This design comes from an exercise in tuning for small area on the open sky130 flow, not from production work. Where RTL was checked, it was by simulation tests only, not by an equivalence proof against the original. Not every run is shown, and edits may drop behaviour that the tests do not exercise. For run 3, only the layout was checked, not whether the RTL still works.

**flow/config.mk**
```make
export PLATFORM = sky130hd
export DESIGN_NAME = fir_csm
export DESIGN_NICKNAME = fir_csm
export VERILOG_FILES = /design/flow/design.v
export SDC_FILE = /design/flow/constraint.sdc
export NUM_CORES = 4
export LEC_CHECK = 0
export CAP_MARGIN = 20
export CORE_MARGIN = 2
export CORE_UTILIZATION = 40
export PLACE_DENSITY = 0.6
export SLEW_MARGIN = 20
```
**flow/constraint.sdc**
```tcl
create_clock -name core_clock -period 10.0 [get_ports {clk}]
set_input_delay 2.0000 -clock core_clock [delete_from_list [all_inputs] [get_ports {clk}]]
set_output_delay 2.0000 -clock core_clock [all_outputs]
set_load 0.01 [all_outputs]
```
**flow/design.v**
```verilog
`timescale 1ns / 1ps
module csm (
    input wire clk,
    input wire rst,
    input wire signed [15:0] x_in,
    input wire signed [16:0] coeff,
    output reg signed [31:0] y_out
);
    wire [15:0] abs_coeff = coeff[15:0];
    wire sign = coeff[16];
    wire signed [16:0] x = x_in;
    wire signed [16:0] x_s1 = x >>> 1;
    wire signed [16:0] x_s2 = x >>> 2;
    wire signed [16:0] bcs[0:7];
    assign bcs[0] = 0;
    assign bcs[1] = x_s2;
    assign bcs[2] = x_s1;
    assign bcs[3] = x_s1 + x_s2;
    assign bcs[4] = x;
    assign bcs[5] = x + x_s2;
    assign bcs[6] = x + x_s1;
    assign bcs[7] = x + x_s1 + x_s2;
    wire [2:0] sel[0:4];
    assign sel[0] = abs_coeff[15:13];
    assign sel[1] = abs_coeff[12:10];
    assign sel[2] = abs_coeff[9:7];
    assign sel[3] = abs_coeff[6:4];
    assign sel[4] = abs_coeff[3:1];
    wire sel6 = abs_coeff[0];
    reg signed [16:0] r[0:5];
    reg sign_s1;
    always @(posedge clk or posedge rst) begin
        if (rst) begin
            r[0] <= 0; r[1] <= 0; r[2] <= 0;
            r[3] <= 0; r[4] <= 0; r[5] <= 0;
            sign_s1 <= 0;
        end else begin
            r[0] <= bcs[sel[0]];
            r[1] <= bcs[sel[1]];
            r[2] <= bcs[sel[2]];
            r[3] <= bcs[sel[3]];
            r[4] <= bcs[sel[4]];
            r[5] <= sel6 ? bcs[4] : 0;
            sign_s1 <= sign;
        end
    end
    reg signed [31:0] sr[0:5];
    reg sign_s2;
    always @(posedge clk or posedge rst) begin
        if (rst) begin
            sr[0] <= 0; sr[1] <= 0; sr[2] <= 0;
            sr[3] <= 0; sr[4] <= 0; sr[5] <= 0;
            sign_s2 <= 0;
        end else begin
            sr[0] <= r[0] >>> 1;
            sr[1] <= r[1] >>> 4;
            sr[2] <= r[2] >>> 7;
            sr[3] <= r[3] >>> 10;
            sr[4] <= r[4] >>> 13;
            sr[5] <= r[5] >>> 16;
            sign_s2 <= sign_s1;
        end
    end
    wire signed [31:0] sum = sr[0] + sr[1] + sr[2] + sr[3] + sr[4] + sr[5];
    always @(posedge clk or posedge rst) begin
        if (rst)
            y_out <= 0;
        else
            y_out <= sign_s2 ? -sum : sum;
    end
endmodule
`timescale 1ns /1ps
module fir_csm #(
    parameter N = 16
)(
    input wire clk,
    input wire rst,
    input wire data_valid,
    input wire signed [15:0] x_in,
    output reg signed [31:0] y_out
);
     function automatic signed [16:0] get_coeff(input integer index);
    case (index)
        0: get_coeff = 17'b1_0000000010110100;
        1: get_coeff = 17'b0_0000000010100100;
        2: get_coeff = 17'b0_0000001101010111;
        3: get_coeff = 17'b1_0000000001110100;
        4: get_coeff = 17'b1_0000110110011101;
        5: get_coeff = 17'b1_0000011111000110;
        6: get_coeff = 17'b0_0010101110000011;
        7: get_coeff = 17'b0_0110011100001101;
        8: get_coeff = 17'b0_0110011100001101;
        9: get_coeff = 17'b0_0010101110000011;
        10: get_coeff = 17'b1_0000011111000110;
        11: get_coeff = 17'b1_0000110110011101;
        12: get_coeff = 17'b1_0000000001110100;
        13: get_coeff = 17'b0_0000001101010111;
        14: get_coeff = 17'b0_0000000010100100;
        15: get_coeff = 17'b1_0000000010110100;
        default: get_coeff = 17'sd0;
    endcase
endfunction
    reg signed [15:0] shift_reg[0:N-1];
 wire signed [15:0] gated_input [N-1:0];
generate
    for (genvar i = 0; i < N; i=i+1) begin : input_gate
        assign gated_input[i] = data_valid ? shift_reg[i] : 16'sd0;
    end
endgenerate
wire signed [31:0] tap_outputs [N-1:0];
generate
    for (genvar i = 0; i < N; i=i+1) begin : taps
    csm tap_inst (
        .clk(clk),
        .rst(rst),
        .x_in(gated_input[i]),
        .coeff(get_coeff(i)),
        .y_out(tap_outputs[i])
    );
end
endgenerate
    integer j;
    always @(posedge clk or posedge rst) begin
        if (rst) begin
            for (j = 0; j < N; j = j + 1)
                shift_reg[j] <= 0;
        end else if (data_valid) begin
            shift_reg[0] <= x_in;
            for (j = 1; j < N; j = j + 1)
                shift_reg[j] <= shift_reg[j-1];
        end
    end
    reg [2:0] valid_pipe;
    always @(posedge clk or posedge rst)
        if (rst) valid_pipe <= 0;
        else valid_pipe <= {valid_pipe[1:0], data_valid};
    integer k;
    reg signed [31:0] sum;
    always @(posedge clk or posedge rst) begin
        if (rst)
            y_out <= 0;
        else if (valid_pipe[2]) begin
            sum = 0;
            for (k = 0; k < N; k = k + 1)
                sum = sum + tap_outputs[k];
            y_out <= sum;
        end
    end
endmodule
```
**flow/run.sh**
```bash
#!/bin/bash
# synth_recipe.tcl (not shown) runs the flow's synth.tcl, then flattens the netlist and writes it again
# the make line also repeats each setting of config.mk as NAME=value (left out here)
make -C /OpenROAD-flow-scripts/flow DESIGN_CONFIG=/design/flow/config.mk WORK_HOME=/design/flow/orfs CLKGATE_MAP_FILE= SYNTH_SCRIPT=/design/flow/synth_recipe.tcl finish
```
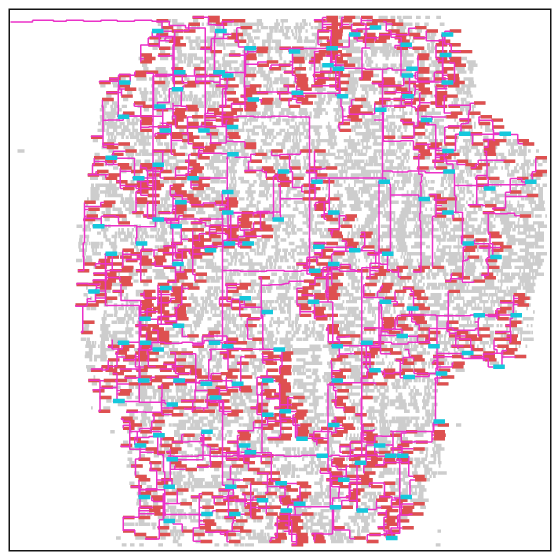
Fig. 1. Routed clock nets over the placement (run 1).
[clock wires] magenta | length: 15800 um
[clock-net drivers] cyan | count: 134
[flip-flops] red | count: 1195
routed clock nets: 135

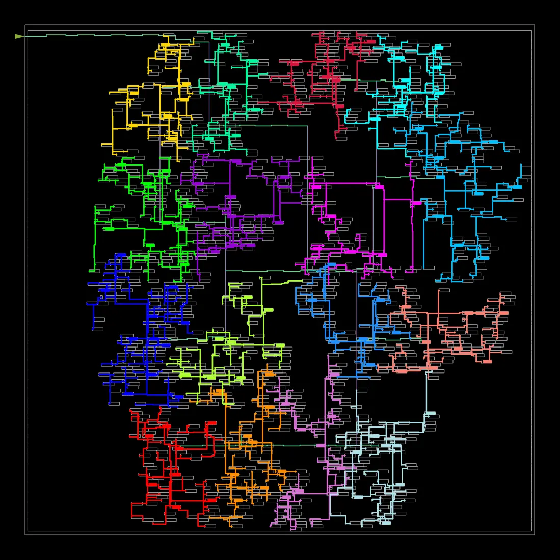
Fig. 2. CTS result over the die (run 1).
root buffer cell: sky130_fd_sc_hd__clkbuf_16
number of sequential storage elements: 1195
number of buffers created by CTS: 134
number of H-tree branching levels: 4
# clock sinks: 1195

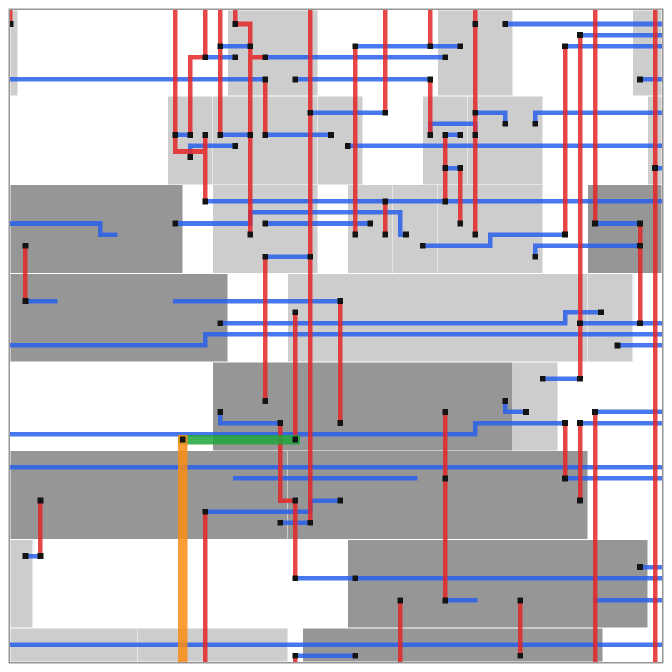
Fig. 3. Close-up of the layout (run 1).
Region (204, 290) to (224, 310) um. Cells in grey, sequential cells in the stronger grey; small squares are vias.
[M2] red
[M1] blue
[M3] green
[M4] orange
most frequent: dfrtp_1 (6), inv_1 (4)
cells with their middle in the window: 20
netlist names of flops here include: taps.tap_inst.y_out (6)
sequential cells in the window: 6

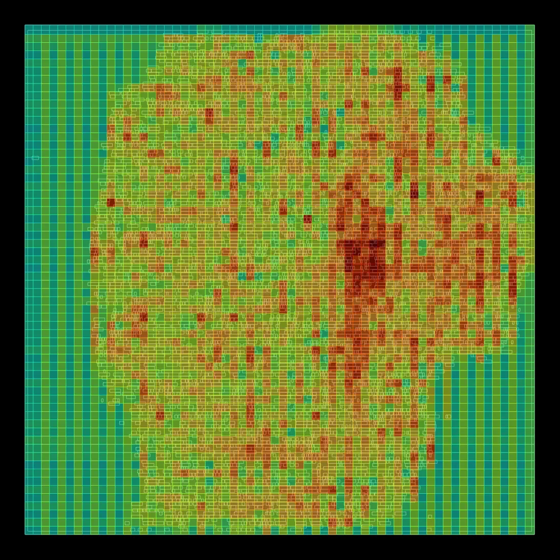
Fig. 4. Routing congestion map (run 1).
Util after Layout: 0.448
GRT Resource Usage Total: 0.179
Most Used Layer, Global Route: met2
fraction of met3 tracks used by global routing: 0.0248
wire length per cell: 18.2 um

## run 1: kinds of logic (layout without fill, tap and decap cells)
family          after synthesis  in the layout  synth area share
flops                      1195           1195             0.414
buf+inv                     974           1189            0.0509
mux                         275            275            0.0429
fa+ha+maj                  1225           1225             0.278
xor+xnor                    405            405            0.0491
other cells                   1              1         0.0000520
compound gates             1004           1004            0.0886
simple gates               1068           1068            0.0760
## run 1: cell type report
cell class | instances | area [um2] | share of cell area
clock buffer | 183 | 3870 | 0.0483
timing repair buffer | 77 | 807 | 0.0101
clock inverter | 63 | 728 | 0.00909
tap | 2355 | 2950 | 0.0368
multi-input combinational | 3978 | 38600 | 0.482
sequential | 1195 | 29900 | 0.373
inverter | 866 | 3250 | 0.0406
## run 1: placed cells by master (no fill, tap or decap), drive strengths merged, types with 239 or more instances in the layout
| master | netlist | layout |
|---|---|---|
| mux2 | 272 | 272 |
| ha | 593 | 593 |
| o21ai | 243 | 243 |
| xnor2 | 306 | 306 |
| nand2 | 306 | 306 |
| inv | 862 | 872 |
| dfrtp | 1195 | 1195 |
| a21oi | 297 | 297 |
| and2 | 239 | 239 |
| fa | 632 | 632 |
## run 1: metal layers
metal	track usage	vias to the layer above
li1	-	20500
met1	0.258	21400
met5	0	-
met3	0.0248	223
met2	0.277	623
met4	0.0626	4
## run 1: worst paths after layout
kind	startpoint	endpoint	slack, ns	cells after the start
hold reg to reg	taps[14].tap_inst.r[2][13]$_DFF_PP0_	taps[14].tap_inst.sr[2][6]$_DFF_PP0_	0.33	0
setup reg to reg	taps[14].tap_inst.y_out[30]$_DFF_PP0_	y_out[26]$_DFFE_PP0P_	2.73	21
hold / removal	taps[14].tap_inst.r[2][13]$_DFF_PP0_	taps[14].tap_inst.sr[2][6]$_DFF_PP0_	0.33	0
min in group asynchronous	rst	taps[2].tap_inst.sr[2][4]$_DFF_PP0_	1.65	2
max in group asynchronous	rst	taps[9].tap_inst.sr[2][4]$_DFF_PP0_	6.27	4
setup / recovery	taps[14].tap_inst.y_out[30]$_DFF_PP0_	y_out[26]$_DFFE_PP0P_	2.73	21
==> run notes, run 1 <==
- The total cell area at the placement stage is 0.0755 mm2.
- The total of cells resized after clock tree synthesis is 0.
- The cell occurring most often along the worst timing path is sky130_fd_sc_hd__fa_1.
- In the routed layout, each cell is associated on average with a via count of 4.90.
- The via count is 42700.
- The run finished with no timing, DRC or antenna violations.
- The final critical delay including setup and external delays is 7.27 ns.
- The critical path buffer and inverter count is 6.
- The number of setup buffers added after CTS is 0.
- The detailed-router iteration count before antenna repair is 7.
- The via count of the first global-routing pass is 45200.
- The count of buffers from port buffering is 50.
- After synthesis, the mean cell area works out to 11.7 um2.
- The largest net degree at the start of global routing is 162.
- The number of antenna violations at the first check in global routing is 3.
- The total of warnings raised by yosys is 6.
- The number of top-level pins is 51.
- At the placement stage, the worst setup path has a slack of 2.83 ns.
- The filler cells instantiated in the layout total 16300.
- The number of setup violations in the final report is 0.
- Wire segments on met3 add up to 5260 um in the final route.
- The total area inside the core boundary comes to 0.179 mm2.
- The count of nets left with antenna violations once routing finished came out at 0.
- The largest registers in the layout are taps.tap_inst.y_out (348), taps.tap_inst.r (278), taps.tap_inst.sr (278).
- The peak fanout along the critical path is 21.
- The number of hold buffers added after CTS was 0.
- In the detailed route, the total length drawn on met2 is 71800 um.
- The global-route wire length before repair is 258000 um.
- In the final timing run, aggregate negative setup slack is 0 ns.
- The post-synthesis sequential area ratio is 0.414.
- Once placement completed, the tool counted placed cells totaling 8470.
- The final estimated routing congestion in global placement is 0.909.
- The buffer depth of the longest clock path is 3.
- Excluding fillers, the count of instances in the completed layout stands at 8717.
- In the post-synthesis netlist, the biggest area contributors are sky130_fd_sc_hd__dfrtp_1 41%, sky130_fd_sc_hd__fa_1 18%, sky130_fd_sc_hd__ha_1 10%.
- The normalized max-slew margin is 0.265.
- STA puts the critical path data arrival time at 7.95 ns.
- At the later pin of the worst-skew pair, clock insertion delay measures 0.80 ns.
- Summing all non-filler instances in the final layout gives an area of 0.0801 mm2.
- The worst setup path is captured at a flip-flop.
- The number of hold-slack violations in the final timing report is 0.
- The cell with the most instances after synthesis is sky130_fd_sc_hd__dfrtp_1.
- The critical path in this run is classified as reg2reg.
- The kind of launch point of the worst setup path is a flip-flop.
- Static timing analysis puts the maximum clock frequency at 0.138 GHz.
- Counting every instance in the synthesized netlist gives 6147.
- More flip-flops sit in one register than any other, and that register is taps.tap_inst.y_out.
- Counting instances in the post-synthesis netlist gives the leading cell types as 1195 x sky130_fd_sc_hd__dfrtp_1, 862 x sky130_fd_sc_hd__inv_1, 632 x sky130_fd_sc_hd__fa_1.
- The share of final-layout standard cells stronger than drive strength 1 is 0.0953.
- The clock slew seen by the registers of the worst setup and hold paths is 0.06 ns.
- The critical path goes through clkinv_1 > fa_1 > inv_1 > fa_1 > inv_1 > fa_1 > inv_1 > fa_1 > fa_1 > inv_1 > fa_1 > inv_1 > ha_1 > a21oi_1 > nand2b_1 > a211o_1 > nand3_1 > a31oi_1 > a311oi_1 > xnor2_1 > mux2_2.
- The highest metal layer used by the detailed router is met5.
- The final clock skew is 0.0361 ns.
- The final global-route overflow total is 0.
- The total half-perimeter wirelength after legalization and detailed placement is 125000 um.
- In this run, synthesis produced a sequential element count of 1195.
- Summing every instance area after synthesis gives 0.0722 mm2.
- The violation count after the first detailed-route iteration is 2389.
- The area enclosed by the die boundary is 0.184 mm2.
- The leading area contributor after synthesis is sky130_fd_sc_hd__dfrtp_1.
- In this run, synthesis inferred 0 flip-flops with an integrated enable.
- The kind of cell adding the most delay to the critical path is adder cells.
- Setup slack on the critical path of the routed design comes to 2.73 ns.
- The total wirelength of the detailed-routed design is 159000 um.
- In this run the core area contains 155 standard-cell rows.
- The register with the most flip-flops in the layout has 348 of them.
- Setup repair after global routing left no endpoint under its margin.
- From bottom edge to top edge, the die measures 429 um.
- Hold timing on the final database bottoms out at a slack of 0.329 ns.
- For this run, the post-layout net count is 7496.
- The layout-stage area growth over the synthesis result is 11.0%.
- The slowest stage cell on the critical path is sky130_fd_sc_hd__fa_1.
- The DRC violations left is 0.
==> inputs of run 2 (changes only) <==
==> flow/design.v (replaced) <==
`timescale 1ns / 1ps
module csm #(
    parameter [16:0] COEFF = 17'd0
)(
    input  wire signed [15:0] x_in,
    output wire signed [17:0] p
);
    wire signed [16:0] x  = x_in;
    wire signed [16:0] x1 = x >>> 1;
    wire signed [16:0] x2 = x >>> 2;
    function automatic signed [16:0] bcs(input [2:0] k);
        bcs = (k[2] ? x : 17'sd0) + (k[1] ? x1 : 17'sd0) + (k[0] ? x2 : 17'sd0);
    endfunction
    wire signed [17:0] pm = (bcs(COEFF[15:13]) >>> 1) + (bcs(COEFF[12:10]) >>> 4)
                          + (bcs(COEFF[9:7]) >>> 7) + (bcs(COEFF[6:4]) >>> 10)
                          + (bcs(COEFF[3:1]) >>> 13) + ((COEFF[0] ? x : 17'sd0) >>> 16);
    assign p = COEFF[16] ? -pm : pm;
endmodule
`timescale 1ns / 1ps
module fir_csm #(
    parameter N = 16
)(
    input wire clk,
    input wire rst,
    input wire data_valid,
    input wire signed [15:0] x_in,
    output wire signed [31:0] y_out
);
    function automatic [16:0] get_coeff(input integer index);
        case (index)
            0: get_coeff = 17'b1_0000000010110100;
            1: get_coeff = 17'b0_0000000010100100;
            2: get_coeff = 17'b0_0000001101010111;
            3: get_coeff = 17'b1_0000000001110100;
            4: get_coeff = 17'b1_0000110110011101;
            5: get_coeff = 17'b1_0000011111000110;
            6: get_coeff = 17'b0_0010101110000011;
            7: get_coeff = 17'b0_0110011100001101;
            8: get_coeff = 17'b0_0110011100001101;
            9: get_coeff = 17'b0_0010101110000011;
            10: get_coeff = 17'b1_0000011111000110;
            11: get_coeff = 17'b1_0000110110011101;
            12: get_coeff = 17'b1_0000000001110100;
            13: get_coeff = 17'b0_0000001101010111;
            14: get_coeff = 17'b0_0000000010100100;
            15: get_coeff = 17'b1_0000000010110100;
            default: get_coeff = 17'd0;
        endcase
    endfunction
    function automatic integer rw(input integer k);
        case (k)
            0,1,2,3,4,5,6,7: rw = 17;
            8: rw = 16;
            9: rw = 15;
            10,11: rw = 13;
            12,13: rw = 11;
            14: rw = 9;
            default: rw = 8;
        endcase
    endfunction
    reg signed [15:0] xa, xb, xc;
    reg va, vb, vc;
    always @(posedge clk) begin
        xa <= x_in;
        xb <= xa;
        xc <= xb;
    end
    always @(posedge clk or posedge rst)
        if (rst) {va, vb, vc} <= 3'b0;
        else {va, vb, vc} <= {data_valid, va, vb};
    wire signed [17:0] p [0:N-1];
    wire signed [16:0] r [0:N];
    assign r[N] = 17'sd0;
    genvar i;
    generate
        for (i = 0; i < N; i = i + 1) begin : taps
            csm #(.COEFF(get_coeff(i))) mul (.x_in(xc), .p(p[i]));
            reg signed [rw(i)-1:0] acc;
            wire signed [16:0] nxt = r[i+1] + p[i];
            always @(posedge clk or posedge rst)
                if (rst) acc <= 0;
                else if (vc) acc <= nxt[rw(i)-1:0];
            assign r[i] = acc;
        end
    endgenerate
    reg signed [16:0] yr;
    always @(posedge clk or posedge rst)
        if (rst) yr <= 17'sd0;
        else if (vc) yr <= r[0];
    assign y_out = yr;
endmodule
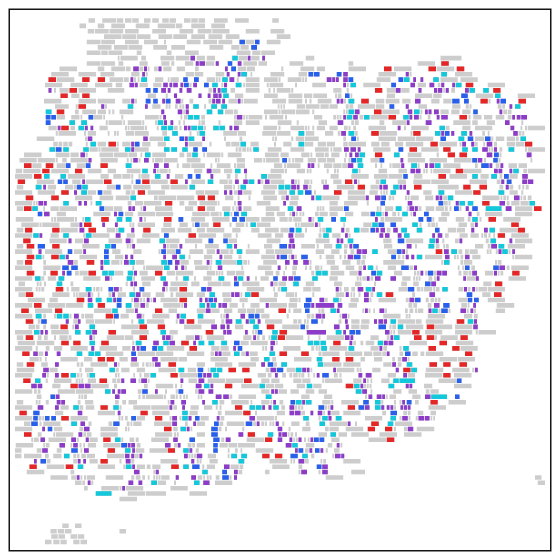
Fig. 5. Logic cells by family (run 2).
[mux cells] red | cells: 182
[xor and xnor cells] cyan | cells: 303
[aoi and oai cells] purple | cells: 591 | where: all over the die
[non-inverting ao/oa cells] blue | cells: 195

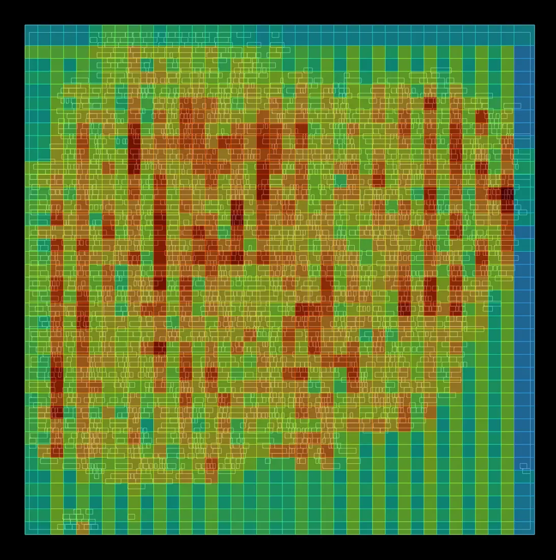
Fig. 6. Routing congestion map (run 2).
grt met1 use: 0.266
Util after Layout: 0.446

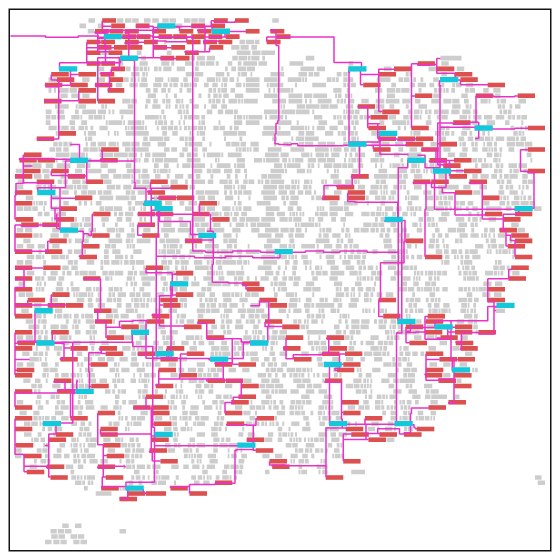
Fig. 7. Routed clock nets over the placement (run 2).
[clock wires] magenta | length: 5170 um
[flip-flops] red | count: 300
[clock-net drivers] cyan | count: 40
routed clock nets: 41

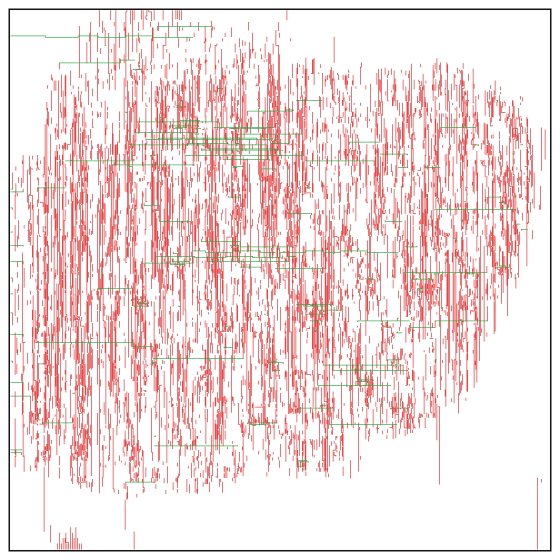
Fig. 8. Wiring by layer (run 2).
Only two layers are drawn.
[M2] red | wire length: 33.9 mm
[M3] green | wire length: 2200 um
routed wire length: 73000 um
detailed-route via count: 22100
wire length per cell: 18.0 um
GRT Resource Usage Total: 0.195

==> run 2 against run 1 <==
Still clean on timing, DRC and antenna. Die area fell by 59%. Count of clock-buffer cells in the layout fell by 125. Clock skew fell by 0.0098 ns. Area after synthesis fell by 60%. Worst hold slack got worse by 0.012 ns. Sequential cell count fell by 895. Via count fell by 48%. Sequential share of layout area fell by 15 points. Non-clock buffer count fell by 6. Critical endpoint is now taps[6].acc[16]$_DFFE_PP0P_.
==> run notes, run 2 <==
- The number of levels in the clock H-tree is 2.
- The end of the worst register-to-register path is taps[6].acc[16]$_DFFE_PP0P_.
- For the worst setup path, the data arrival time is 9.47 ns.
- No sink is reached through more buffers than the 3 on the longest clock path.
- For this run, the register share of the synthesized area comes to 0.251.
- Counting flops with a built-in enable in the synthesized netlist gives 0.
- The largest registers in the layout are taps.acc (232), yr (17).
- The setup slack of the worst register-to-register path is 0.97 ns.
- After global routing the overflow that remains totals 0.
- The share of the synthesized area in compound gates (AO/OA/AOI/OAI) was 0.183.
- Setup violations remaining at the end of the flow were counted as 0.
- Based on the critical path, the design can be clocked at up to 0.111 GHz.
- The number of antenna violations at the first check in global routing is 0.
- The kind of launch point of the worst setup path is a flip-flop.
- The cell with the most instances after synthesis is sky130_fd_sc_hd__ha_1.
- The die covers 0.0747 mm2.
- The net total in the final layout is 3616.
- Counting I/O delays and the setup requirement, the final critical path takes 9.03 ns.
- The total of warnings raised by yosys is 9.
- The number of top-level pins is 51.
- Setup repair after global routing left no endpoint under its margin.
- After clock tree synthesis, the repair step resized 0 gates.
- The total clock buffers created by CTS is 40.
- The endpoint of the worst hold-timing path is xc[8]$_DFF_P_.
- The register with the most flip-flops in the layout has 232 of them.
- After clock tree synthesis, the clock-pin slew on the worst setup and hold paths is 0.06 ns.
- Together, buffers and inverters on the worst path number 1.
- The adder and majority gate portion of the synthesized area is 0.254.
- The kind of cell adding the most delay to the critical path is compound AO/OA/AOI/OAI gates.
- The most common library cell in the layout ignoring fill and taps is sky130_fd_sc_hd__ha_1.
- The first detailed-routing pass took 6 iterations.
- The clock net in this run drives a total of 300 sinks.
- The mapped netlist covers 0.0290 mm2.
- Headroom to the max-slew limit came out at 0.354.
- Counting cells, the worst reg-to-reg path comes to 36.
- Entering global routing, the biggest net connects 149 pins.
- Using the TritonRoute via totals, the vias-per-cell ratio works out to 5.45.
- The remaining antenna violation count is 0.
- The run finished with no timing, DRC or antenna violations.
- Sorting the synthesized cells by area gives the leading types as sky130_fd_sc_hd__dfrtp_1 22%, sky130_fd_sc_hd__ha_1 18%, sky130_fd_sc_hd__fa_1 7.5%.
- After floorplanning, the core was divided into 98 placement rows.
- At the later pin of the worst-skew pair, clock insertion delay measures 0.58 ns.
- The first global-routing pass estimated 117000 um of wire.
- The final clock skew is 0.0264 ns.
- The largest individual stage delay along the critical path comes from the cell sky130_fd_sc_hd__fa_1.
- The share of synthesized cell area in and, or, nand and nor gates is 0.111.
- The average cell area after synthesis is 9.56 um2.
- For this run, design rule violations remaining after detail routing come to 0.
- The peak fanout along the critical path is 7.
- The cell occurring most often along the worst timing path is sky130_fd_sc_hd__ha_1.
- The XOR/XNOR share of the synthesized area is 0.0934.
run 2: cell types whose count changed after synthesis, moves of 48 or more:
cell                      change
sky130_fd_sc_hd__mux2_2      -91
sky130_fd_sc_hd__nor2_1      +53
sky130_fd_sc_hd__inv_1      -666
sky130_fd_sc_hd__a21oi_1     -63
sky130_fd_sc_hd__and2_1     -227
sky130_fd_sc_hd__xnor2_1     -73
sky130_fd_sc_hd__o21ai_0    -126
sky130_fd_sc_hd__ha_1       -178
sky130_fd_sc_hd__fa_1       -523
sky130_fd_sc_hd__dfrtp_1    -943
sky130_fd_sc_hd__nand2_1    -179
sky130_fd_sc_hd__dfxtp_1     +48
run 2: cells by family (layout without fill, tap and decap cells):
family,Yosys count,in the layout
AO/OA/AOI/OAI,786,786
buffers and inverters,271,338
adder cells (fa/ha/maj),524,524
AND/OR/NAND/NOR,668,668
multiplexers,182,182
XOR/XNOR,303,303
flip-flops,300,300
run 2: worst max path at each step:
| stage | from | endpoint | slack, ns | cells past startpoint |
|---|---|---|---|---|
| floorplan | xc[15]$_DFF_P_ | taps[6].acc[16]$_DFFE_PP0P_ | 0.76 | 23 |
| global placement | xc[2]$_DFF_P_ | taps[6].acc[16]$_DFFE_PP0P_ | 1.15 | 36 |
| detailed placement | xc[2]$_DFF_P_ | taps[6].acc[16]$_DFFE_PP0P_ | 1.12 | 36 |
| CTS | xc[2]$_DFF_P_ | taps[6].acc[16]$_DFFE_PP0P_ | 1.01 | 36 |
| global route | xc[2]$_DFF_P_ | taps[6].acc[16]$_DFFE_PP0P_ | 0.39 | 36 |
| finish | xc[2]$_DFF_P_ | taps[6].acc[16]$_DFFE_PP0P_ | 0.97 | 36 |
run 2: per-layer routing:
metal,GRT usage,routed length (um),vias to the layer above
li1,-,-,11100
met1,0.266,35000,10600
met2,0.324,33900,320
met3,0.0241,2200,101
met4,0.0557,1890,0
met5,0,0,-
run 2: per-stage QoR:
stage / util / std cells / hold slack (ns) / area, um2 / setup slack (ns)
after detailed placement: 0.426 / 3981 / 0.312 / 30500 / 1.12
after global placement: 0.426 / 3981 / 0.310 / 30500 / 1.15
after floorplan: - / 3034 / 0.310 / 29000 / 0.757
after CTS: 0.445 / 4051 / 0.317 / 31900 / 1.01
after global routing: 0.446 / 4051 / 0.328 / 31900 / 0.392
final: 0.446 / 4051 / 0.316 / 31900 / 0.971
run 2: area by class of cell:
cell class,instances,area (um2)
Sequential cell,300,7270
Multi-Input combinational cell,2463,20700
Clock inverter,12,175
Fill cell,6998,39700
Inverter,197,747
Tap cell,950,1190
Clock buffer,58,1190
Timing Repair Buffer,71,671
run 2: worst register-to-register path: cells and delay by family (launching register included):
family | cells | cell delay (ns)
AO/OA/AOI/OAI | 15 | 3.90
adder cells (fa/ha/maj) | 7 | 2.46
flip-flops | 1 | 0.40
XOR/XNOR | 4 | 0.93
AND/OR/NAND/NOR | 9 | 1.07
buffers and inverters | 1 | 0.11
Fig. 9: run 2, close-up of the layout
Region (127, 181) to (147, 201) um. Cells in grey, sequential cells in the stronger grey; small squares are vias.
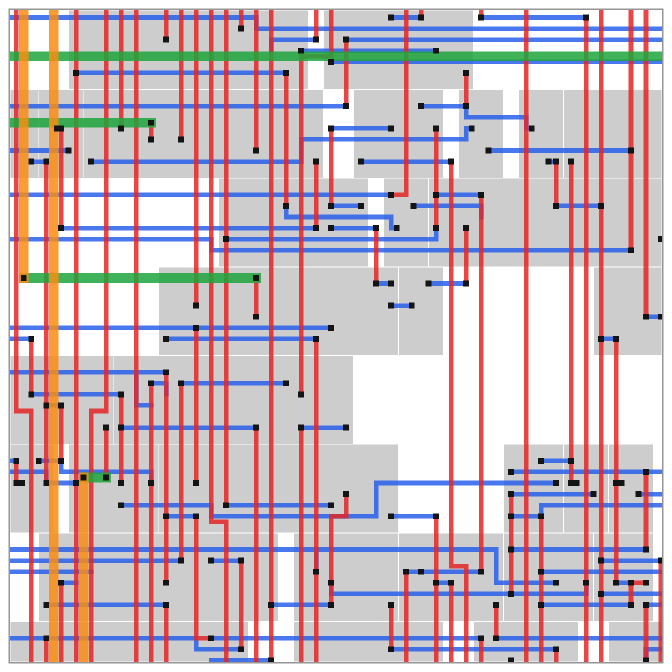

--- run 3: outline of the changes from run 2 ---
flow/design.v: 91 -> 1065 lines; modules unchanged: 0
  csm_fa: new, 4 lines
  csm_ha: new, 4 lines
  csm_hc: new, 4 lines
  fir_csm: edited, 72 -> 1051 lines
  removed: csm
==> module csm_ha as of run 3 <==
module csm_ha (input wire a, input wire b, output wire s, output wire co);
    assign s = a ^ b;
    assign co = a & b;
endmodule
==> module csm_fa as of run 3 <==
module csm_fa (input wire a, input wire b, input wire c, output wire s, output wire co);
    assign s = a ^ b ^ c;
    assign co = (a & b) | (a & c) | (b & c);
endmodule
==> module csm_hc as of run 3 <==
module csm_hc (input wire a, input wire b, output wire s, output wire co);
    assign s = ~(a ^ b);
    assign co = a | b;
endmodule
--- a/flow/config.mk
+++ b/flow/config.mk
@@ -8,5 +8,9 @@
 export CAP_MARGIN = 20
 export CORE_MARGIN = 2
-export CORE_UTILIZATION = 40
-export PLACE_DENSITY = 0.6
+export CORE_UTILIZATION = 60
+export CTS_BUF_LIST = sky130_fd_sc_hd__clkbuf_16
+export CTS_CLUSTER_DIAMETER = 100
+export CTS_CLUSTER_SIZE = 30
+export PLACE_DENSITY = 0.75
 export SLEW_MARGIN = 20
+export SYNTH_HIERARCHICAL = 1
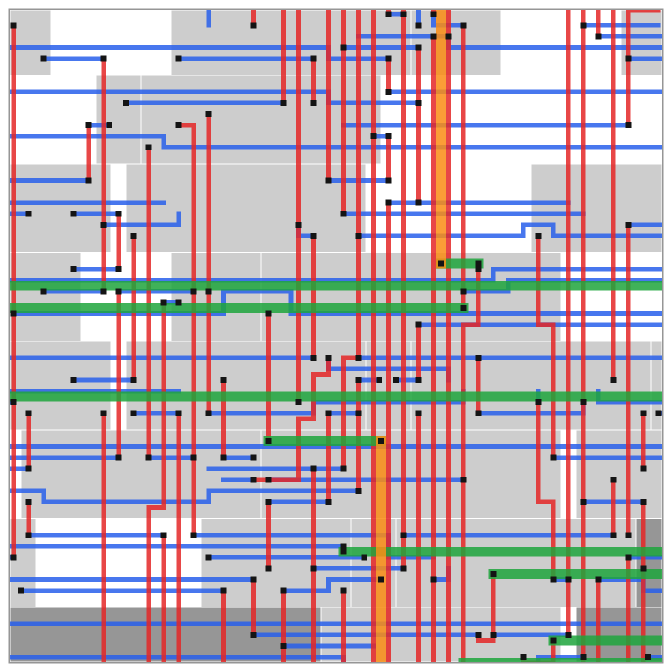
Fig. 10. Close-up of the layout (run 3).
Region (82, 118) to (102, 138) um. Cells in grey, sequential cells in the stronger grey; small squares are vias.
[M2] red
[M4] orange
[M3] green
[M1] blue
netlist names of flops here include: r6 (1)
cells with their middle in the window: 21
most frequent: fa_1 (9), inv_1 (4), ha_1 (3)
sequential cells in the window: 1

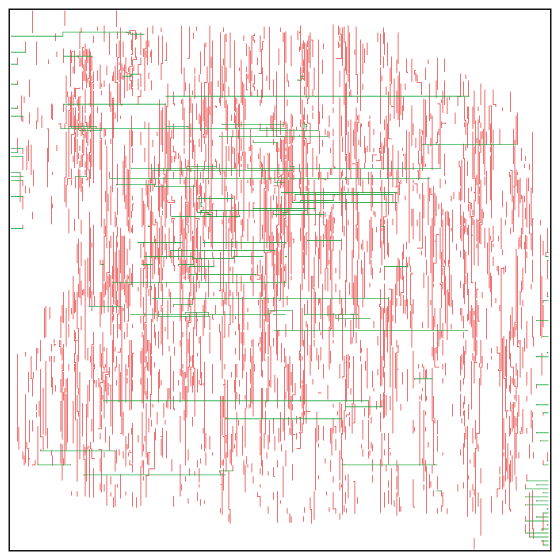
Fig. 11. Wiring by layer (run 3).
Only two layers are drawn.
[M2] red | wire length: 15700 um
[M3] green | wire length: 1900 um
wire length per cell: 18.8 um
detailed-route via count: 9108
routed wire length: 32000 um
GRT Resource Usage Total: 0.206

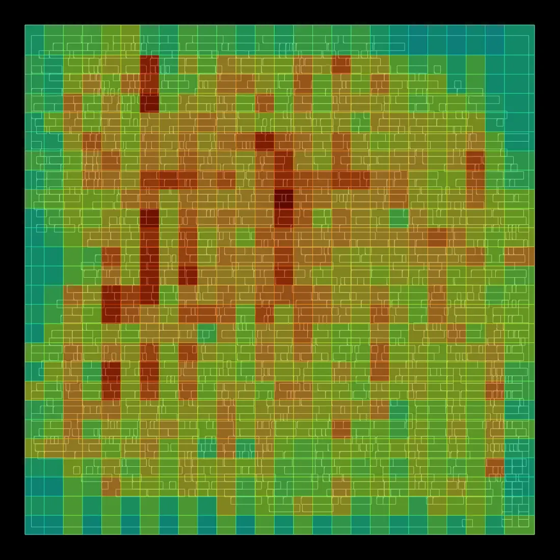
Fig. 12. Routing congestion map (run 3).
fraction of met3 tracks used by global routing: 0.0399
Util after Layout: 0.651

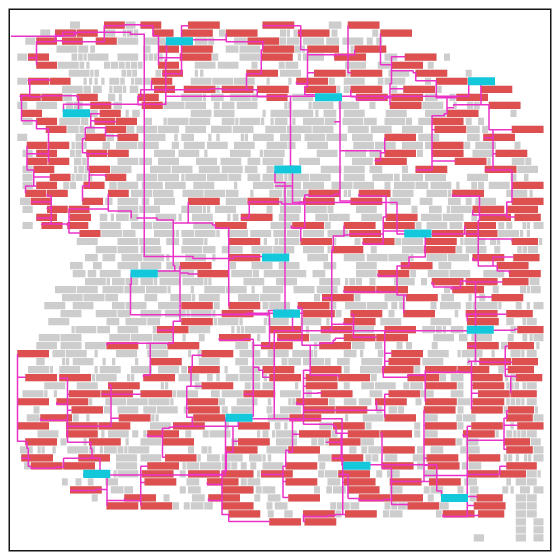
Fig. 13. Routed clock nets over the placement (run 3).
[clock-net drivers] cyan | count: 14
[clock wires] magenta | length: 3420 um
[flip-flops] red | count: 311
routed clock nets: 15

==> run 3 against run 2 <==
Still clean. Register-to-register slack worse by 0.33 ns. Highest routed layer unchanged. Setup slack worse by 0.33 ns. First-iteration DRC count is 50% lower.
==> run notes, run 3 <==
- Setup repair after global routing left no endpoint under its margin.
- The area taken by multi-input logic gates is 0.00994 mm2.
- After global routing, the most crowded layer is met2.
- The peak fanout along the critical path is 8.
- The kind of cell adding the most delay to the critical path is adder cells.
- The via count of the first global-routing pass is 10100.
- The count of nets left with antenna violations once routing finished came out at 0.
- The filler cells instantiated in the layout total 2238.
- The cell occurring most often along the worst timing path is sky130_fd_sc_hd__fa_1.
- The buffer depth of the longest clock path is 3.
- STA puts the critical path data arrival time at 9.63 ns.
- The violation count after the first detailed-route iteration is 583.
- The post-synthesis cell count is 1256.
- The commonest cells after synthesis are 323 x sky130_fd_sc_hd__fa_1, 232 x sky130_fd_sc_hd__edfxtp_1, 123 x sky130_fd_sc_hd__ha_1.
- Along the worst hold path, the cell count comes to 0.
- The average vias per placed instance is 5.36.
- The hold path startpoint is xa[9]$_DFF_P_.
- Counting the buffers created by CTS gives 14.
- In this run the standard cell core region covers 0.0316 mm2.
- Once placement finished, the instance area stood at 0.0202 mm2.
- From synthesis to final layout, the design area changed by 6.84%.
- At the end of routability-driven placement, the weighted congestion stood at 0.860.
- After routing the design area is 0.0206 mm2.
- The critical path is of the reg2reg type.
- The DRC violations left is 0.
- The number of hold-slack violations in the final timing report is 0.
- The flow ran to the end and the layout has no timing, DRC or antenna violations.
- The number of clock sinks seen by CTS is 311.
- The setup slack of the worst register-to-register path is 0.64 ns.
- The largest net degree at the start of global routing is 171.
- The die covers 0.0336 mm2.
- During synthesis, Yosys emitted a total of 7 warnings.
- Dividing the synthesized area by the synthesized cell count gives 15.4 um2.
- Among all cell types in the netlist, the one instantiated most often is sky130_fd_sc_hd__fa_1.
- Buffers placed on the I/O ports in this run total 50.
- The detailed-router iteration count before antenna repair is 5.
- The vertical die dimension is 183 um.
- The cell sitting at the root of the clock tree is a sky130_fd_sc_hd__clkbuf_16.
- Setup violations remaining at the end of the flow were counted as 0.
- The number of flops mapped to enable cells by yosys is 232.
- Counting cells, the worst reg-to-reg path comes to 21.
- The critical path buffer and inverter count is 0.
- The number of setup buffers added after CTS is 0.
- Hold repair after CTS inserted 0 buffers.
- The net total in the final layout is 1754.
## run 3: worst register-to-register path: stages, from the launching register on
cell and delay (ns):
sky130_fd_sc_hd__dfxtp_1 0.49, sky130_fd_sc_hd__fa_1 0.50, sky130_fd_sc_hd__fa_1 0.39, sky130_fd_sc_hd__fa_1 0.54
sky130_fd_sc_hd__fa_1 0.48, sky130_fd_sc_hd__fa_1 0.48, sky130_fd_sc_hd__fa_1 0.43, sky130_fd_sc_hd__fa_1 0.41
sky130_fd_sc_hd__fa_1 0.40, sky130_fd_sc_hd__fa_1 0.40, sky130_fd_sc_hd__fa_1 0.41, sky130_fd_sc_hd__fa_1 0.39
sky130_fd_sc_hd__fa_1 0.45, sky130_fd_sc_hd__ha_1 0.21, sky130_fd_sc_hd__fa_1 0.37, sky130_fd_sc_hd__fa_1 0.51
sky130_fd_sc_hd__fa_1 0.40, sky130_fd_sc_hd__fa_1 0.44, sky130_fd_sc_hd__ha_1 0.32, sky130_fd_sc_hd__fa_1 0.41
sky130_fd_sc_hd__fa_1 0.40, sky130_fd_sc_hd__ha_1 0.28
## run 3: final cells by class
type	instances	share of cell area
repair buffers	65	0.0304
clock inverters	9	0.00225
clock buffers	15	0.0182
multi-input cells	775	0.482
well taps	402	0.0244
flip-flops and latches	311	0.420
inverters	122	0.0222
## run 3: logic make-up (layout without fill, tap and decap cells)
| kind of cell | after synthesis | in the layout | share of synthesized area |
|---|---|---|---|
| adder cells (fa/ha/maj) | 448 | 448 | 0.416 |
| flip-flops | 311 | 311 | 0.449 |
| AND/OR/NAND/NOR | 254 | 254 | 0.0728 |
| buffers and inverters | 170 | 211 | 0.0361 |
| AO/OA/AOI/OAI | 58 | 58 | 0.0195 |
| XOR/XNOR | 15 | 15 | 0.00681 |
## run 3: routing by layer
| metal | share of wire | routed length (um) | up-vias |
|---|---|---|---|
| met2 | 0.49 | 15700 | 185 |
| met5 | 0 | 0 | - |
| met1 | 0.44 | 14000 | 4751 |
| met4 | 0.011 | 342 | 0 |
| li1 | - | - | 4144 |
| met3 | 0.059 | 1900 | 28 |
## run 3: worst max-delay path by stage
stage	start	end	slack, ns	cells after the start
6_report	xc[8]$_DFF_P_	r7[15]$_DFFE_PP_	0.64	21
5_1_grt	xc[8]$_DFF_P_	r7[15]$_DFFE_PP_	0.35	21
4_1_cts	xc[8]$_DFF_P_	r7[15]$_DFFE_PP_	0.57	21
3_5_place_dp	xc[8]$_DFF_P_	r7[15]$_DFFE_PP_	0.61	21
3_3_place_gp	xc[8]$_DFF_P_	r7[15]$_DFFE_PP_	0.78	21
2_1_floorplan	xc[15]$_DFF_P_	r7[15]$_DFFE_PP_	0.13	22
## run 3: Yosys stat by module, one instance, submodules excluded
module   times used  area [um2]  flops+latches  cells
fir_csm           1       11300            311    810
csm_fa          323        20.0              0      1
csm_ha          123        12.5              0      1
## run 3: metrics by stage
step / worst slack, ns / std cells
6_report: 0.643 / 1699
3_5_place_dp: 0.615 / 1675
3_3_place_gp: 0.781 / 1675
4_1_cts: 0.570 / 1699
2_1_floorplan: 0.132 / 1256
5_1_grt: 0.354 / 1699
Fig. 14: run 3, logic cells by family
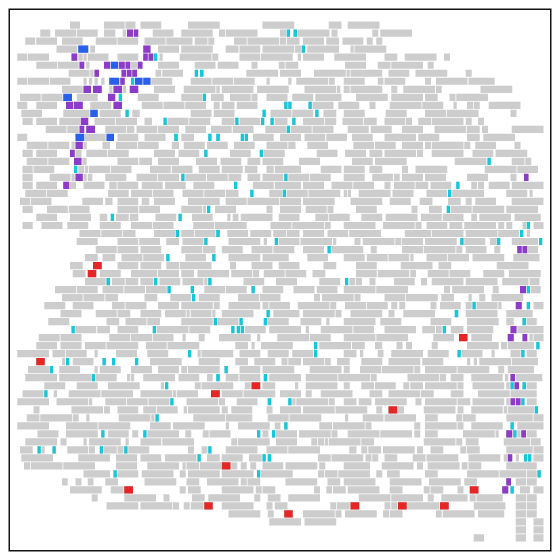

--- run 4: outline of the changes from run 3 ---
flow/design.v: 1065 -> 1105 lines; modules unchanged: 3
  fir_csm: edited, 1051 -> 1091 lines
--- a/flow/config.mk
+++ b/flow/config.mk
@@ -8,9 +8,8 @@
 export CAP_MARGIN = 20
 export CORE_MARGIN = 2
-export CORE_UTILIZATION = 60
-export CTS_BUF_LIST = sky130_fd_sc_hd__clkbuf_16
-export CTS_CLUSTER_DIAMETER = 100
+export CORE_UTILIZATION = 40
+export CTS_BUF_LIST = sky130_fd_sc_hd__clkbuf_2 sky130_fd_sc_hd__clkbuf_4
 export CTS_CLUSTER_SIZE = 30
-export PLACE_DENSITY = 0.75
+export PLACE_DENSITY = 0.6
 export SLEW_MARGIN = 20
 export SYNTH_HIERARCHICAL = 1
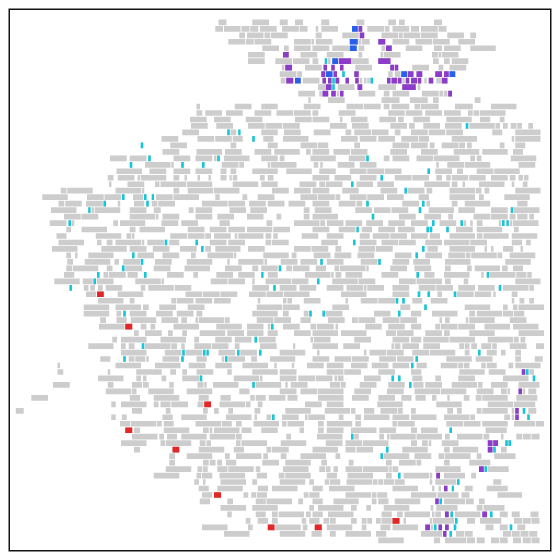
Fig. 15. Logic cells by family (run 4).
[inv cells] cyan | cells: 115
[aoi and oai cells] purple | cells: 58
[non-inverting ao/oa cells] blue | cells: 8
[xor and xnor cells] red | cells: 9

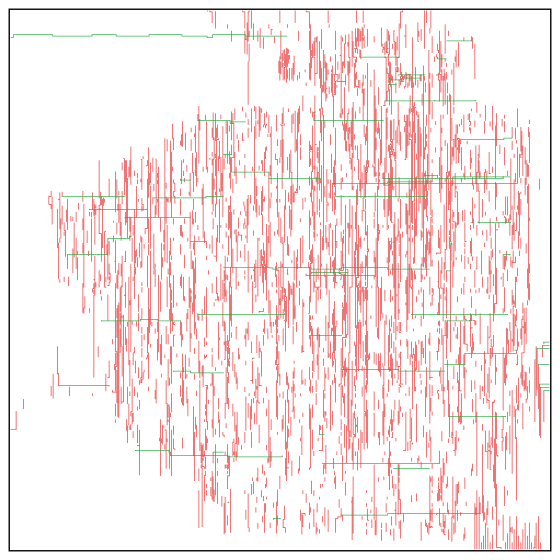
Fig. 16. Wiring by layer (run 4).
Only two layers are drawn.
[M2] red | wire length: 17100 um
[M3] green | wire length: 1360 um

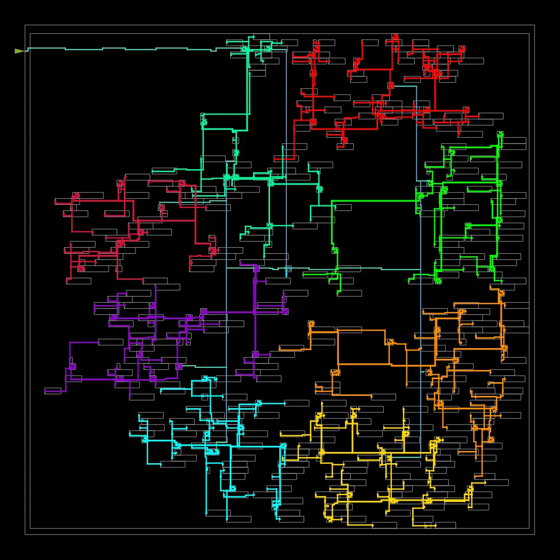
Fig. 17. CTS result over the die (run 4).
number of sequential storage elements: 311
number of buffers created by CTS: 91

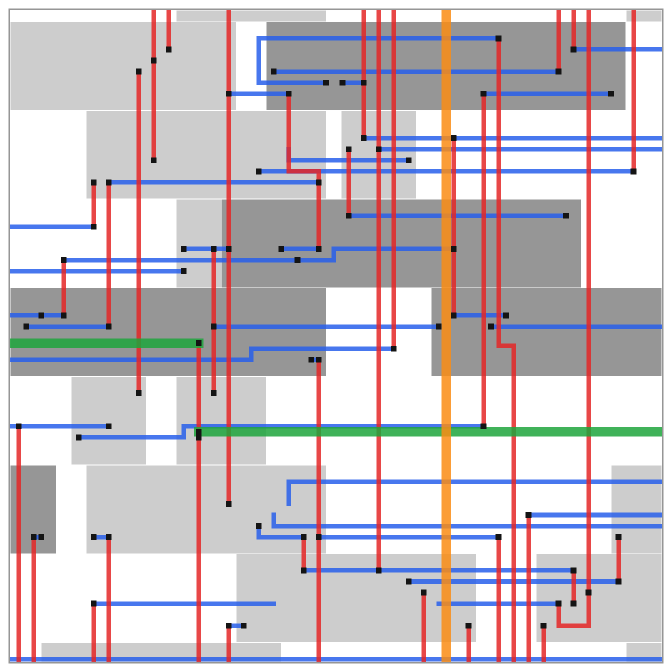
Fig. 18. Close-up of the layout (run 4).
Region (103, 149) to (123, 169) um. Cells in grey, sequential cells in the stronger grey; small squares are vias.
[M2] red
[M1] blue
[M4] orange
[M3] green
sequential cells in the window: 4
most frequent: fa_1 (5), edfxtp_1 (4)
netlist names of flops here include: r9 (2)
cells with their middle in the window: 13

==> run 4 against run 3 <==
Critical path depth down 2. Register-to-register slack better by 0.53 ns. Sequential share of layout area down 3.1 points. First-iteration DRC count down 24%. Cell area up 8.0%. Non-clock buffer count up 1. Die area up 53%. Sequential cell count unchanged. Setup slack better by 0.53 ns. Via count up 6.3%. Largest cell class unchanged.
==> run notes, run 4 <==
- Counting flops and latches in the post-synthesis netlist gives 311.
- The worst-case reg-to-reg path depth is 19.
- The detailed-router iteration count before antenna repair is 4.
- From bottom edge to top edge, the die measures 227 um.
- The number of fill cells is 4399.
- The tree is rooted in a sky130_fd_sc_hd__clkbuf_4.
- The global routing stage identified its most utilized layer as met2.
- The number of hold-slack violations in the final timing report came to 0.
- Of the available clock period, the critical path in the final layout requires 0.883.
- The mapped netlist covers 0.0199 mm2.
- Ranked by instance count, the synthesized netlist is headed by 367 x sky130_fd_sc_hd__fa_1, 232 x sky130_fd_sc_hd__edfxtp_1, 115 x sky130_fd_sc_hd__inv_1.
- Dividing the detail-routed wire length by the instance count gives 16.7 um.
- After detailed routing, the number of vias per cell comes to 4.56.
- Post-CTS timing repair inserted 0 buffers for setup.
- In this run the most critical hold path is launched from xa[1]$_DFF_P_.
- For this block, the initial DRC count from the detailed router was 445.
- For this run, the leading register cell type out of synthesis is sky130_fd_sc_hd__edfxtp_1.
- Across all register-to-register paths, the minimum setup slack is 1.17 ns.
- In this run the critical register-to-register path is launched from xc[7]$_DFF_P_.
- The final global-route overflow total is 0.
- The worst setup path is captured at a flip-flop.
- The HPWL after detailed placement is 24800 um.
- The worst setup path is launched from a flip-flop.
- The cell count after synthesis came out at 1271.
- The run finished with no timing, DRC or antenna violations.
- The class of the most critical hold timing path is reg2reg.
- The met3 demand-to-capacity share in global routing is 0.0343.
- Data on the critical path arrives at its endpoint at 9.36 ns.
- The end of the worst register-to-register path is r7[15]$_DFFE_PP_.
- The final critical delay including setup and external delays is 8.83 ns.
- The library cell used most frequently in the layout, excluding fill and tap cells, is sky130_fd_sc_hd__fa_1.
- The area taken by multi-input logic gates is 0.0105 mm2.
- The worst hold path terminates at xb[1]$_DFF_P_.
- In this run the tool buffered the top-level ports with 50 buffer cells.
- The critical setup path kind is reg2reg.
- Yosys attributes the largest share of cell area to sky130_fd_sc_hd__fa_1 37%, sky130_fd_sc_hd__edfxtp_1 35%, sky130_fd_sc_hd__ha_1 6.4%.
- The layout-stage area growth over the synthesis result is 12.0%.
- After clock tree synthesis, the clock-pin slew on the worst setup and hold paths is 0.06 ns.
- The synthesized design contains 232 enable-type register cells.
- sky130_fd_sc_hd__fa_1 takes more of the synthesized area than any other cell.
- The initialized floorplan defines 81 standard-cell rows.
- The routed layout has 9684 vias.
- Counting stages on the worst path, the most repeated cell is sky130_fd_sc_hd__fa_1.
- In the routed design, unresolved DRC markers number 0.
- The clock reaches the later pin of the worst-skew pair after 0.83 ns.
- The average cell area after synthesis is 15.6 um2.
- The net count of the finished layout is 1871.
- Measured against its own limit, the worst slew margin works out to 0.356.
- The library cells used most frequently in the layout, excluding fill and tap cells, are 367 x sky130_fd_sc_hd__fa_1, 232 x sky130_fd_sc_hd__edfxtp_1, 130 x sky130_fd_sc_hd__clkbuf_4, 114 x sky130_fd_sc_hd__inv_1, 102 x sky130_fd_sc_hd__ha_1.
- Entering global routing, the biggest net connects 78 pins.
- The cell with the most instances after synthesis is sky130_fd_sc_hd__fa_1.
- The core region is 0.0490 mm2.
- The global-route wire length before repair is 59600 um.
- Pin placement for this block handled 51 I/O pins.
- Clock skew on the completed layout was measured at 0.0607 ns.
- The overall global routing resource usage is 0.153.
- The number of antenna violations at the first check in global routing is 1.
- Of all nets on the critical path, the largest fanout is 8.
- Of the synthesized area, sequential elements account for 0.436.
- The worst hold path passes through 0 cells.
- The total of cells resized after clock tree synthesis is 0.
- For this design, the slowest cell found on the critical path is sky130_fd_sc_hd__dfxtp_1.
- The area enclosed by the die boundary is 0.0515 mm2.
- The buffer depth of the longest clock path is 3.
- The number of clock sinks seen by CTS is 311.
- The remaining antenna violation count is 0.
- The via count of the first global-routing pass was 11100.
- The total of warnings raised by yosys is 7.
- Setup total negative slack on the finished layout was measured at 0 ns.
- Setup repair after global routing left no endpoint under its margin.
- The H-tree was split into 3 levels.
- The global routing usage on met1 is 0.212.
- The number of buffers added to fix hold violations after cts is 0.
- The share of final-layout standard cells stronger than drive strength 1 is 0.118.
- The number of setup violations in the final report is 0.
- The floorplan die width is 227 um.
- When the netlist entered floorplanning its net count stood at 1759.
- The final estimated routing congestion in global placement is 0.795.
- Wires add up to 35400 um.
- Based on the critical path, the design can be clocked at up to 0.113 GHz.
- Registers take 0.00867 mm2.
[run 4: cells by family (layout without fill, tap and decap cells)]
kind of cell,Yosys count,in the layout,share of synthesized area
AO/OA/AOI/OAI,66,66,0.0221
XOR/XNOR,9,9,0.00397
adder cells (fa/ha/maj),470,470,0.435
buffers and inverters,162,348,0.0337
flip-flops,311,311,0.436
other,0,1,0
AND/OR/NAND/NOR,253,253,0.0702
[run 4: per-module statistics from Yosys, one instance, submodules excluded]
module	cell area [um2]	cells inside	copies in the design	flops+latches
csm_fa	20.0	1	367	0
fir_csm	11200	802	1	311
csm_ha	12.5	1	102	0
[run 4: cell type report]
| cell class | instances | area share |
|---|---|---|
| Antenna cell | 1 | 0.000112 |
| Clock buffer | 130 | 0.0438 |
| Clock inverter | 37 | 0.00821 |
| Inverter | 115 | 0.0194 |
| Multi-Input combinational cell | 798 | 0.474 |
| Sequential cell | 311 | 0.389 |
| Tap cell | 664 | 0.0373 |
| Timing Repair Buffer | 66 | 0.0279 |
[run 4: critical path, delay by kind of cell, from the launching register on]
kind / cells / cell delay [ns]
flops: 1 / 0.67
fa+ha+maj: 19 / 7.87
[run 4: through the flow]
stage               worst slack [ns]  instances  area [um2]   util  hold WS, ns
CTS                             1.10       2121       22300  0.455        0.290
global route                   0.834       2122       22300  0.455        0.302
global placement                1.25       1954       21100  0.431        0.312
finish                          1.17       2122       22300  0.455        0.293
floorplan                      0.275       1271       19900      -        0.310
detailed placement              1.17       1954       21100  0.431        0.312
[run 4: layer usage]
layer,wire [um],part of all wire
met1,16200,0.46
met2,17100,0.48
met3,1360,0.039
met4,766,0.022
met5,0,0
[run 4: worst max-delay path by stage]
stage,startpoint,endpoint,slack (ns)
2_1_floorplan,xc[14]$_DFF_P_,r7[15]$_DFFE_PP_,0.27
3_3_place_gp,xc[7]$_DFF_P_,r7[15]$_DFFE_PP_,1.25
3_5_place_dp,xc[7]$_DFF_P_,r7[15]$_DFFE_PP_,1.17
4_1_cts,xc[7]$_DFF_P_,r7[15]$_DFFE_PP_,1.10
5_1_grt,xc[7]$_DFF_P_,r7[15]$_DFFE_PP_,0.83
6_report,xc[7]$_DFF_P_,r7[15]$_DFFE_PP_,1.17
Fig. 19: run 4, routing congestion map
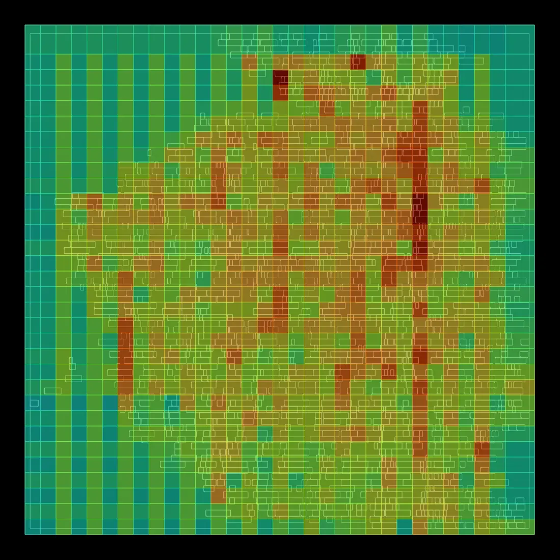

==> inputs of run 5 (changes only) <==
--- a/flow/config.mk
+++ b/flow/config.mk
@@ -8,8 +8,6 @@
 export CAP_MARGIN = 20
 export CORE_MARGIN = 2
 export CORE_UTILIZATION = 40
-export CTS_BUF_LIST = sky130_fd_sc_hd__clkbuf_2 sky130_fd_sc_hd__clkbuf_4
-export CTS_CLUSTER_SIZE = 30
 export PLACE_DENSITY = 0.6
 export SLEW_MARGIN = 20
 export SYNTH_HIERARCHICAL = 1
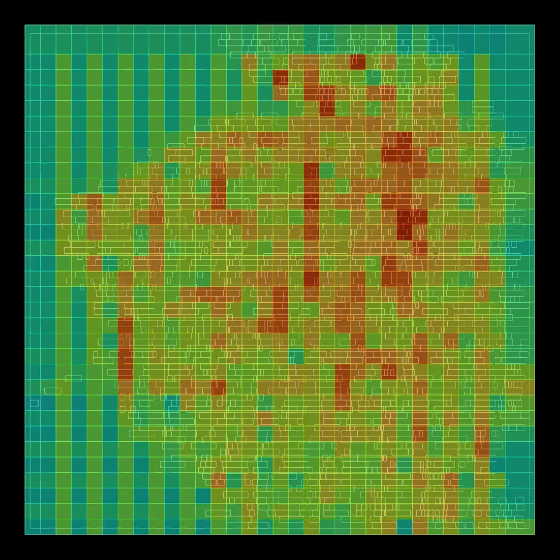
Fig. 20. Routing congestion map (run 5).
met2 demand-to-capacity share in global routing: 0.228
Util after Layout: 0.457
wire length per cell: 17.1 um
GRT Resource Usage Total: 0.148

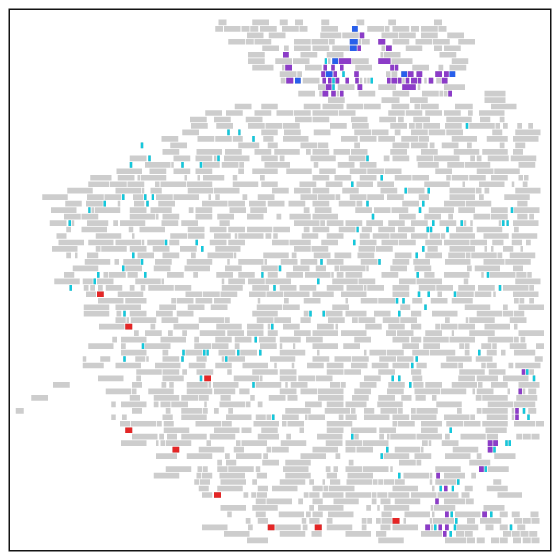
Fig. 21. Logic cells by family (run 5).
[aoi and oai cells] purple | cells: 58
[inv cells] cyan | cells: 115
[non-inverting ao/oa cells] blue | cells: 8
[xor and xnor cells] red | cells: 9

==> run 5 against run 4 <==
Still clean. Worst hold slack gained 0.024 ns. Sequential share of layout area shrank 0.24 points. Global-route usage shrank 0.45 points. Highest routed layer unchanged.
==> run notes, run 5 <==
- The core region is 0.0490 mm2.
- The endpoint of the worst setup timing path is r7[15]$_DFFE_PP_.
- The min-delay analysis places its worst path in the category reg2reg.
- The peak fanout along the critical path is 8.
- The area growth from synthesis to layout is 12.7%.
- The total of cells resized after clock tree synthesis is 0.
- In the post-synthesis netlist, the biggest area contributors are sky130_fd_sc_hd__fa_1 37%, sky130_fd_sc_hd__edfxtp_1 35%, sky130_fd_sc_hd__ha_1 6.4%.
- The worst endpoint data arrival time is 9.06 ns.
- Leaving out fill and tap cells, the most frequent cells in the layout are 367 x sky130_fd_sc_hd__fa_1, 232 x sky130_fd_sc_hd__edfxtp_1, 114 x sky130_fd_sc_hd__inv_1, 102 x sky130_fd_sc_hd__ha_1, 72 x sky130_fd_sc_hd__or2_1.
- Setup repair after global routing left no endpoint under its margin.
- The maximum clock rate is 0.114 GHz.
- The aggregate negative setup slack is 0 ns.
- The flow ran to the end and the layout has no timing, DRC or antenna violations.
- The floorplan step set the die height to 227 um.
- Leaving out fill and tap cells, the most frequent cell in the layout is sky130_fd_sc_hd__fa_1.
- The global routing usage on met1 is 0.217.
- By count the netlist is led by 367 x sky130_fd_sc_hd__fa_1, 232 x sky130_fd_sc_hd__edfxtp_1, 115 x sky130_fd_sc_hd__inv_1.
- The die covers 0.0515 mm2.
- The worst hold path begins at xa[1]$_DFF_P_.
- The main flop type after synthesis is sky130_fd_sc_hd__edfxtp_1.
- The worst register-to-register path begins at xc[7]$_DFF_P_.
- The number of placed instances, taps included, is 1954.
- For met3 alone, demand over resource in global routing was 0.0228.
- In this run the clock root is driven by a sky130_fd_sc_hd__clkbuf_16.
- The global-route wire length before repair is 58400 um.
- For this block, the initial DRC count from the detailed router was 555.
- The worst-case reg-to-reg path depth is 19.
- The number of hold buffers added after CTS was 0.
- In this run the tightest slew margin relative to its limit is 0.356.
- The worst hold path passes through 0 cells.
- The detailed-router iteration count before antenna repair is 4.
- The final critical delay including setup and external delays is 8.77 ns.
- The total half-perimeter wirelength after legalization and detailed placement is 24800 um.
- The kind of launch point of the worst setup path is a flip-flop.
- By startpoint and endpoint, the worst setup path is classified as reg2reg.
- The end of the worst register-to-register path is r7[15]$_DFFE_PP_.
- Setup violations remaining at the end of the flow were counted as 0.
- The number of nets handed over by synthesis was 1759.
- The final global-route overflow total is 0.
- 0 antenna diodes ended up in the layout.
- In the finished design, the share of the clock period the worst path needs comes to 0.877.
- The leading area contributor after synthesis is sky130_fd_sc_hd__fa_1.
- The cell with the most instances after synthesis is sky130_fd_sc_hd__fa_1.
- The post-synthesis sequential area ratio is 0.436.
- The number of fill cells is 4331.
- The number of antenna violations at the first check in global routing is 0.
- The final estimated routing congestion in global placement is 0.795.
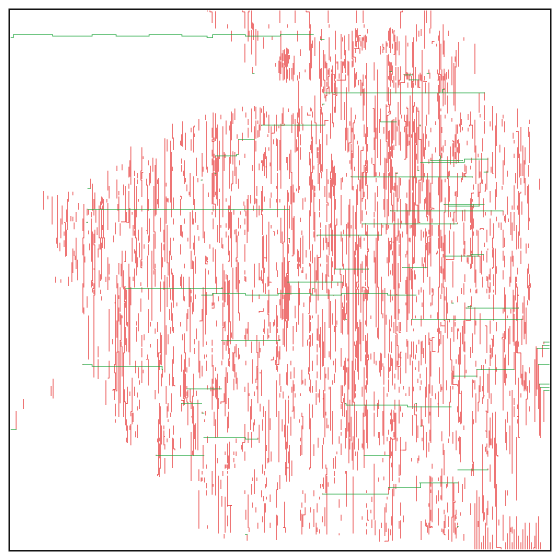
Fig. 22. Wiring by layer (run 5).
Only two layers are drawn.
[M2] red | wire length: 16500 um
[M3] green | wire length: 1180 um
routed wire length: 34500 um
detailed-route via count: 9395

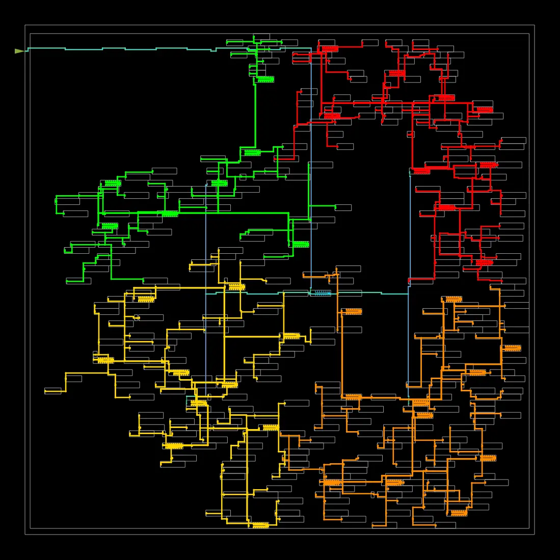
Fig. 23. CTS result over the die (run 5).
# clock sinks: 311
number of buffers created by CTS: 38
number of H-tree branching levels: 2

[run 5: cell counts after synthesis]
Identical to the previous run, type by type.
[run 5: worst max-delay path, stage by stage, from the launching register on]
cell and delay (ns):
sky130_fd_sc_hd__dfxtp_1 0.66, sky130_fd_sc_hd__fa_1 0.55, sky130_fd_sc_hd__fa_1 0.55, sky130_fd_sc_hd__fa_1 0.43, sky130_fd_sc_hd__fa_1 0.49, sky130_fd_sc_hd__fa_1 0.41
sky130_fd_sc_hd__fa_1 0.39, sky130_fd_sc_hd__fa_1 0.44, sky130_fd_sc_hd__fa_1 0.41, sky130_fd_sc_hd__fa_1 0.40, sky130_fd_sc_hd__fa_1 0.40, sky130_fd_sc_hd__fa_1 0.39
sky130_fd_sc_hd__fa_1 0.39, sky130_fd_sc_hd__fa_1 0.39, sky130_fd_sc_hd__fa_1 0.38, sky130_fd_sc_hd__fa_1 0.39, sky130_fd_sc_hd__fa_1 0.39, sky130_fd_sc_hd__fa_1 0.38
sky130_fd_sc_hd__fa_1 0.38, sky130_fd_sc_hd__ha_1 0.27
[run 5: modules after synthesis (local to each module, per instance)]
| module | flip-flops and latches | cell area (um2) | cells inside | times used |
|---|---|---|---|---|
| fir_csm | 311 | 11200 | 802 | 1 |
| csm_fa | 0 | 20.0 | 1 | 367 |
| csm_ha | 0 | 12.5 | 1 | 102 |
[run 5: cell families after synthesis]
logic type                 count (synthesis)  synth area share
DFF                                      311             0.436
adders and majority gates                470             0.435
and+or+nand+nor                          253            0.0702
buffers and inverters                    162            0.0337
AOI/OAI and AO/OA                         66            0.0221
xor gates and xnor gates                   9           0.00397
[run 5: metrics by stage]
stage | hold WS [ns] | util | instance area (um2) | setup slack [ns]
floorplan | 0.310 | - | 19900 | 0.275
global placement | 0.312 | 0.431 | 21100 | 1.25
detailed placement | 0.312 | 0.431 | 21100 | 1.17
CTS | 0.321 | 0.457 | 22400 | 1.16
global route | 0.328 | 0.457 | 22400 | 0.878
finish | 0.317 | 0.457 | 22400 | 1.23
[run 5: metal layers]
| layer | vias to the layer above | wire length [um] |
|---|---|---|
| met2 | 100 | 16500 |
| li1 | 4257 | - |
| met4 | 0 | 799 |
| met1 | 4987 | 16000 |
| met3 | 51 | 1180 |
| met5 | - | 0 |
[run 5: how the worst min path moves through the flow]
stage	to	slack, ns
detailed placement	xb[11]$_DFF_P_	0.31
global placement	xb[9]$_DFF_P_	0.31
CTS	xb[1]$_DFF_P_	0.32
finish	xb[1]$_DFF_P_	0.32
global route	xb[0]$_DFF_P_	0.33
floorplan	xb[0]$_DFF_P_	0.31
[run 5: cell type report]
| type | instances | area, um2 | share of cell area |
|---|---|---|---|
| Timing Repair Buffer | 66 | 621 | 0.0277 |
| Multi-Input combinational cell | 798 | 10500 | 0.471 |
| Clock buffer | 55 | 1170 | 0.0525 |
| Tap cell | 664 | 831 | 0.0371 |
| Inverter | 115 | 432 | 0.0193 |
| Clock inverter | 14 | 121 | 0.00542 |
| Sequential cell | 311 | 8670 | 0.387 |
Fig. 24: run 5, routed clock nets over the placement
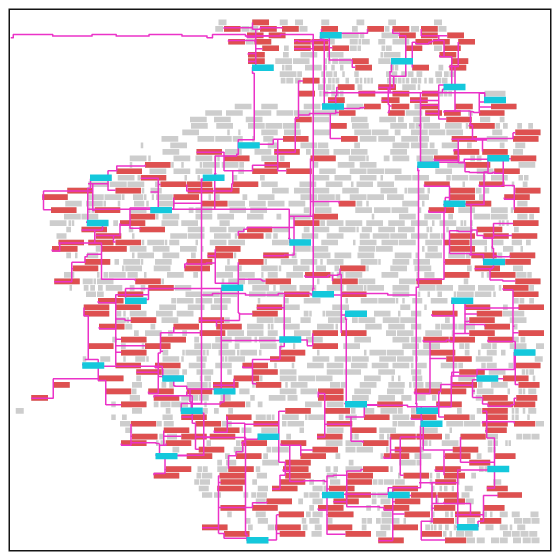

==> inputs of run 6 (changes only) <==
--- a/flow/config.mk
+++ b/flow/config.mk
@@ -8,6 +8,7 @@
 export CAP_MARGIN = 20
 export CORE_MARGIN = 2
 export CORE_UTILIZATION = 40
+export CTS_BUF_LIST = sky130_fd_sc_hd__clkbuf_4
 export PLACE_DENSITY = 0.6
 export SLEW_MARGIN = 20
 export SYNTH_HIERARCHICAL = 1
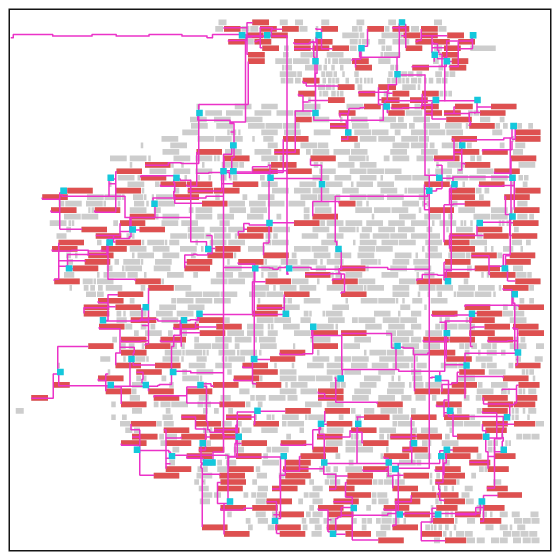
Fig. 25. Routed clock nets over the placement (run 6).
[clock wires] magenta | length: 5310 um
[flip-flops] red | count: 311
[clock-net drivers] cyan | count: 91
flops lie: all over the die

==> run 6 against run 5 <==
Non-clock buffer count is the same. Sequential share of layout area is 0.24 points higher. Critical path depth did not move. Area after synthesis did not move. Count of clock-buffer cells in the layout increased by 75.
==> run notes, run 6 <==
- The critical setup path kind is reg2reg.
- The via count of the first global-routing pass is 11100.
- The final routed wire length divided by cell count is 16.7 um.
- The most common library cell in the layout ignoring fill and taps is sky130_fd_sc_hd__fa_1.
- The first global-routing pass estimated 59600 um of wire.
- The total clock buffers created by CTS is 91.
- The final global-route overflow total is 0.
- The number of setup buffers added after CTS is 0.
- The average cell area after synthesis is 15.6 um2.
- The commonest cells after synthesis are 367 x sky130_fd_sc_hd__fa_1, 232 x sky130_fd_sc_hd__edfxtp_1, 115 x sky130_fd_sc_hd__inv_1.
- The post-synthesis sequential element count is 311.
- The first TritonRoute pass finished after 4 iterations.
- The violation count after the first detailed-route iteration is 445.
- The final clock skew is 0.0607 ns.
- The total of warnings raised by yosys is 7.
- By area the synthesized netlist is led by sky130_fd_sc_hd__fa_1 37%, sky130_fd_sc_hd__edfxtp_1 35%, sky130_fd_sc_hd__ha_1 6.4%.
- The buffer depth of the longest clock path is 3.
- The met3 demand-to-capacity share in global routing is 0.0343.
- Setup repair after global routing left no endpoint under its margin.
- In the final layout, the share of cells above drive strength 1 is 0.118.
- For this block, the routed nets add up to 35400 um of wire.
- The post-synthesis cell count is 1271.
- Timing would allow up to 0.113 GHz.
- The area taken by multi-input logic gates is 0.0105 mm2.
- The congestion estimate from routability-driven global placement came to 0.795.
- The area taken by flip-flops and latches is 0.00867 mm2.
- The count of nets left with antenna violations once routing finished came out at 0.
- The count of buffers from port buffering is 50.
- The final count of pins violating max slew is 0.
- The portion of the clock cycle consumed by the worst path in the final layout is 0.883.
- The clock tree from TritonCTS is done.
- Clock latency on the worst-skew pair, taken at its later pin, is 0.83 ns.
- Counting I/O delays and the setup requirement, the final critical path takes 8.83 ns.
- The utilization of the core after routing is 0.455.
- The number of levels in the clock H-tree is 3.
- The number of buffers added to fix hold violations after cts is 0.
- Clock tree synthesis found a total of 311 sinks.
- The die covers 0.0515 mm2.
- Entering global routing, the biggest net connects 78 pins.
- After clock tree synthesis, the repair step resized 0 gates.
- Dividing the detail-routed via count by the number of cells gives 4.56.
- The global routing usage on met1 is 0.212.
- Clock-pin slew was measured on the worst setup and hold paths at 0.06 ns.
- The class of the most critical hold timing path is reg2reg.
- Counting flops with a built-in enable in the synthesized netlist gives 232.
- The share of the Yosys chip area taken by registers is 0.436.
- After filler insertion, the fill cell instance count of the layout stands at 4399.
- The DRC violations left is 0.
- The cell at the root of the clock tree is sky130_fd_sc_hd__clkbuf_4.
- The aggregate negative setup slack is 0 ns.
- In the global route stage, met2 resource usage came out at 0.233.
- The vertical die dimension is 227 um.
- Summed over all instances, the cell type with the most area after synthesis is sky130_fd_sc_hd__fa_1.
- The run finished with no timing, DRC or antenna violations.
- The number of antenna violations at the first check in global routing was 1.
- In the post-synthesis netlist, the cell with the most instances is sky130_fd_sc_hd__fa_1.
- At the end of the flow, the number of nets in the layout was 1871.
- The normalized max-slew margin is 0.356.
- The top cell types in the final layout, fill and taps aside, are 367 x sky130_fd_sc_hd__fa_1, 232 x sky130_fd_sc_hd__edfxtp_1, 130 x sky130_fd_sc_hd__clkbuf_4, 114 x sky130_fd_sc_hd__inv_1, 102 x sky130_fd_sc_hd__ha_1.
- The floorplan die width is 227 um.
- The number of setup violations in the final report is 0.
- The worst setup path is captured at a flip-flop.
- The peak fanout along the critical path is 8.
- The area of the core is 0.0490 mm2.
- Across all hold checks on the routed design, the worst slack comes to 0.293 ns.
- The via count is 9684.
- The total nets after synthesis is 1759.
- The number of top-level pins is 51.
- The total half-perimeter wirelength after legalization and detailed placement is 24800 um.
- The worst setup path is launched from a flip-flop.
- The area growth from synthesis to layout is 12.0%.
- The floorplan has 81 rows.
- For the worst setup path, the data arrival time is 9.36 ns.
- The layer with the highest usage is met2.
- The overall global routing resource usage is 0.153.
- The mapped netlist covers 0.0199 mm2.
- The number of hold-slack violations in the final timing report was 0.
- Among all flip-flop cells after synthesis, the most frequent one is sky130_fd_sc_hd__edfxtp_1.
==> run 6: cell counts after synthesis <==
No cell type changed its count.
==> run 6: layout make-up <==
cell class,instances,area share
timing repair buffer,66,0.0279
clock inverter,37,0.00821
sequential,311,0.389
multi-input combinational,798,0.474
tap,664,0.0373
inverter,115,0.0194
antenna,1,0.000112
clock buffer,130,0.0438
==> run 6: per-module statistics from Yosys (local to each module, per instance) <==
module | cell area (um2) | copies in the design | cells inside
csm_fa | 20.0 | 367 | 1
fir_csm | 11200 | 1 | 802
csm_ha | 12.5 | 102 | 1
==> run 6: logic make-up after synthesis <==
logic type / after synthesis / synth area share
flops: 311 / 0.436
simple gates: 253 / 0.0702
fa+ha+maj: 470 / 0.435
buf+inv: 162 / 0.0337
compound gates: 66 / 0.0221
xor+xnor: 9 / 0.00397
==> run 6: path summary, 6_finish.rpt <==
| kind | from | to | slack, ns | depth (start not counted) |
|---|---|---|---|---|
| min in group asynchronous | rst | vb$_DFF_PP0_ | 1.61 | 2 |
| worst max register to register | xc[7]$_DFF_P_ | r7[15]$_DFFE_PP_ | 1.17 | 19 |
| max in group asynchronous | rst | vc$_DFF_PP0_ | 7.78 | 2 |
| worst min register to register | xa[1]$_DFF_P_ | xb[1]$_DFF_P_ | 0.29 | 0 |
| worst min-delay path | xa[1]$_DFF_P_ | xb[1]$_DFF_P_ | 0.29 | 0 |
| worst max-delay path | xc[7]$_DFF_P_ | r7[15]$_DFFE_PP_ | 1.17 | 19 |
==> run 6: critical path, stage by stage (launching register included) <==
cell	delay [ns]
sky130_fd_sc_hd__dfxtp_1	0.67
sky130_fd_sc_hd__fa_1	0.56
sky130_fd_sc_hd__fa_1	0.55
sky130_fd_sc_hd__fa_1	0.43
sky130_fd_sc_hd__fa_1	0.49
sky130_fd_sc_hd__fa_1	0.41
sky130_fd_sc_hd__fa_1	0.39
sky130_fd_sc_hd__fa_1	0.44
sky130_fd_sc_hd__fa_1	0.41
sky130_fd_sc_hd__fa_1	0.40
sky130_fd_sc_hd__fa_1	0.39
sky130_fd_sc_hd__fa_1	0.39
sky130_fd_sc_hd__fa_1	0.39
sky130_fd_sc_hd__fa_1	0.39
sky130_fd_sc_hd__fa_1	0.40
sky130_fd_sc_hd__fa_1	0.40
sky130_fd_sc_hd__fa_1	0.40
sky130_fd_sc_hd__fa_1	0.38
sky130_fd_sc_hd__fa_1	0.38
sky130_fd_sc_hd__ha_1	0.27
==> run 6: per-layer routing <==
metal,up-vias,wire [um]
met1,5065,16200
met3,58,1360
met5,-,0
met4,0,766
met2,127,17100
li1,4434,-
==> run 6: per-stage QoR <==
stage | instances | cell area (um2) | setup slack (ns)
floorplan | 1271 | 19900 | 0.275
global placement | 1954 | 21100 | 1.25
detailed placement | 1954 | 21100 | 1.17
CTS | 2121 | 22300 | 1.10
global route | 2122 | 22300 | 0.834
finish | 2122 | 22300 | 1.17
==> run 7: too many edits to list; what changed since run 6 <==
flow/design.v: 1105 -> 1061 lines; modules unchanged: 3
  fir_csm: edited, 1091 -> 1047 lines
--- a/flow/config.mk
+++ b/flow/config.mk
@@ -8,7 +8,9 @@
 export CAP_MARGIN = 20
 export CORE_MARGIN = 2
-export CORE_UTILIZATION = 40
-export CTS_BUF_LIST = sky130_fd_sc_hd__clkbuf_4
-export PLACE_DENSITY = 0.6
+export CORE_UTILIZATION = 60
+export CTS_BUF_LIST = sky130_fd_sc_hd__clkbuf_16
+export CTS_CLUSTER_DIAMETER = 100
+export CTS_CLUSTER_SIZE = 30
+export PLACE_DENSITY = 0.75
 export SLEW_MARGIN = 20
 export SYNTH_HIERARCHICAL = 1
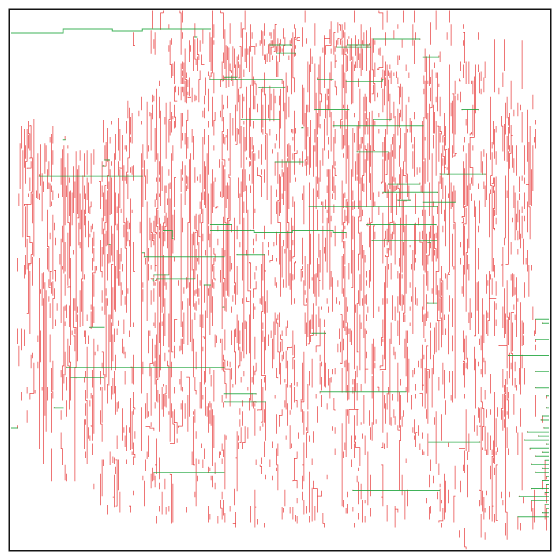
Fig. 26. Wiring by layer (run 7).
Only two layers are drawn.
[M2] red | wire length: 16000 um
[M3] green | wire length: 903 um

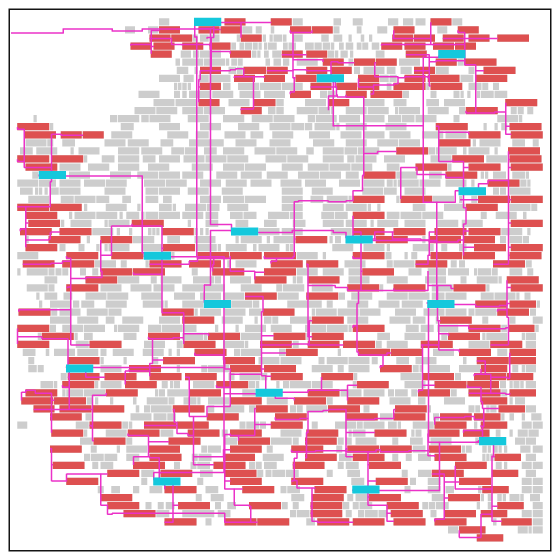
Fig. 27. Routed clock nets over the placement (run 7).
[clock-net drivers] cyan | count: 15
[flip-flops] red | count: 311
[clock wires] magenta | length: 3520 um
flops lie: all over the die
routed clock nets: 16
Worst Clk Skew: 0.0263 ns
worst skew pair latency: 0.52 ns

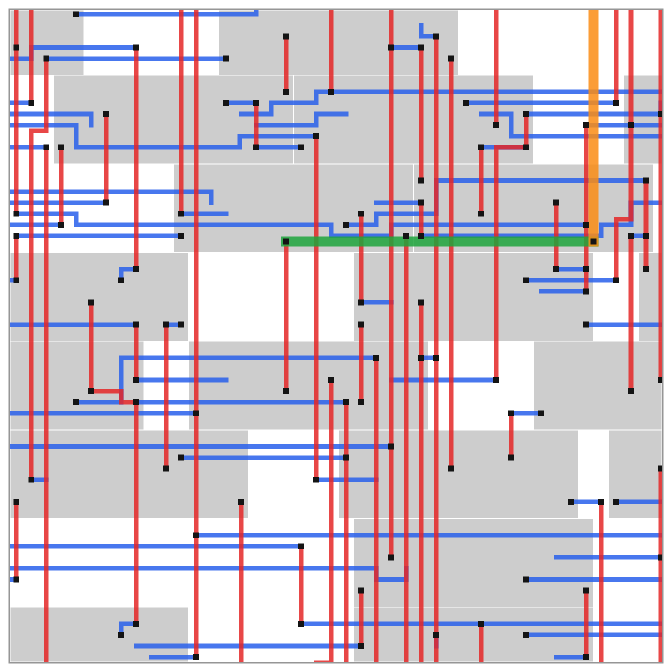
Fig. 28. Close-up of the layout (run 7).
Region (81, 118) to (101, 138) um. Cells in grey, sequential cells in the stronger grey; small squares are vias.
[M1] blue
[M4] orange
[M2] red
[M3] green
most frequent: fa_1 (15)
sequential cells in the window: 0
cells with their middle in the window: 15

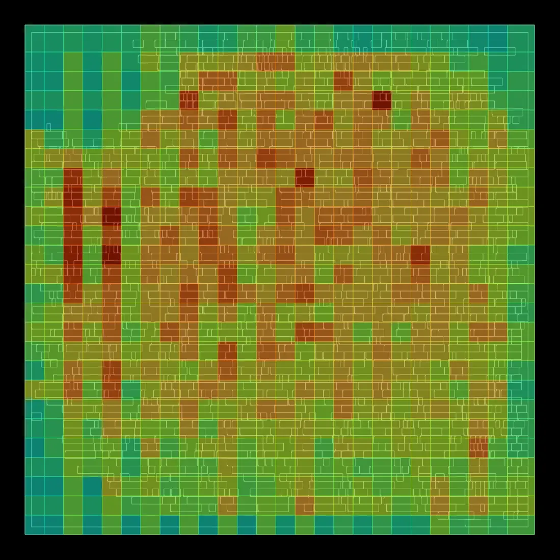
Fig. 29. Routing congestion map (run 7).
fraction of met3 tracks used by global routing: 0.0204
met2 demand-to-capacity share in global routing: 0.348
GRT Resource Usage Total: 0.211
grt met1 use: 0.316
wire length per cell: 19.4 um

==> run 7 against run 6 <==
Die area shrank 36%. Register-to-register slack got worse by 0.77 ns. Routed wire length fell by 9.6%. Via count decreased by 7.8%. Critical path depth is 5 higher. Worst hold slack improved by 0.040 ns. Synthesized cell count down 4.7%. Count of clock-buffer cells in the layout down 115. Setup slack worse by 0.77 ns. Critical endpoint unchanged. Highest routed layer unchanged.
==> run notes, run 7 <==
- The slowest stage cell on the critical path is sky130_fd_sc_hd__dfxtp_1.
- The largest total area in the synthesized netlist belongs to sky130_fd_sc_hd__edfxtp_1.
- The post-synthesis sequential element count is 311.
- The DRC violations left is 0.
- The number of levels in the clock H-tree is 1.
- The clock slew seen by the registers of the worst setup and hold paths is 0.09 ns.
- The number of buffers added to fix hold violations after cts is 0.
- The share of the Yosys chip area taken by registers is 0.454.
- In the layout the commonest cells are 321 x sky130_fd_sc_hd__fa_1, 232 x sky130_fd_sc_hd__edfxtp_1, 123 x sky130_fd_sc_hd__ha_1, 83 x sky130_fd_sc_hd__inv_1, 73 x sky130_fd_sc_hd__nor2_1.
- The total of warnings raised by yosys is 7.
- The buffer depth of the longest clock path is 3.
- The cell area after synthesis is 0.0190 mm2.
- The global-route wire length before repair is 54000 um.
- The cell row count is 65.
- The die is 182 um tall.
- The number of setup violations in the final report is 0.
- The number of clock sinks seen by CTS is 311.
- The final count of pins violating max slew is 0.
- The via count of the first global-routing pass was 9940.
- The count of nets left with antenna violations once routing finished came out at 0.
- The number of nets handed over by synthesis was 1674.
- Post-CTS timing repair inserted 0 buffers for setup.
- Measured against its own limit, the worst slew margin works out to 0.316.
- The antenna diode count is 0.
- The worst setup path is of the reg2reg kind.
- The first detailed-routing pass ran for 4 iterations.
- Of the available clock period, the critical path in the final layout requires 0.961.
- The worst setup path is captured at a flip-flop.
- The via count is 8931.
- The cell with the most instances after synthesis is sky130_fd_sc_hd__fa_1.
- The total half-perimeter wirelength after legalization and detailed placement is 24300 um.
- The core region is 0.0314 mm2.
- The number of hold-slack violations in the final timing report was 0.
- Setup repair after global routing left no endpoint under its margin.
- The endpoint required time on the critical path is 10.26 ns.
- For this run, the share of the core covered by cells in the final layout is 0.651.
- The clock tree from TritonCTS is done.
- Data arrives at the worst endpoint at 9.86 ns.
- Among the stages of the critical path, the cell type that occurs most often is sky130_fd_sc_hd__fa_1.
- The worst setup path is launched from a flip-flop.
- The violation count after the first detailed-route iteration is 622.
- The layout-stage area growth over the synthesis result is 7.23%.
- The class of the most critical hold timing path is reg2reg.
- For this run, the post-layout net count is 1706.
- The aggregate negative setup slack is 0 ns.
- 51 I/O pins were placed.
- The highest cell delay on the worst timing path is 0.72 ns.
- Walking the worst path, the cells encountered are fa_1 > fa_1 > fa_1 > fa_1 > fa_1 > fa_1 > fa_1 > fa_1 > fa_1 > fa_1 > fa_1 > fa_1 > inv_1 > ha_1 > inv_1 > fa_1 > fa_1 > ha_1 > fa_1 > fa_1 > ha_1 > fa_1 > fa_1 > ha_1.
- The area enclosed by the die boundary is 0.0332 mm2.
- The count of buffers from port buffering is 50.
- The most common library cell in the layout ignoring fill and taps is sky130_fd_sc_hd__fa_1.
- In the post-synthesis netlist, the biggest area contributors are sky130_fd_sc_hd__edfxtp_1 37%, sky130_fd_sc_hd__fa_1 34%, sky130_fd_sc_hd__ha_1 8.1%.
- For this run the aggregate overflow at the end of global routing stands at 0.
- The cell at the root of the clock tree is sky130_fd_sc_hd__clkbuf_16.
- Timing would allow up to 0.104 GHz.
- The post-synthesis cell count is 1211.
- The synthesized design contains 232 enable-type register cells.
- The share of final-layout standard cells stronger than drive strength 1 is 0.0832.
- The run finished with no timing, DRC or antenna violations.
- The floorplan die width is 182 um.
- The total of cells resized after clock tree synthesis is 0.
- The number of antenna violations at the first check in global routing is 0.
- The average vias per placed instance is 5.41.
- After layout, the minimum clock period comes to 9.61 ns.
- The congestion estimate from routability-driven global placement came to 0.836.
## run 7: cells by family (layout without fill, tap and decap cells)
logic type,Yosys count,count (layout),share of synthesized area
adder cells (fa/ha/maj),446,446,0.419
flip-flops,311,311,0.454
AND/OR/NAND/NOR,251,251,0.0706
buffers and inverters,130,169,0.0288
AO/OA/AOI/OAI,58,58,0.0200
XOR/XNOR,15,15,0.00690
## run 7: critical path, delay by kind of cell, from the launching register on
family,cells,cell delay (ns)
adders and majority gates,22,8.50
buffers and inverters,2,0.11
DFF,1,0.72
## run 7: modules after synthesis (local to each module, per instance)
module   area [um2]  cells inside
fir_csm       11100           767
csm_fa         20.0             1
csm_ha         12.5             1
## run 7: final cells by class
| cell class | instances | area, um2 |
|---|---|---|
| clock buffer | 15 | 375 |
| clock inverter | 9 | 111 |
| fill | 2190 | 11000 |
| inverter | 81 | 308 |
| multi-input combinational | 770 | 9840 |
| sequential | 311 | 8660 |
| tap | 402 | 503 |
| timing repair buffer | 64 | 618 |
## run 7: path summary, 6_finish.rpt
kind                                startpoint           endpoint  slack, ns  cells after the start
max in group asynchronous                  rst       vc$_DFF_PP0_       7.52                      2
worst min register to register  xb[15]$_DFF_P_     xc[15]$_DFF_P_       0.33                      0
worst min-delay path            xb[15]$_DFF_P_     xc[15]$_DFF_P_       0.33                      0
worst max register to register   xc[7]$_DFF_P_   r7[15]$_DFFE_PP_       0.39                     24
min in group asynchronous                  rst  yr[2]$_DFFE_PP0P_       1.91                      2
worst max-delay path             xc[7]$_DFF_P_   r7[15]$_DFFE_PP_       0.39                     24
## run 7: per-stage QoR
step | setup slack, ns | area, um2 | cells | hold WS, ns
floorplan | 0.103 | 19100 | 1211 | 0.310
global placement | 0.480 | 19900 | 1628 | 0.311
detailed placement | 0.289 | 19900 | 1628 | 0.312
CTS | 0.273 | 20400 | 1652 | 0.334
global route | 0.0439 | 20400 | 1652 | 0.341
finish | 0.395 | 20400 | 1652 | 0.333
## run 7: metal layers
metal / share of wire / global-route usage / vias up
met5: 0 / 0 / -
met4: 0.019 / 0.0410 / 0
met3: 0.028 / 0.0204 / 33
met2: 0.50 / 0.348 / 123
met1: 0.45 / 0.316 / 4724
li1: - / - / 4051

==> re-timing with driven ports <==
Ports are ideal in the flow. The routed layouts listed here were re-timed in OpenROAD.
Step 1, drivers: a clkbuf_16 drives clk and a buf_2 each remaining input, both assumed.
Step 2 times the ports against the registers' clock, not the clock port: input delays grow and output delays shrink by t, the midpoint of the rising clock arrivals with the driver on.
a / b / c = ideal / step 1 / step 2; a / b = the first two.
run	t, ns	setup slack, ns	latest minus earliest clock arrival (ns)	slew at the worst register clock pin (ns)	worst slew at a driven data input, ns
run 1	0.874	2.732 / 2.732 / 2.732	0.036 / 0.036	0.06 / 0.06	0.07
run 2	0.631	0.971 / 0.971 / 0.971	0.027 / 0.027	0.07 / 0.07	0.06
run 3	0.557	0.643 / 0.643 / 0.643	0.030 / 0.030	0.12 / 0.12	0.03
run 4	0.855	1.170 / 1.170 / 1.170	0.061 / 0.061	0.08 / 0.08	0.03
run 5	0.601	1.233 / 1.233 / 1.233	0.017 / 0.017	0.06 / 0.06	0.03
run 6	0.855	1.170 / 1.170 / 1.170	0.061 / 0.061	0.08 / 0.08	0.03
run 7	0.555	0.395 / 0.395 / 0.395	0.027 / 0.026	0.12 / 0.12	0.04
After both steps setup and hold are still met in every run listed.
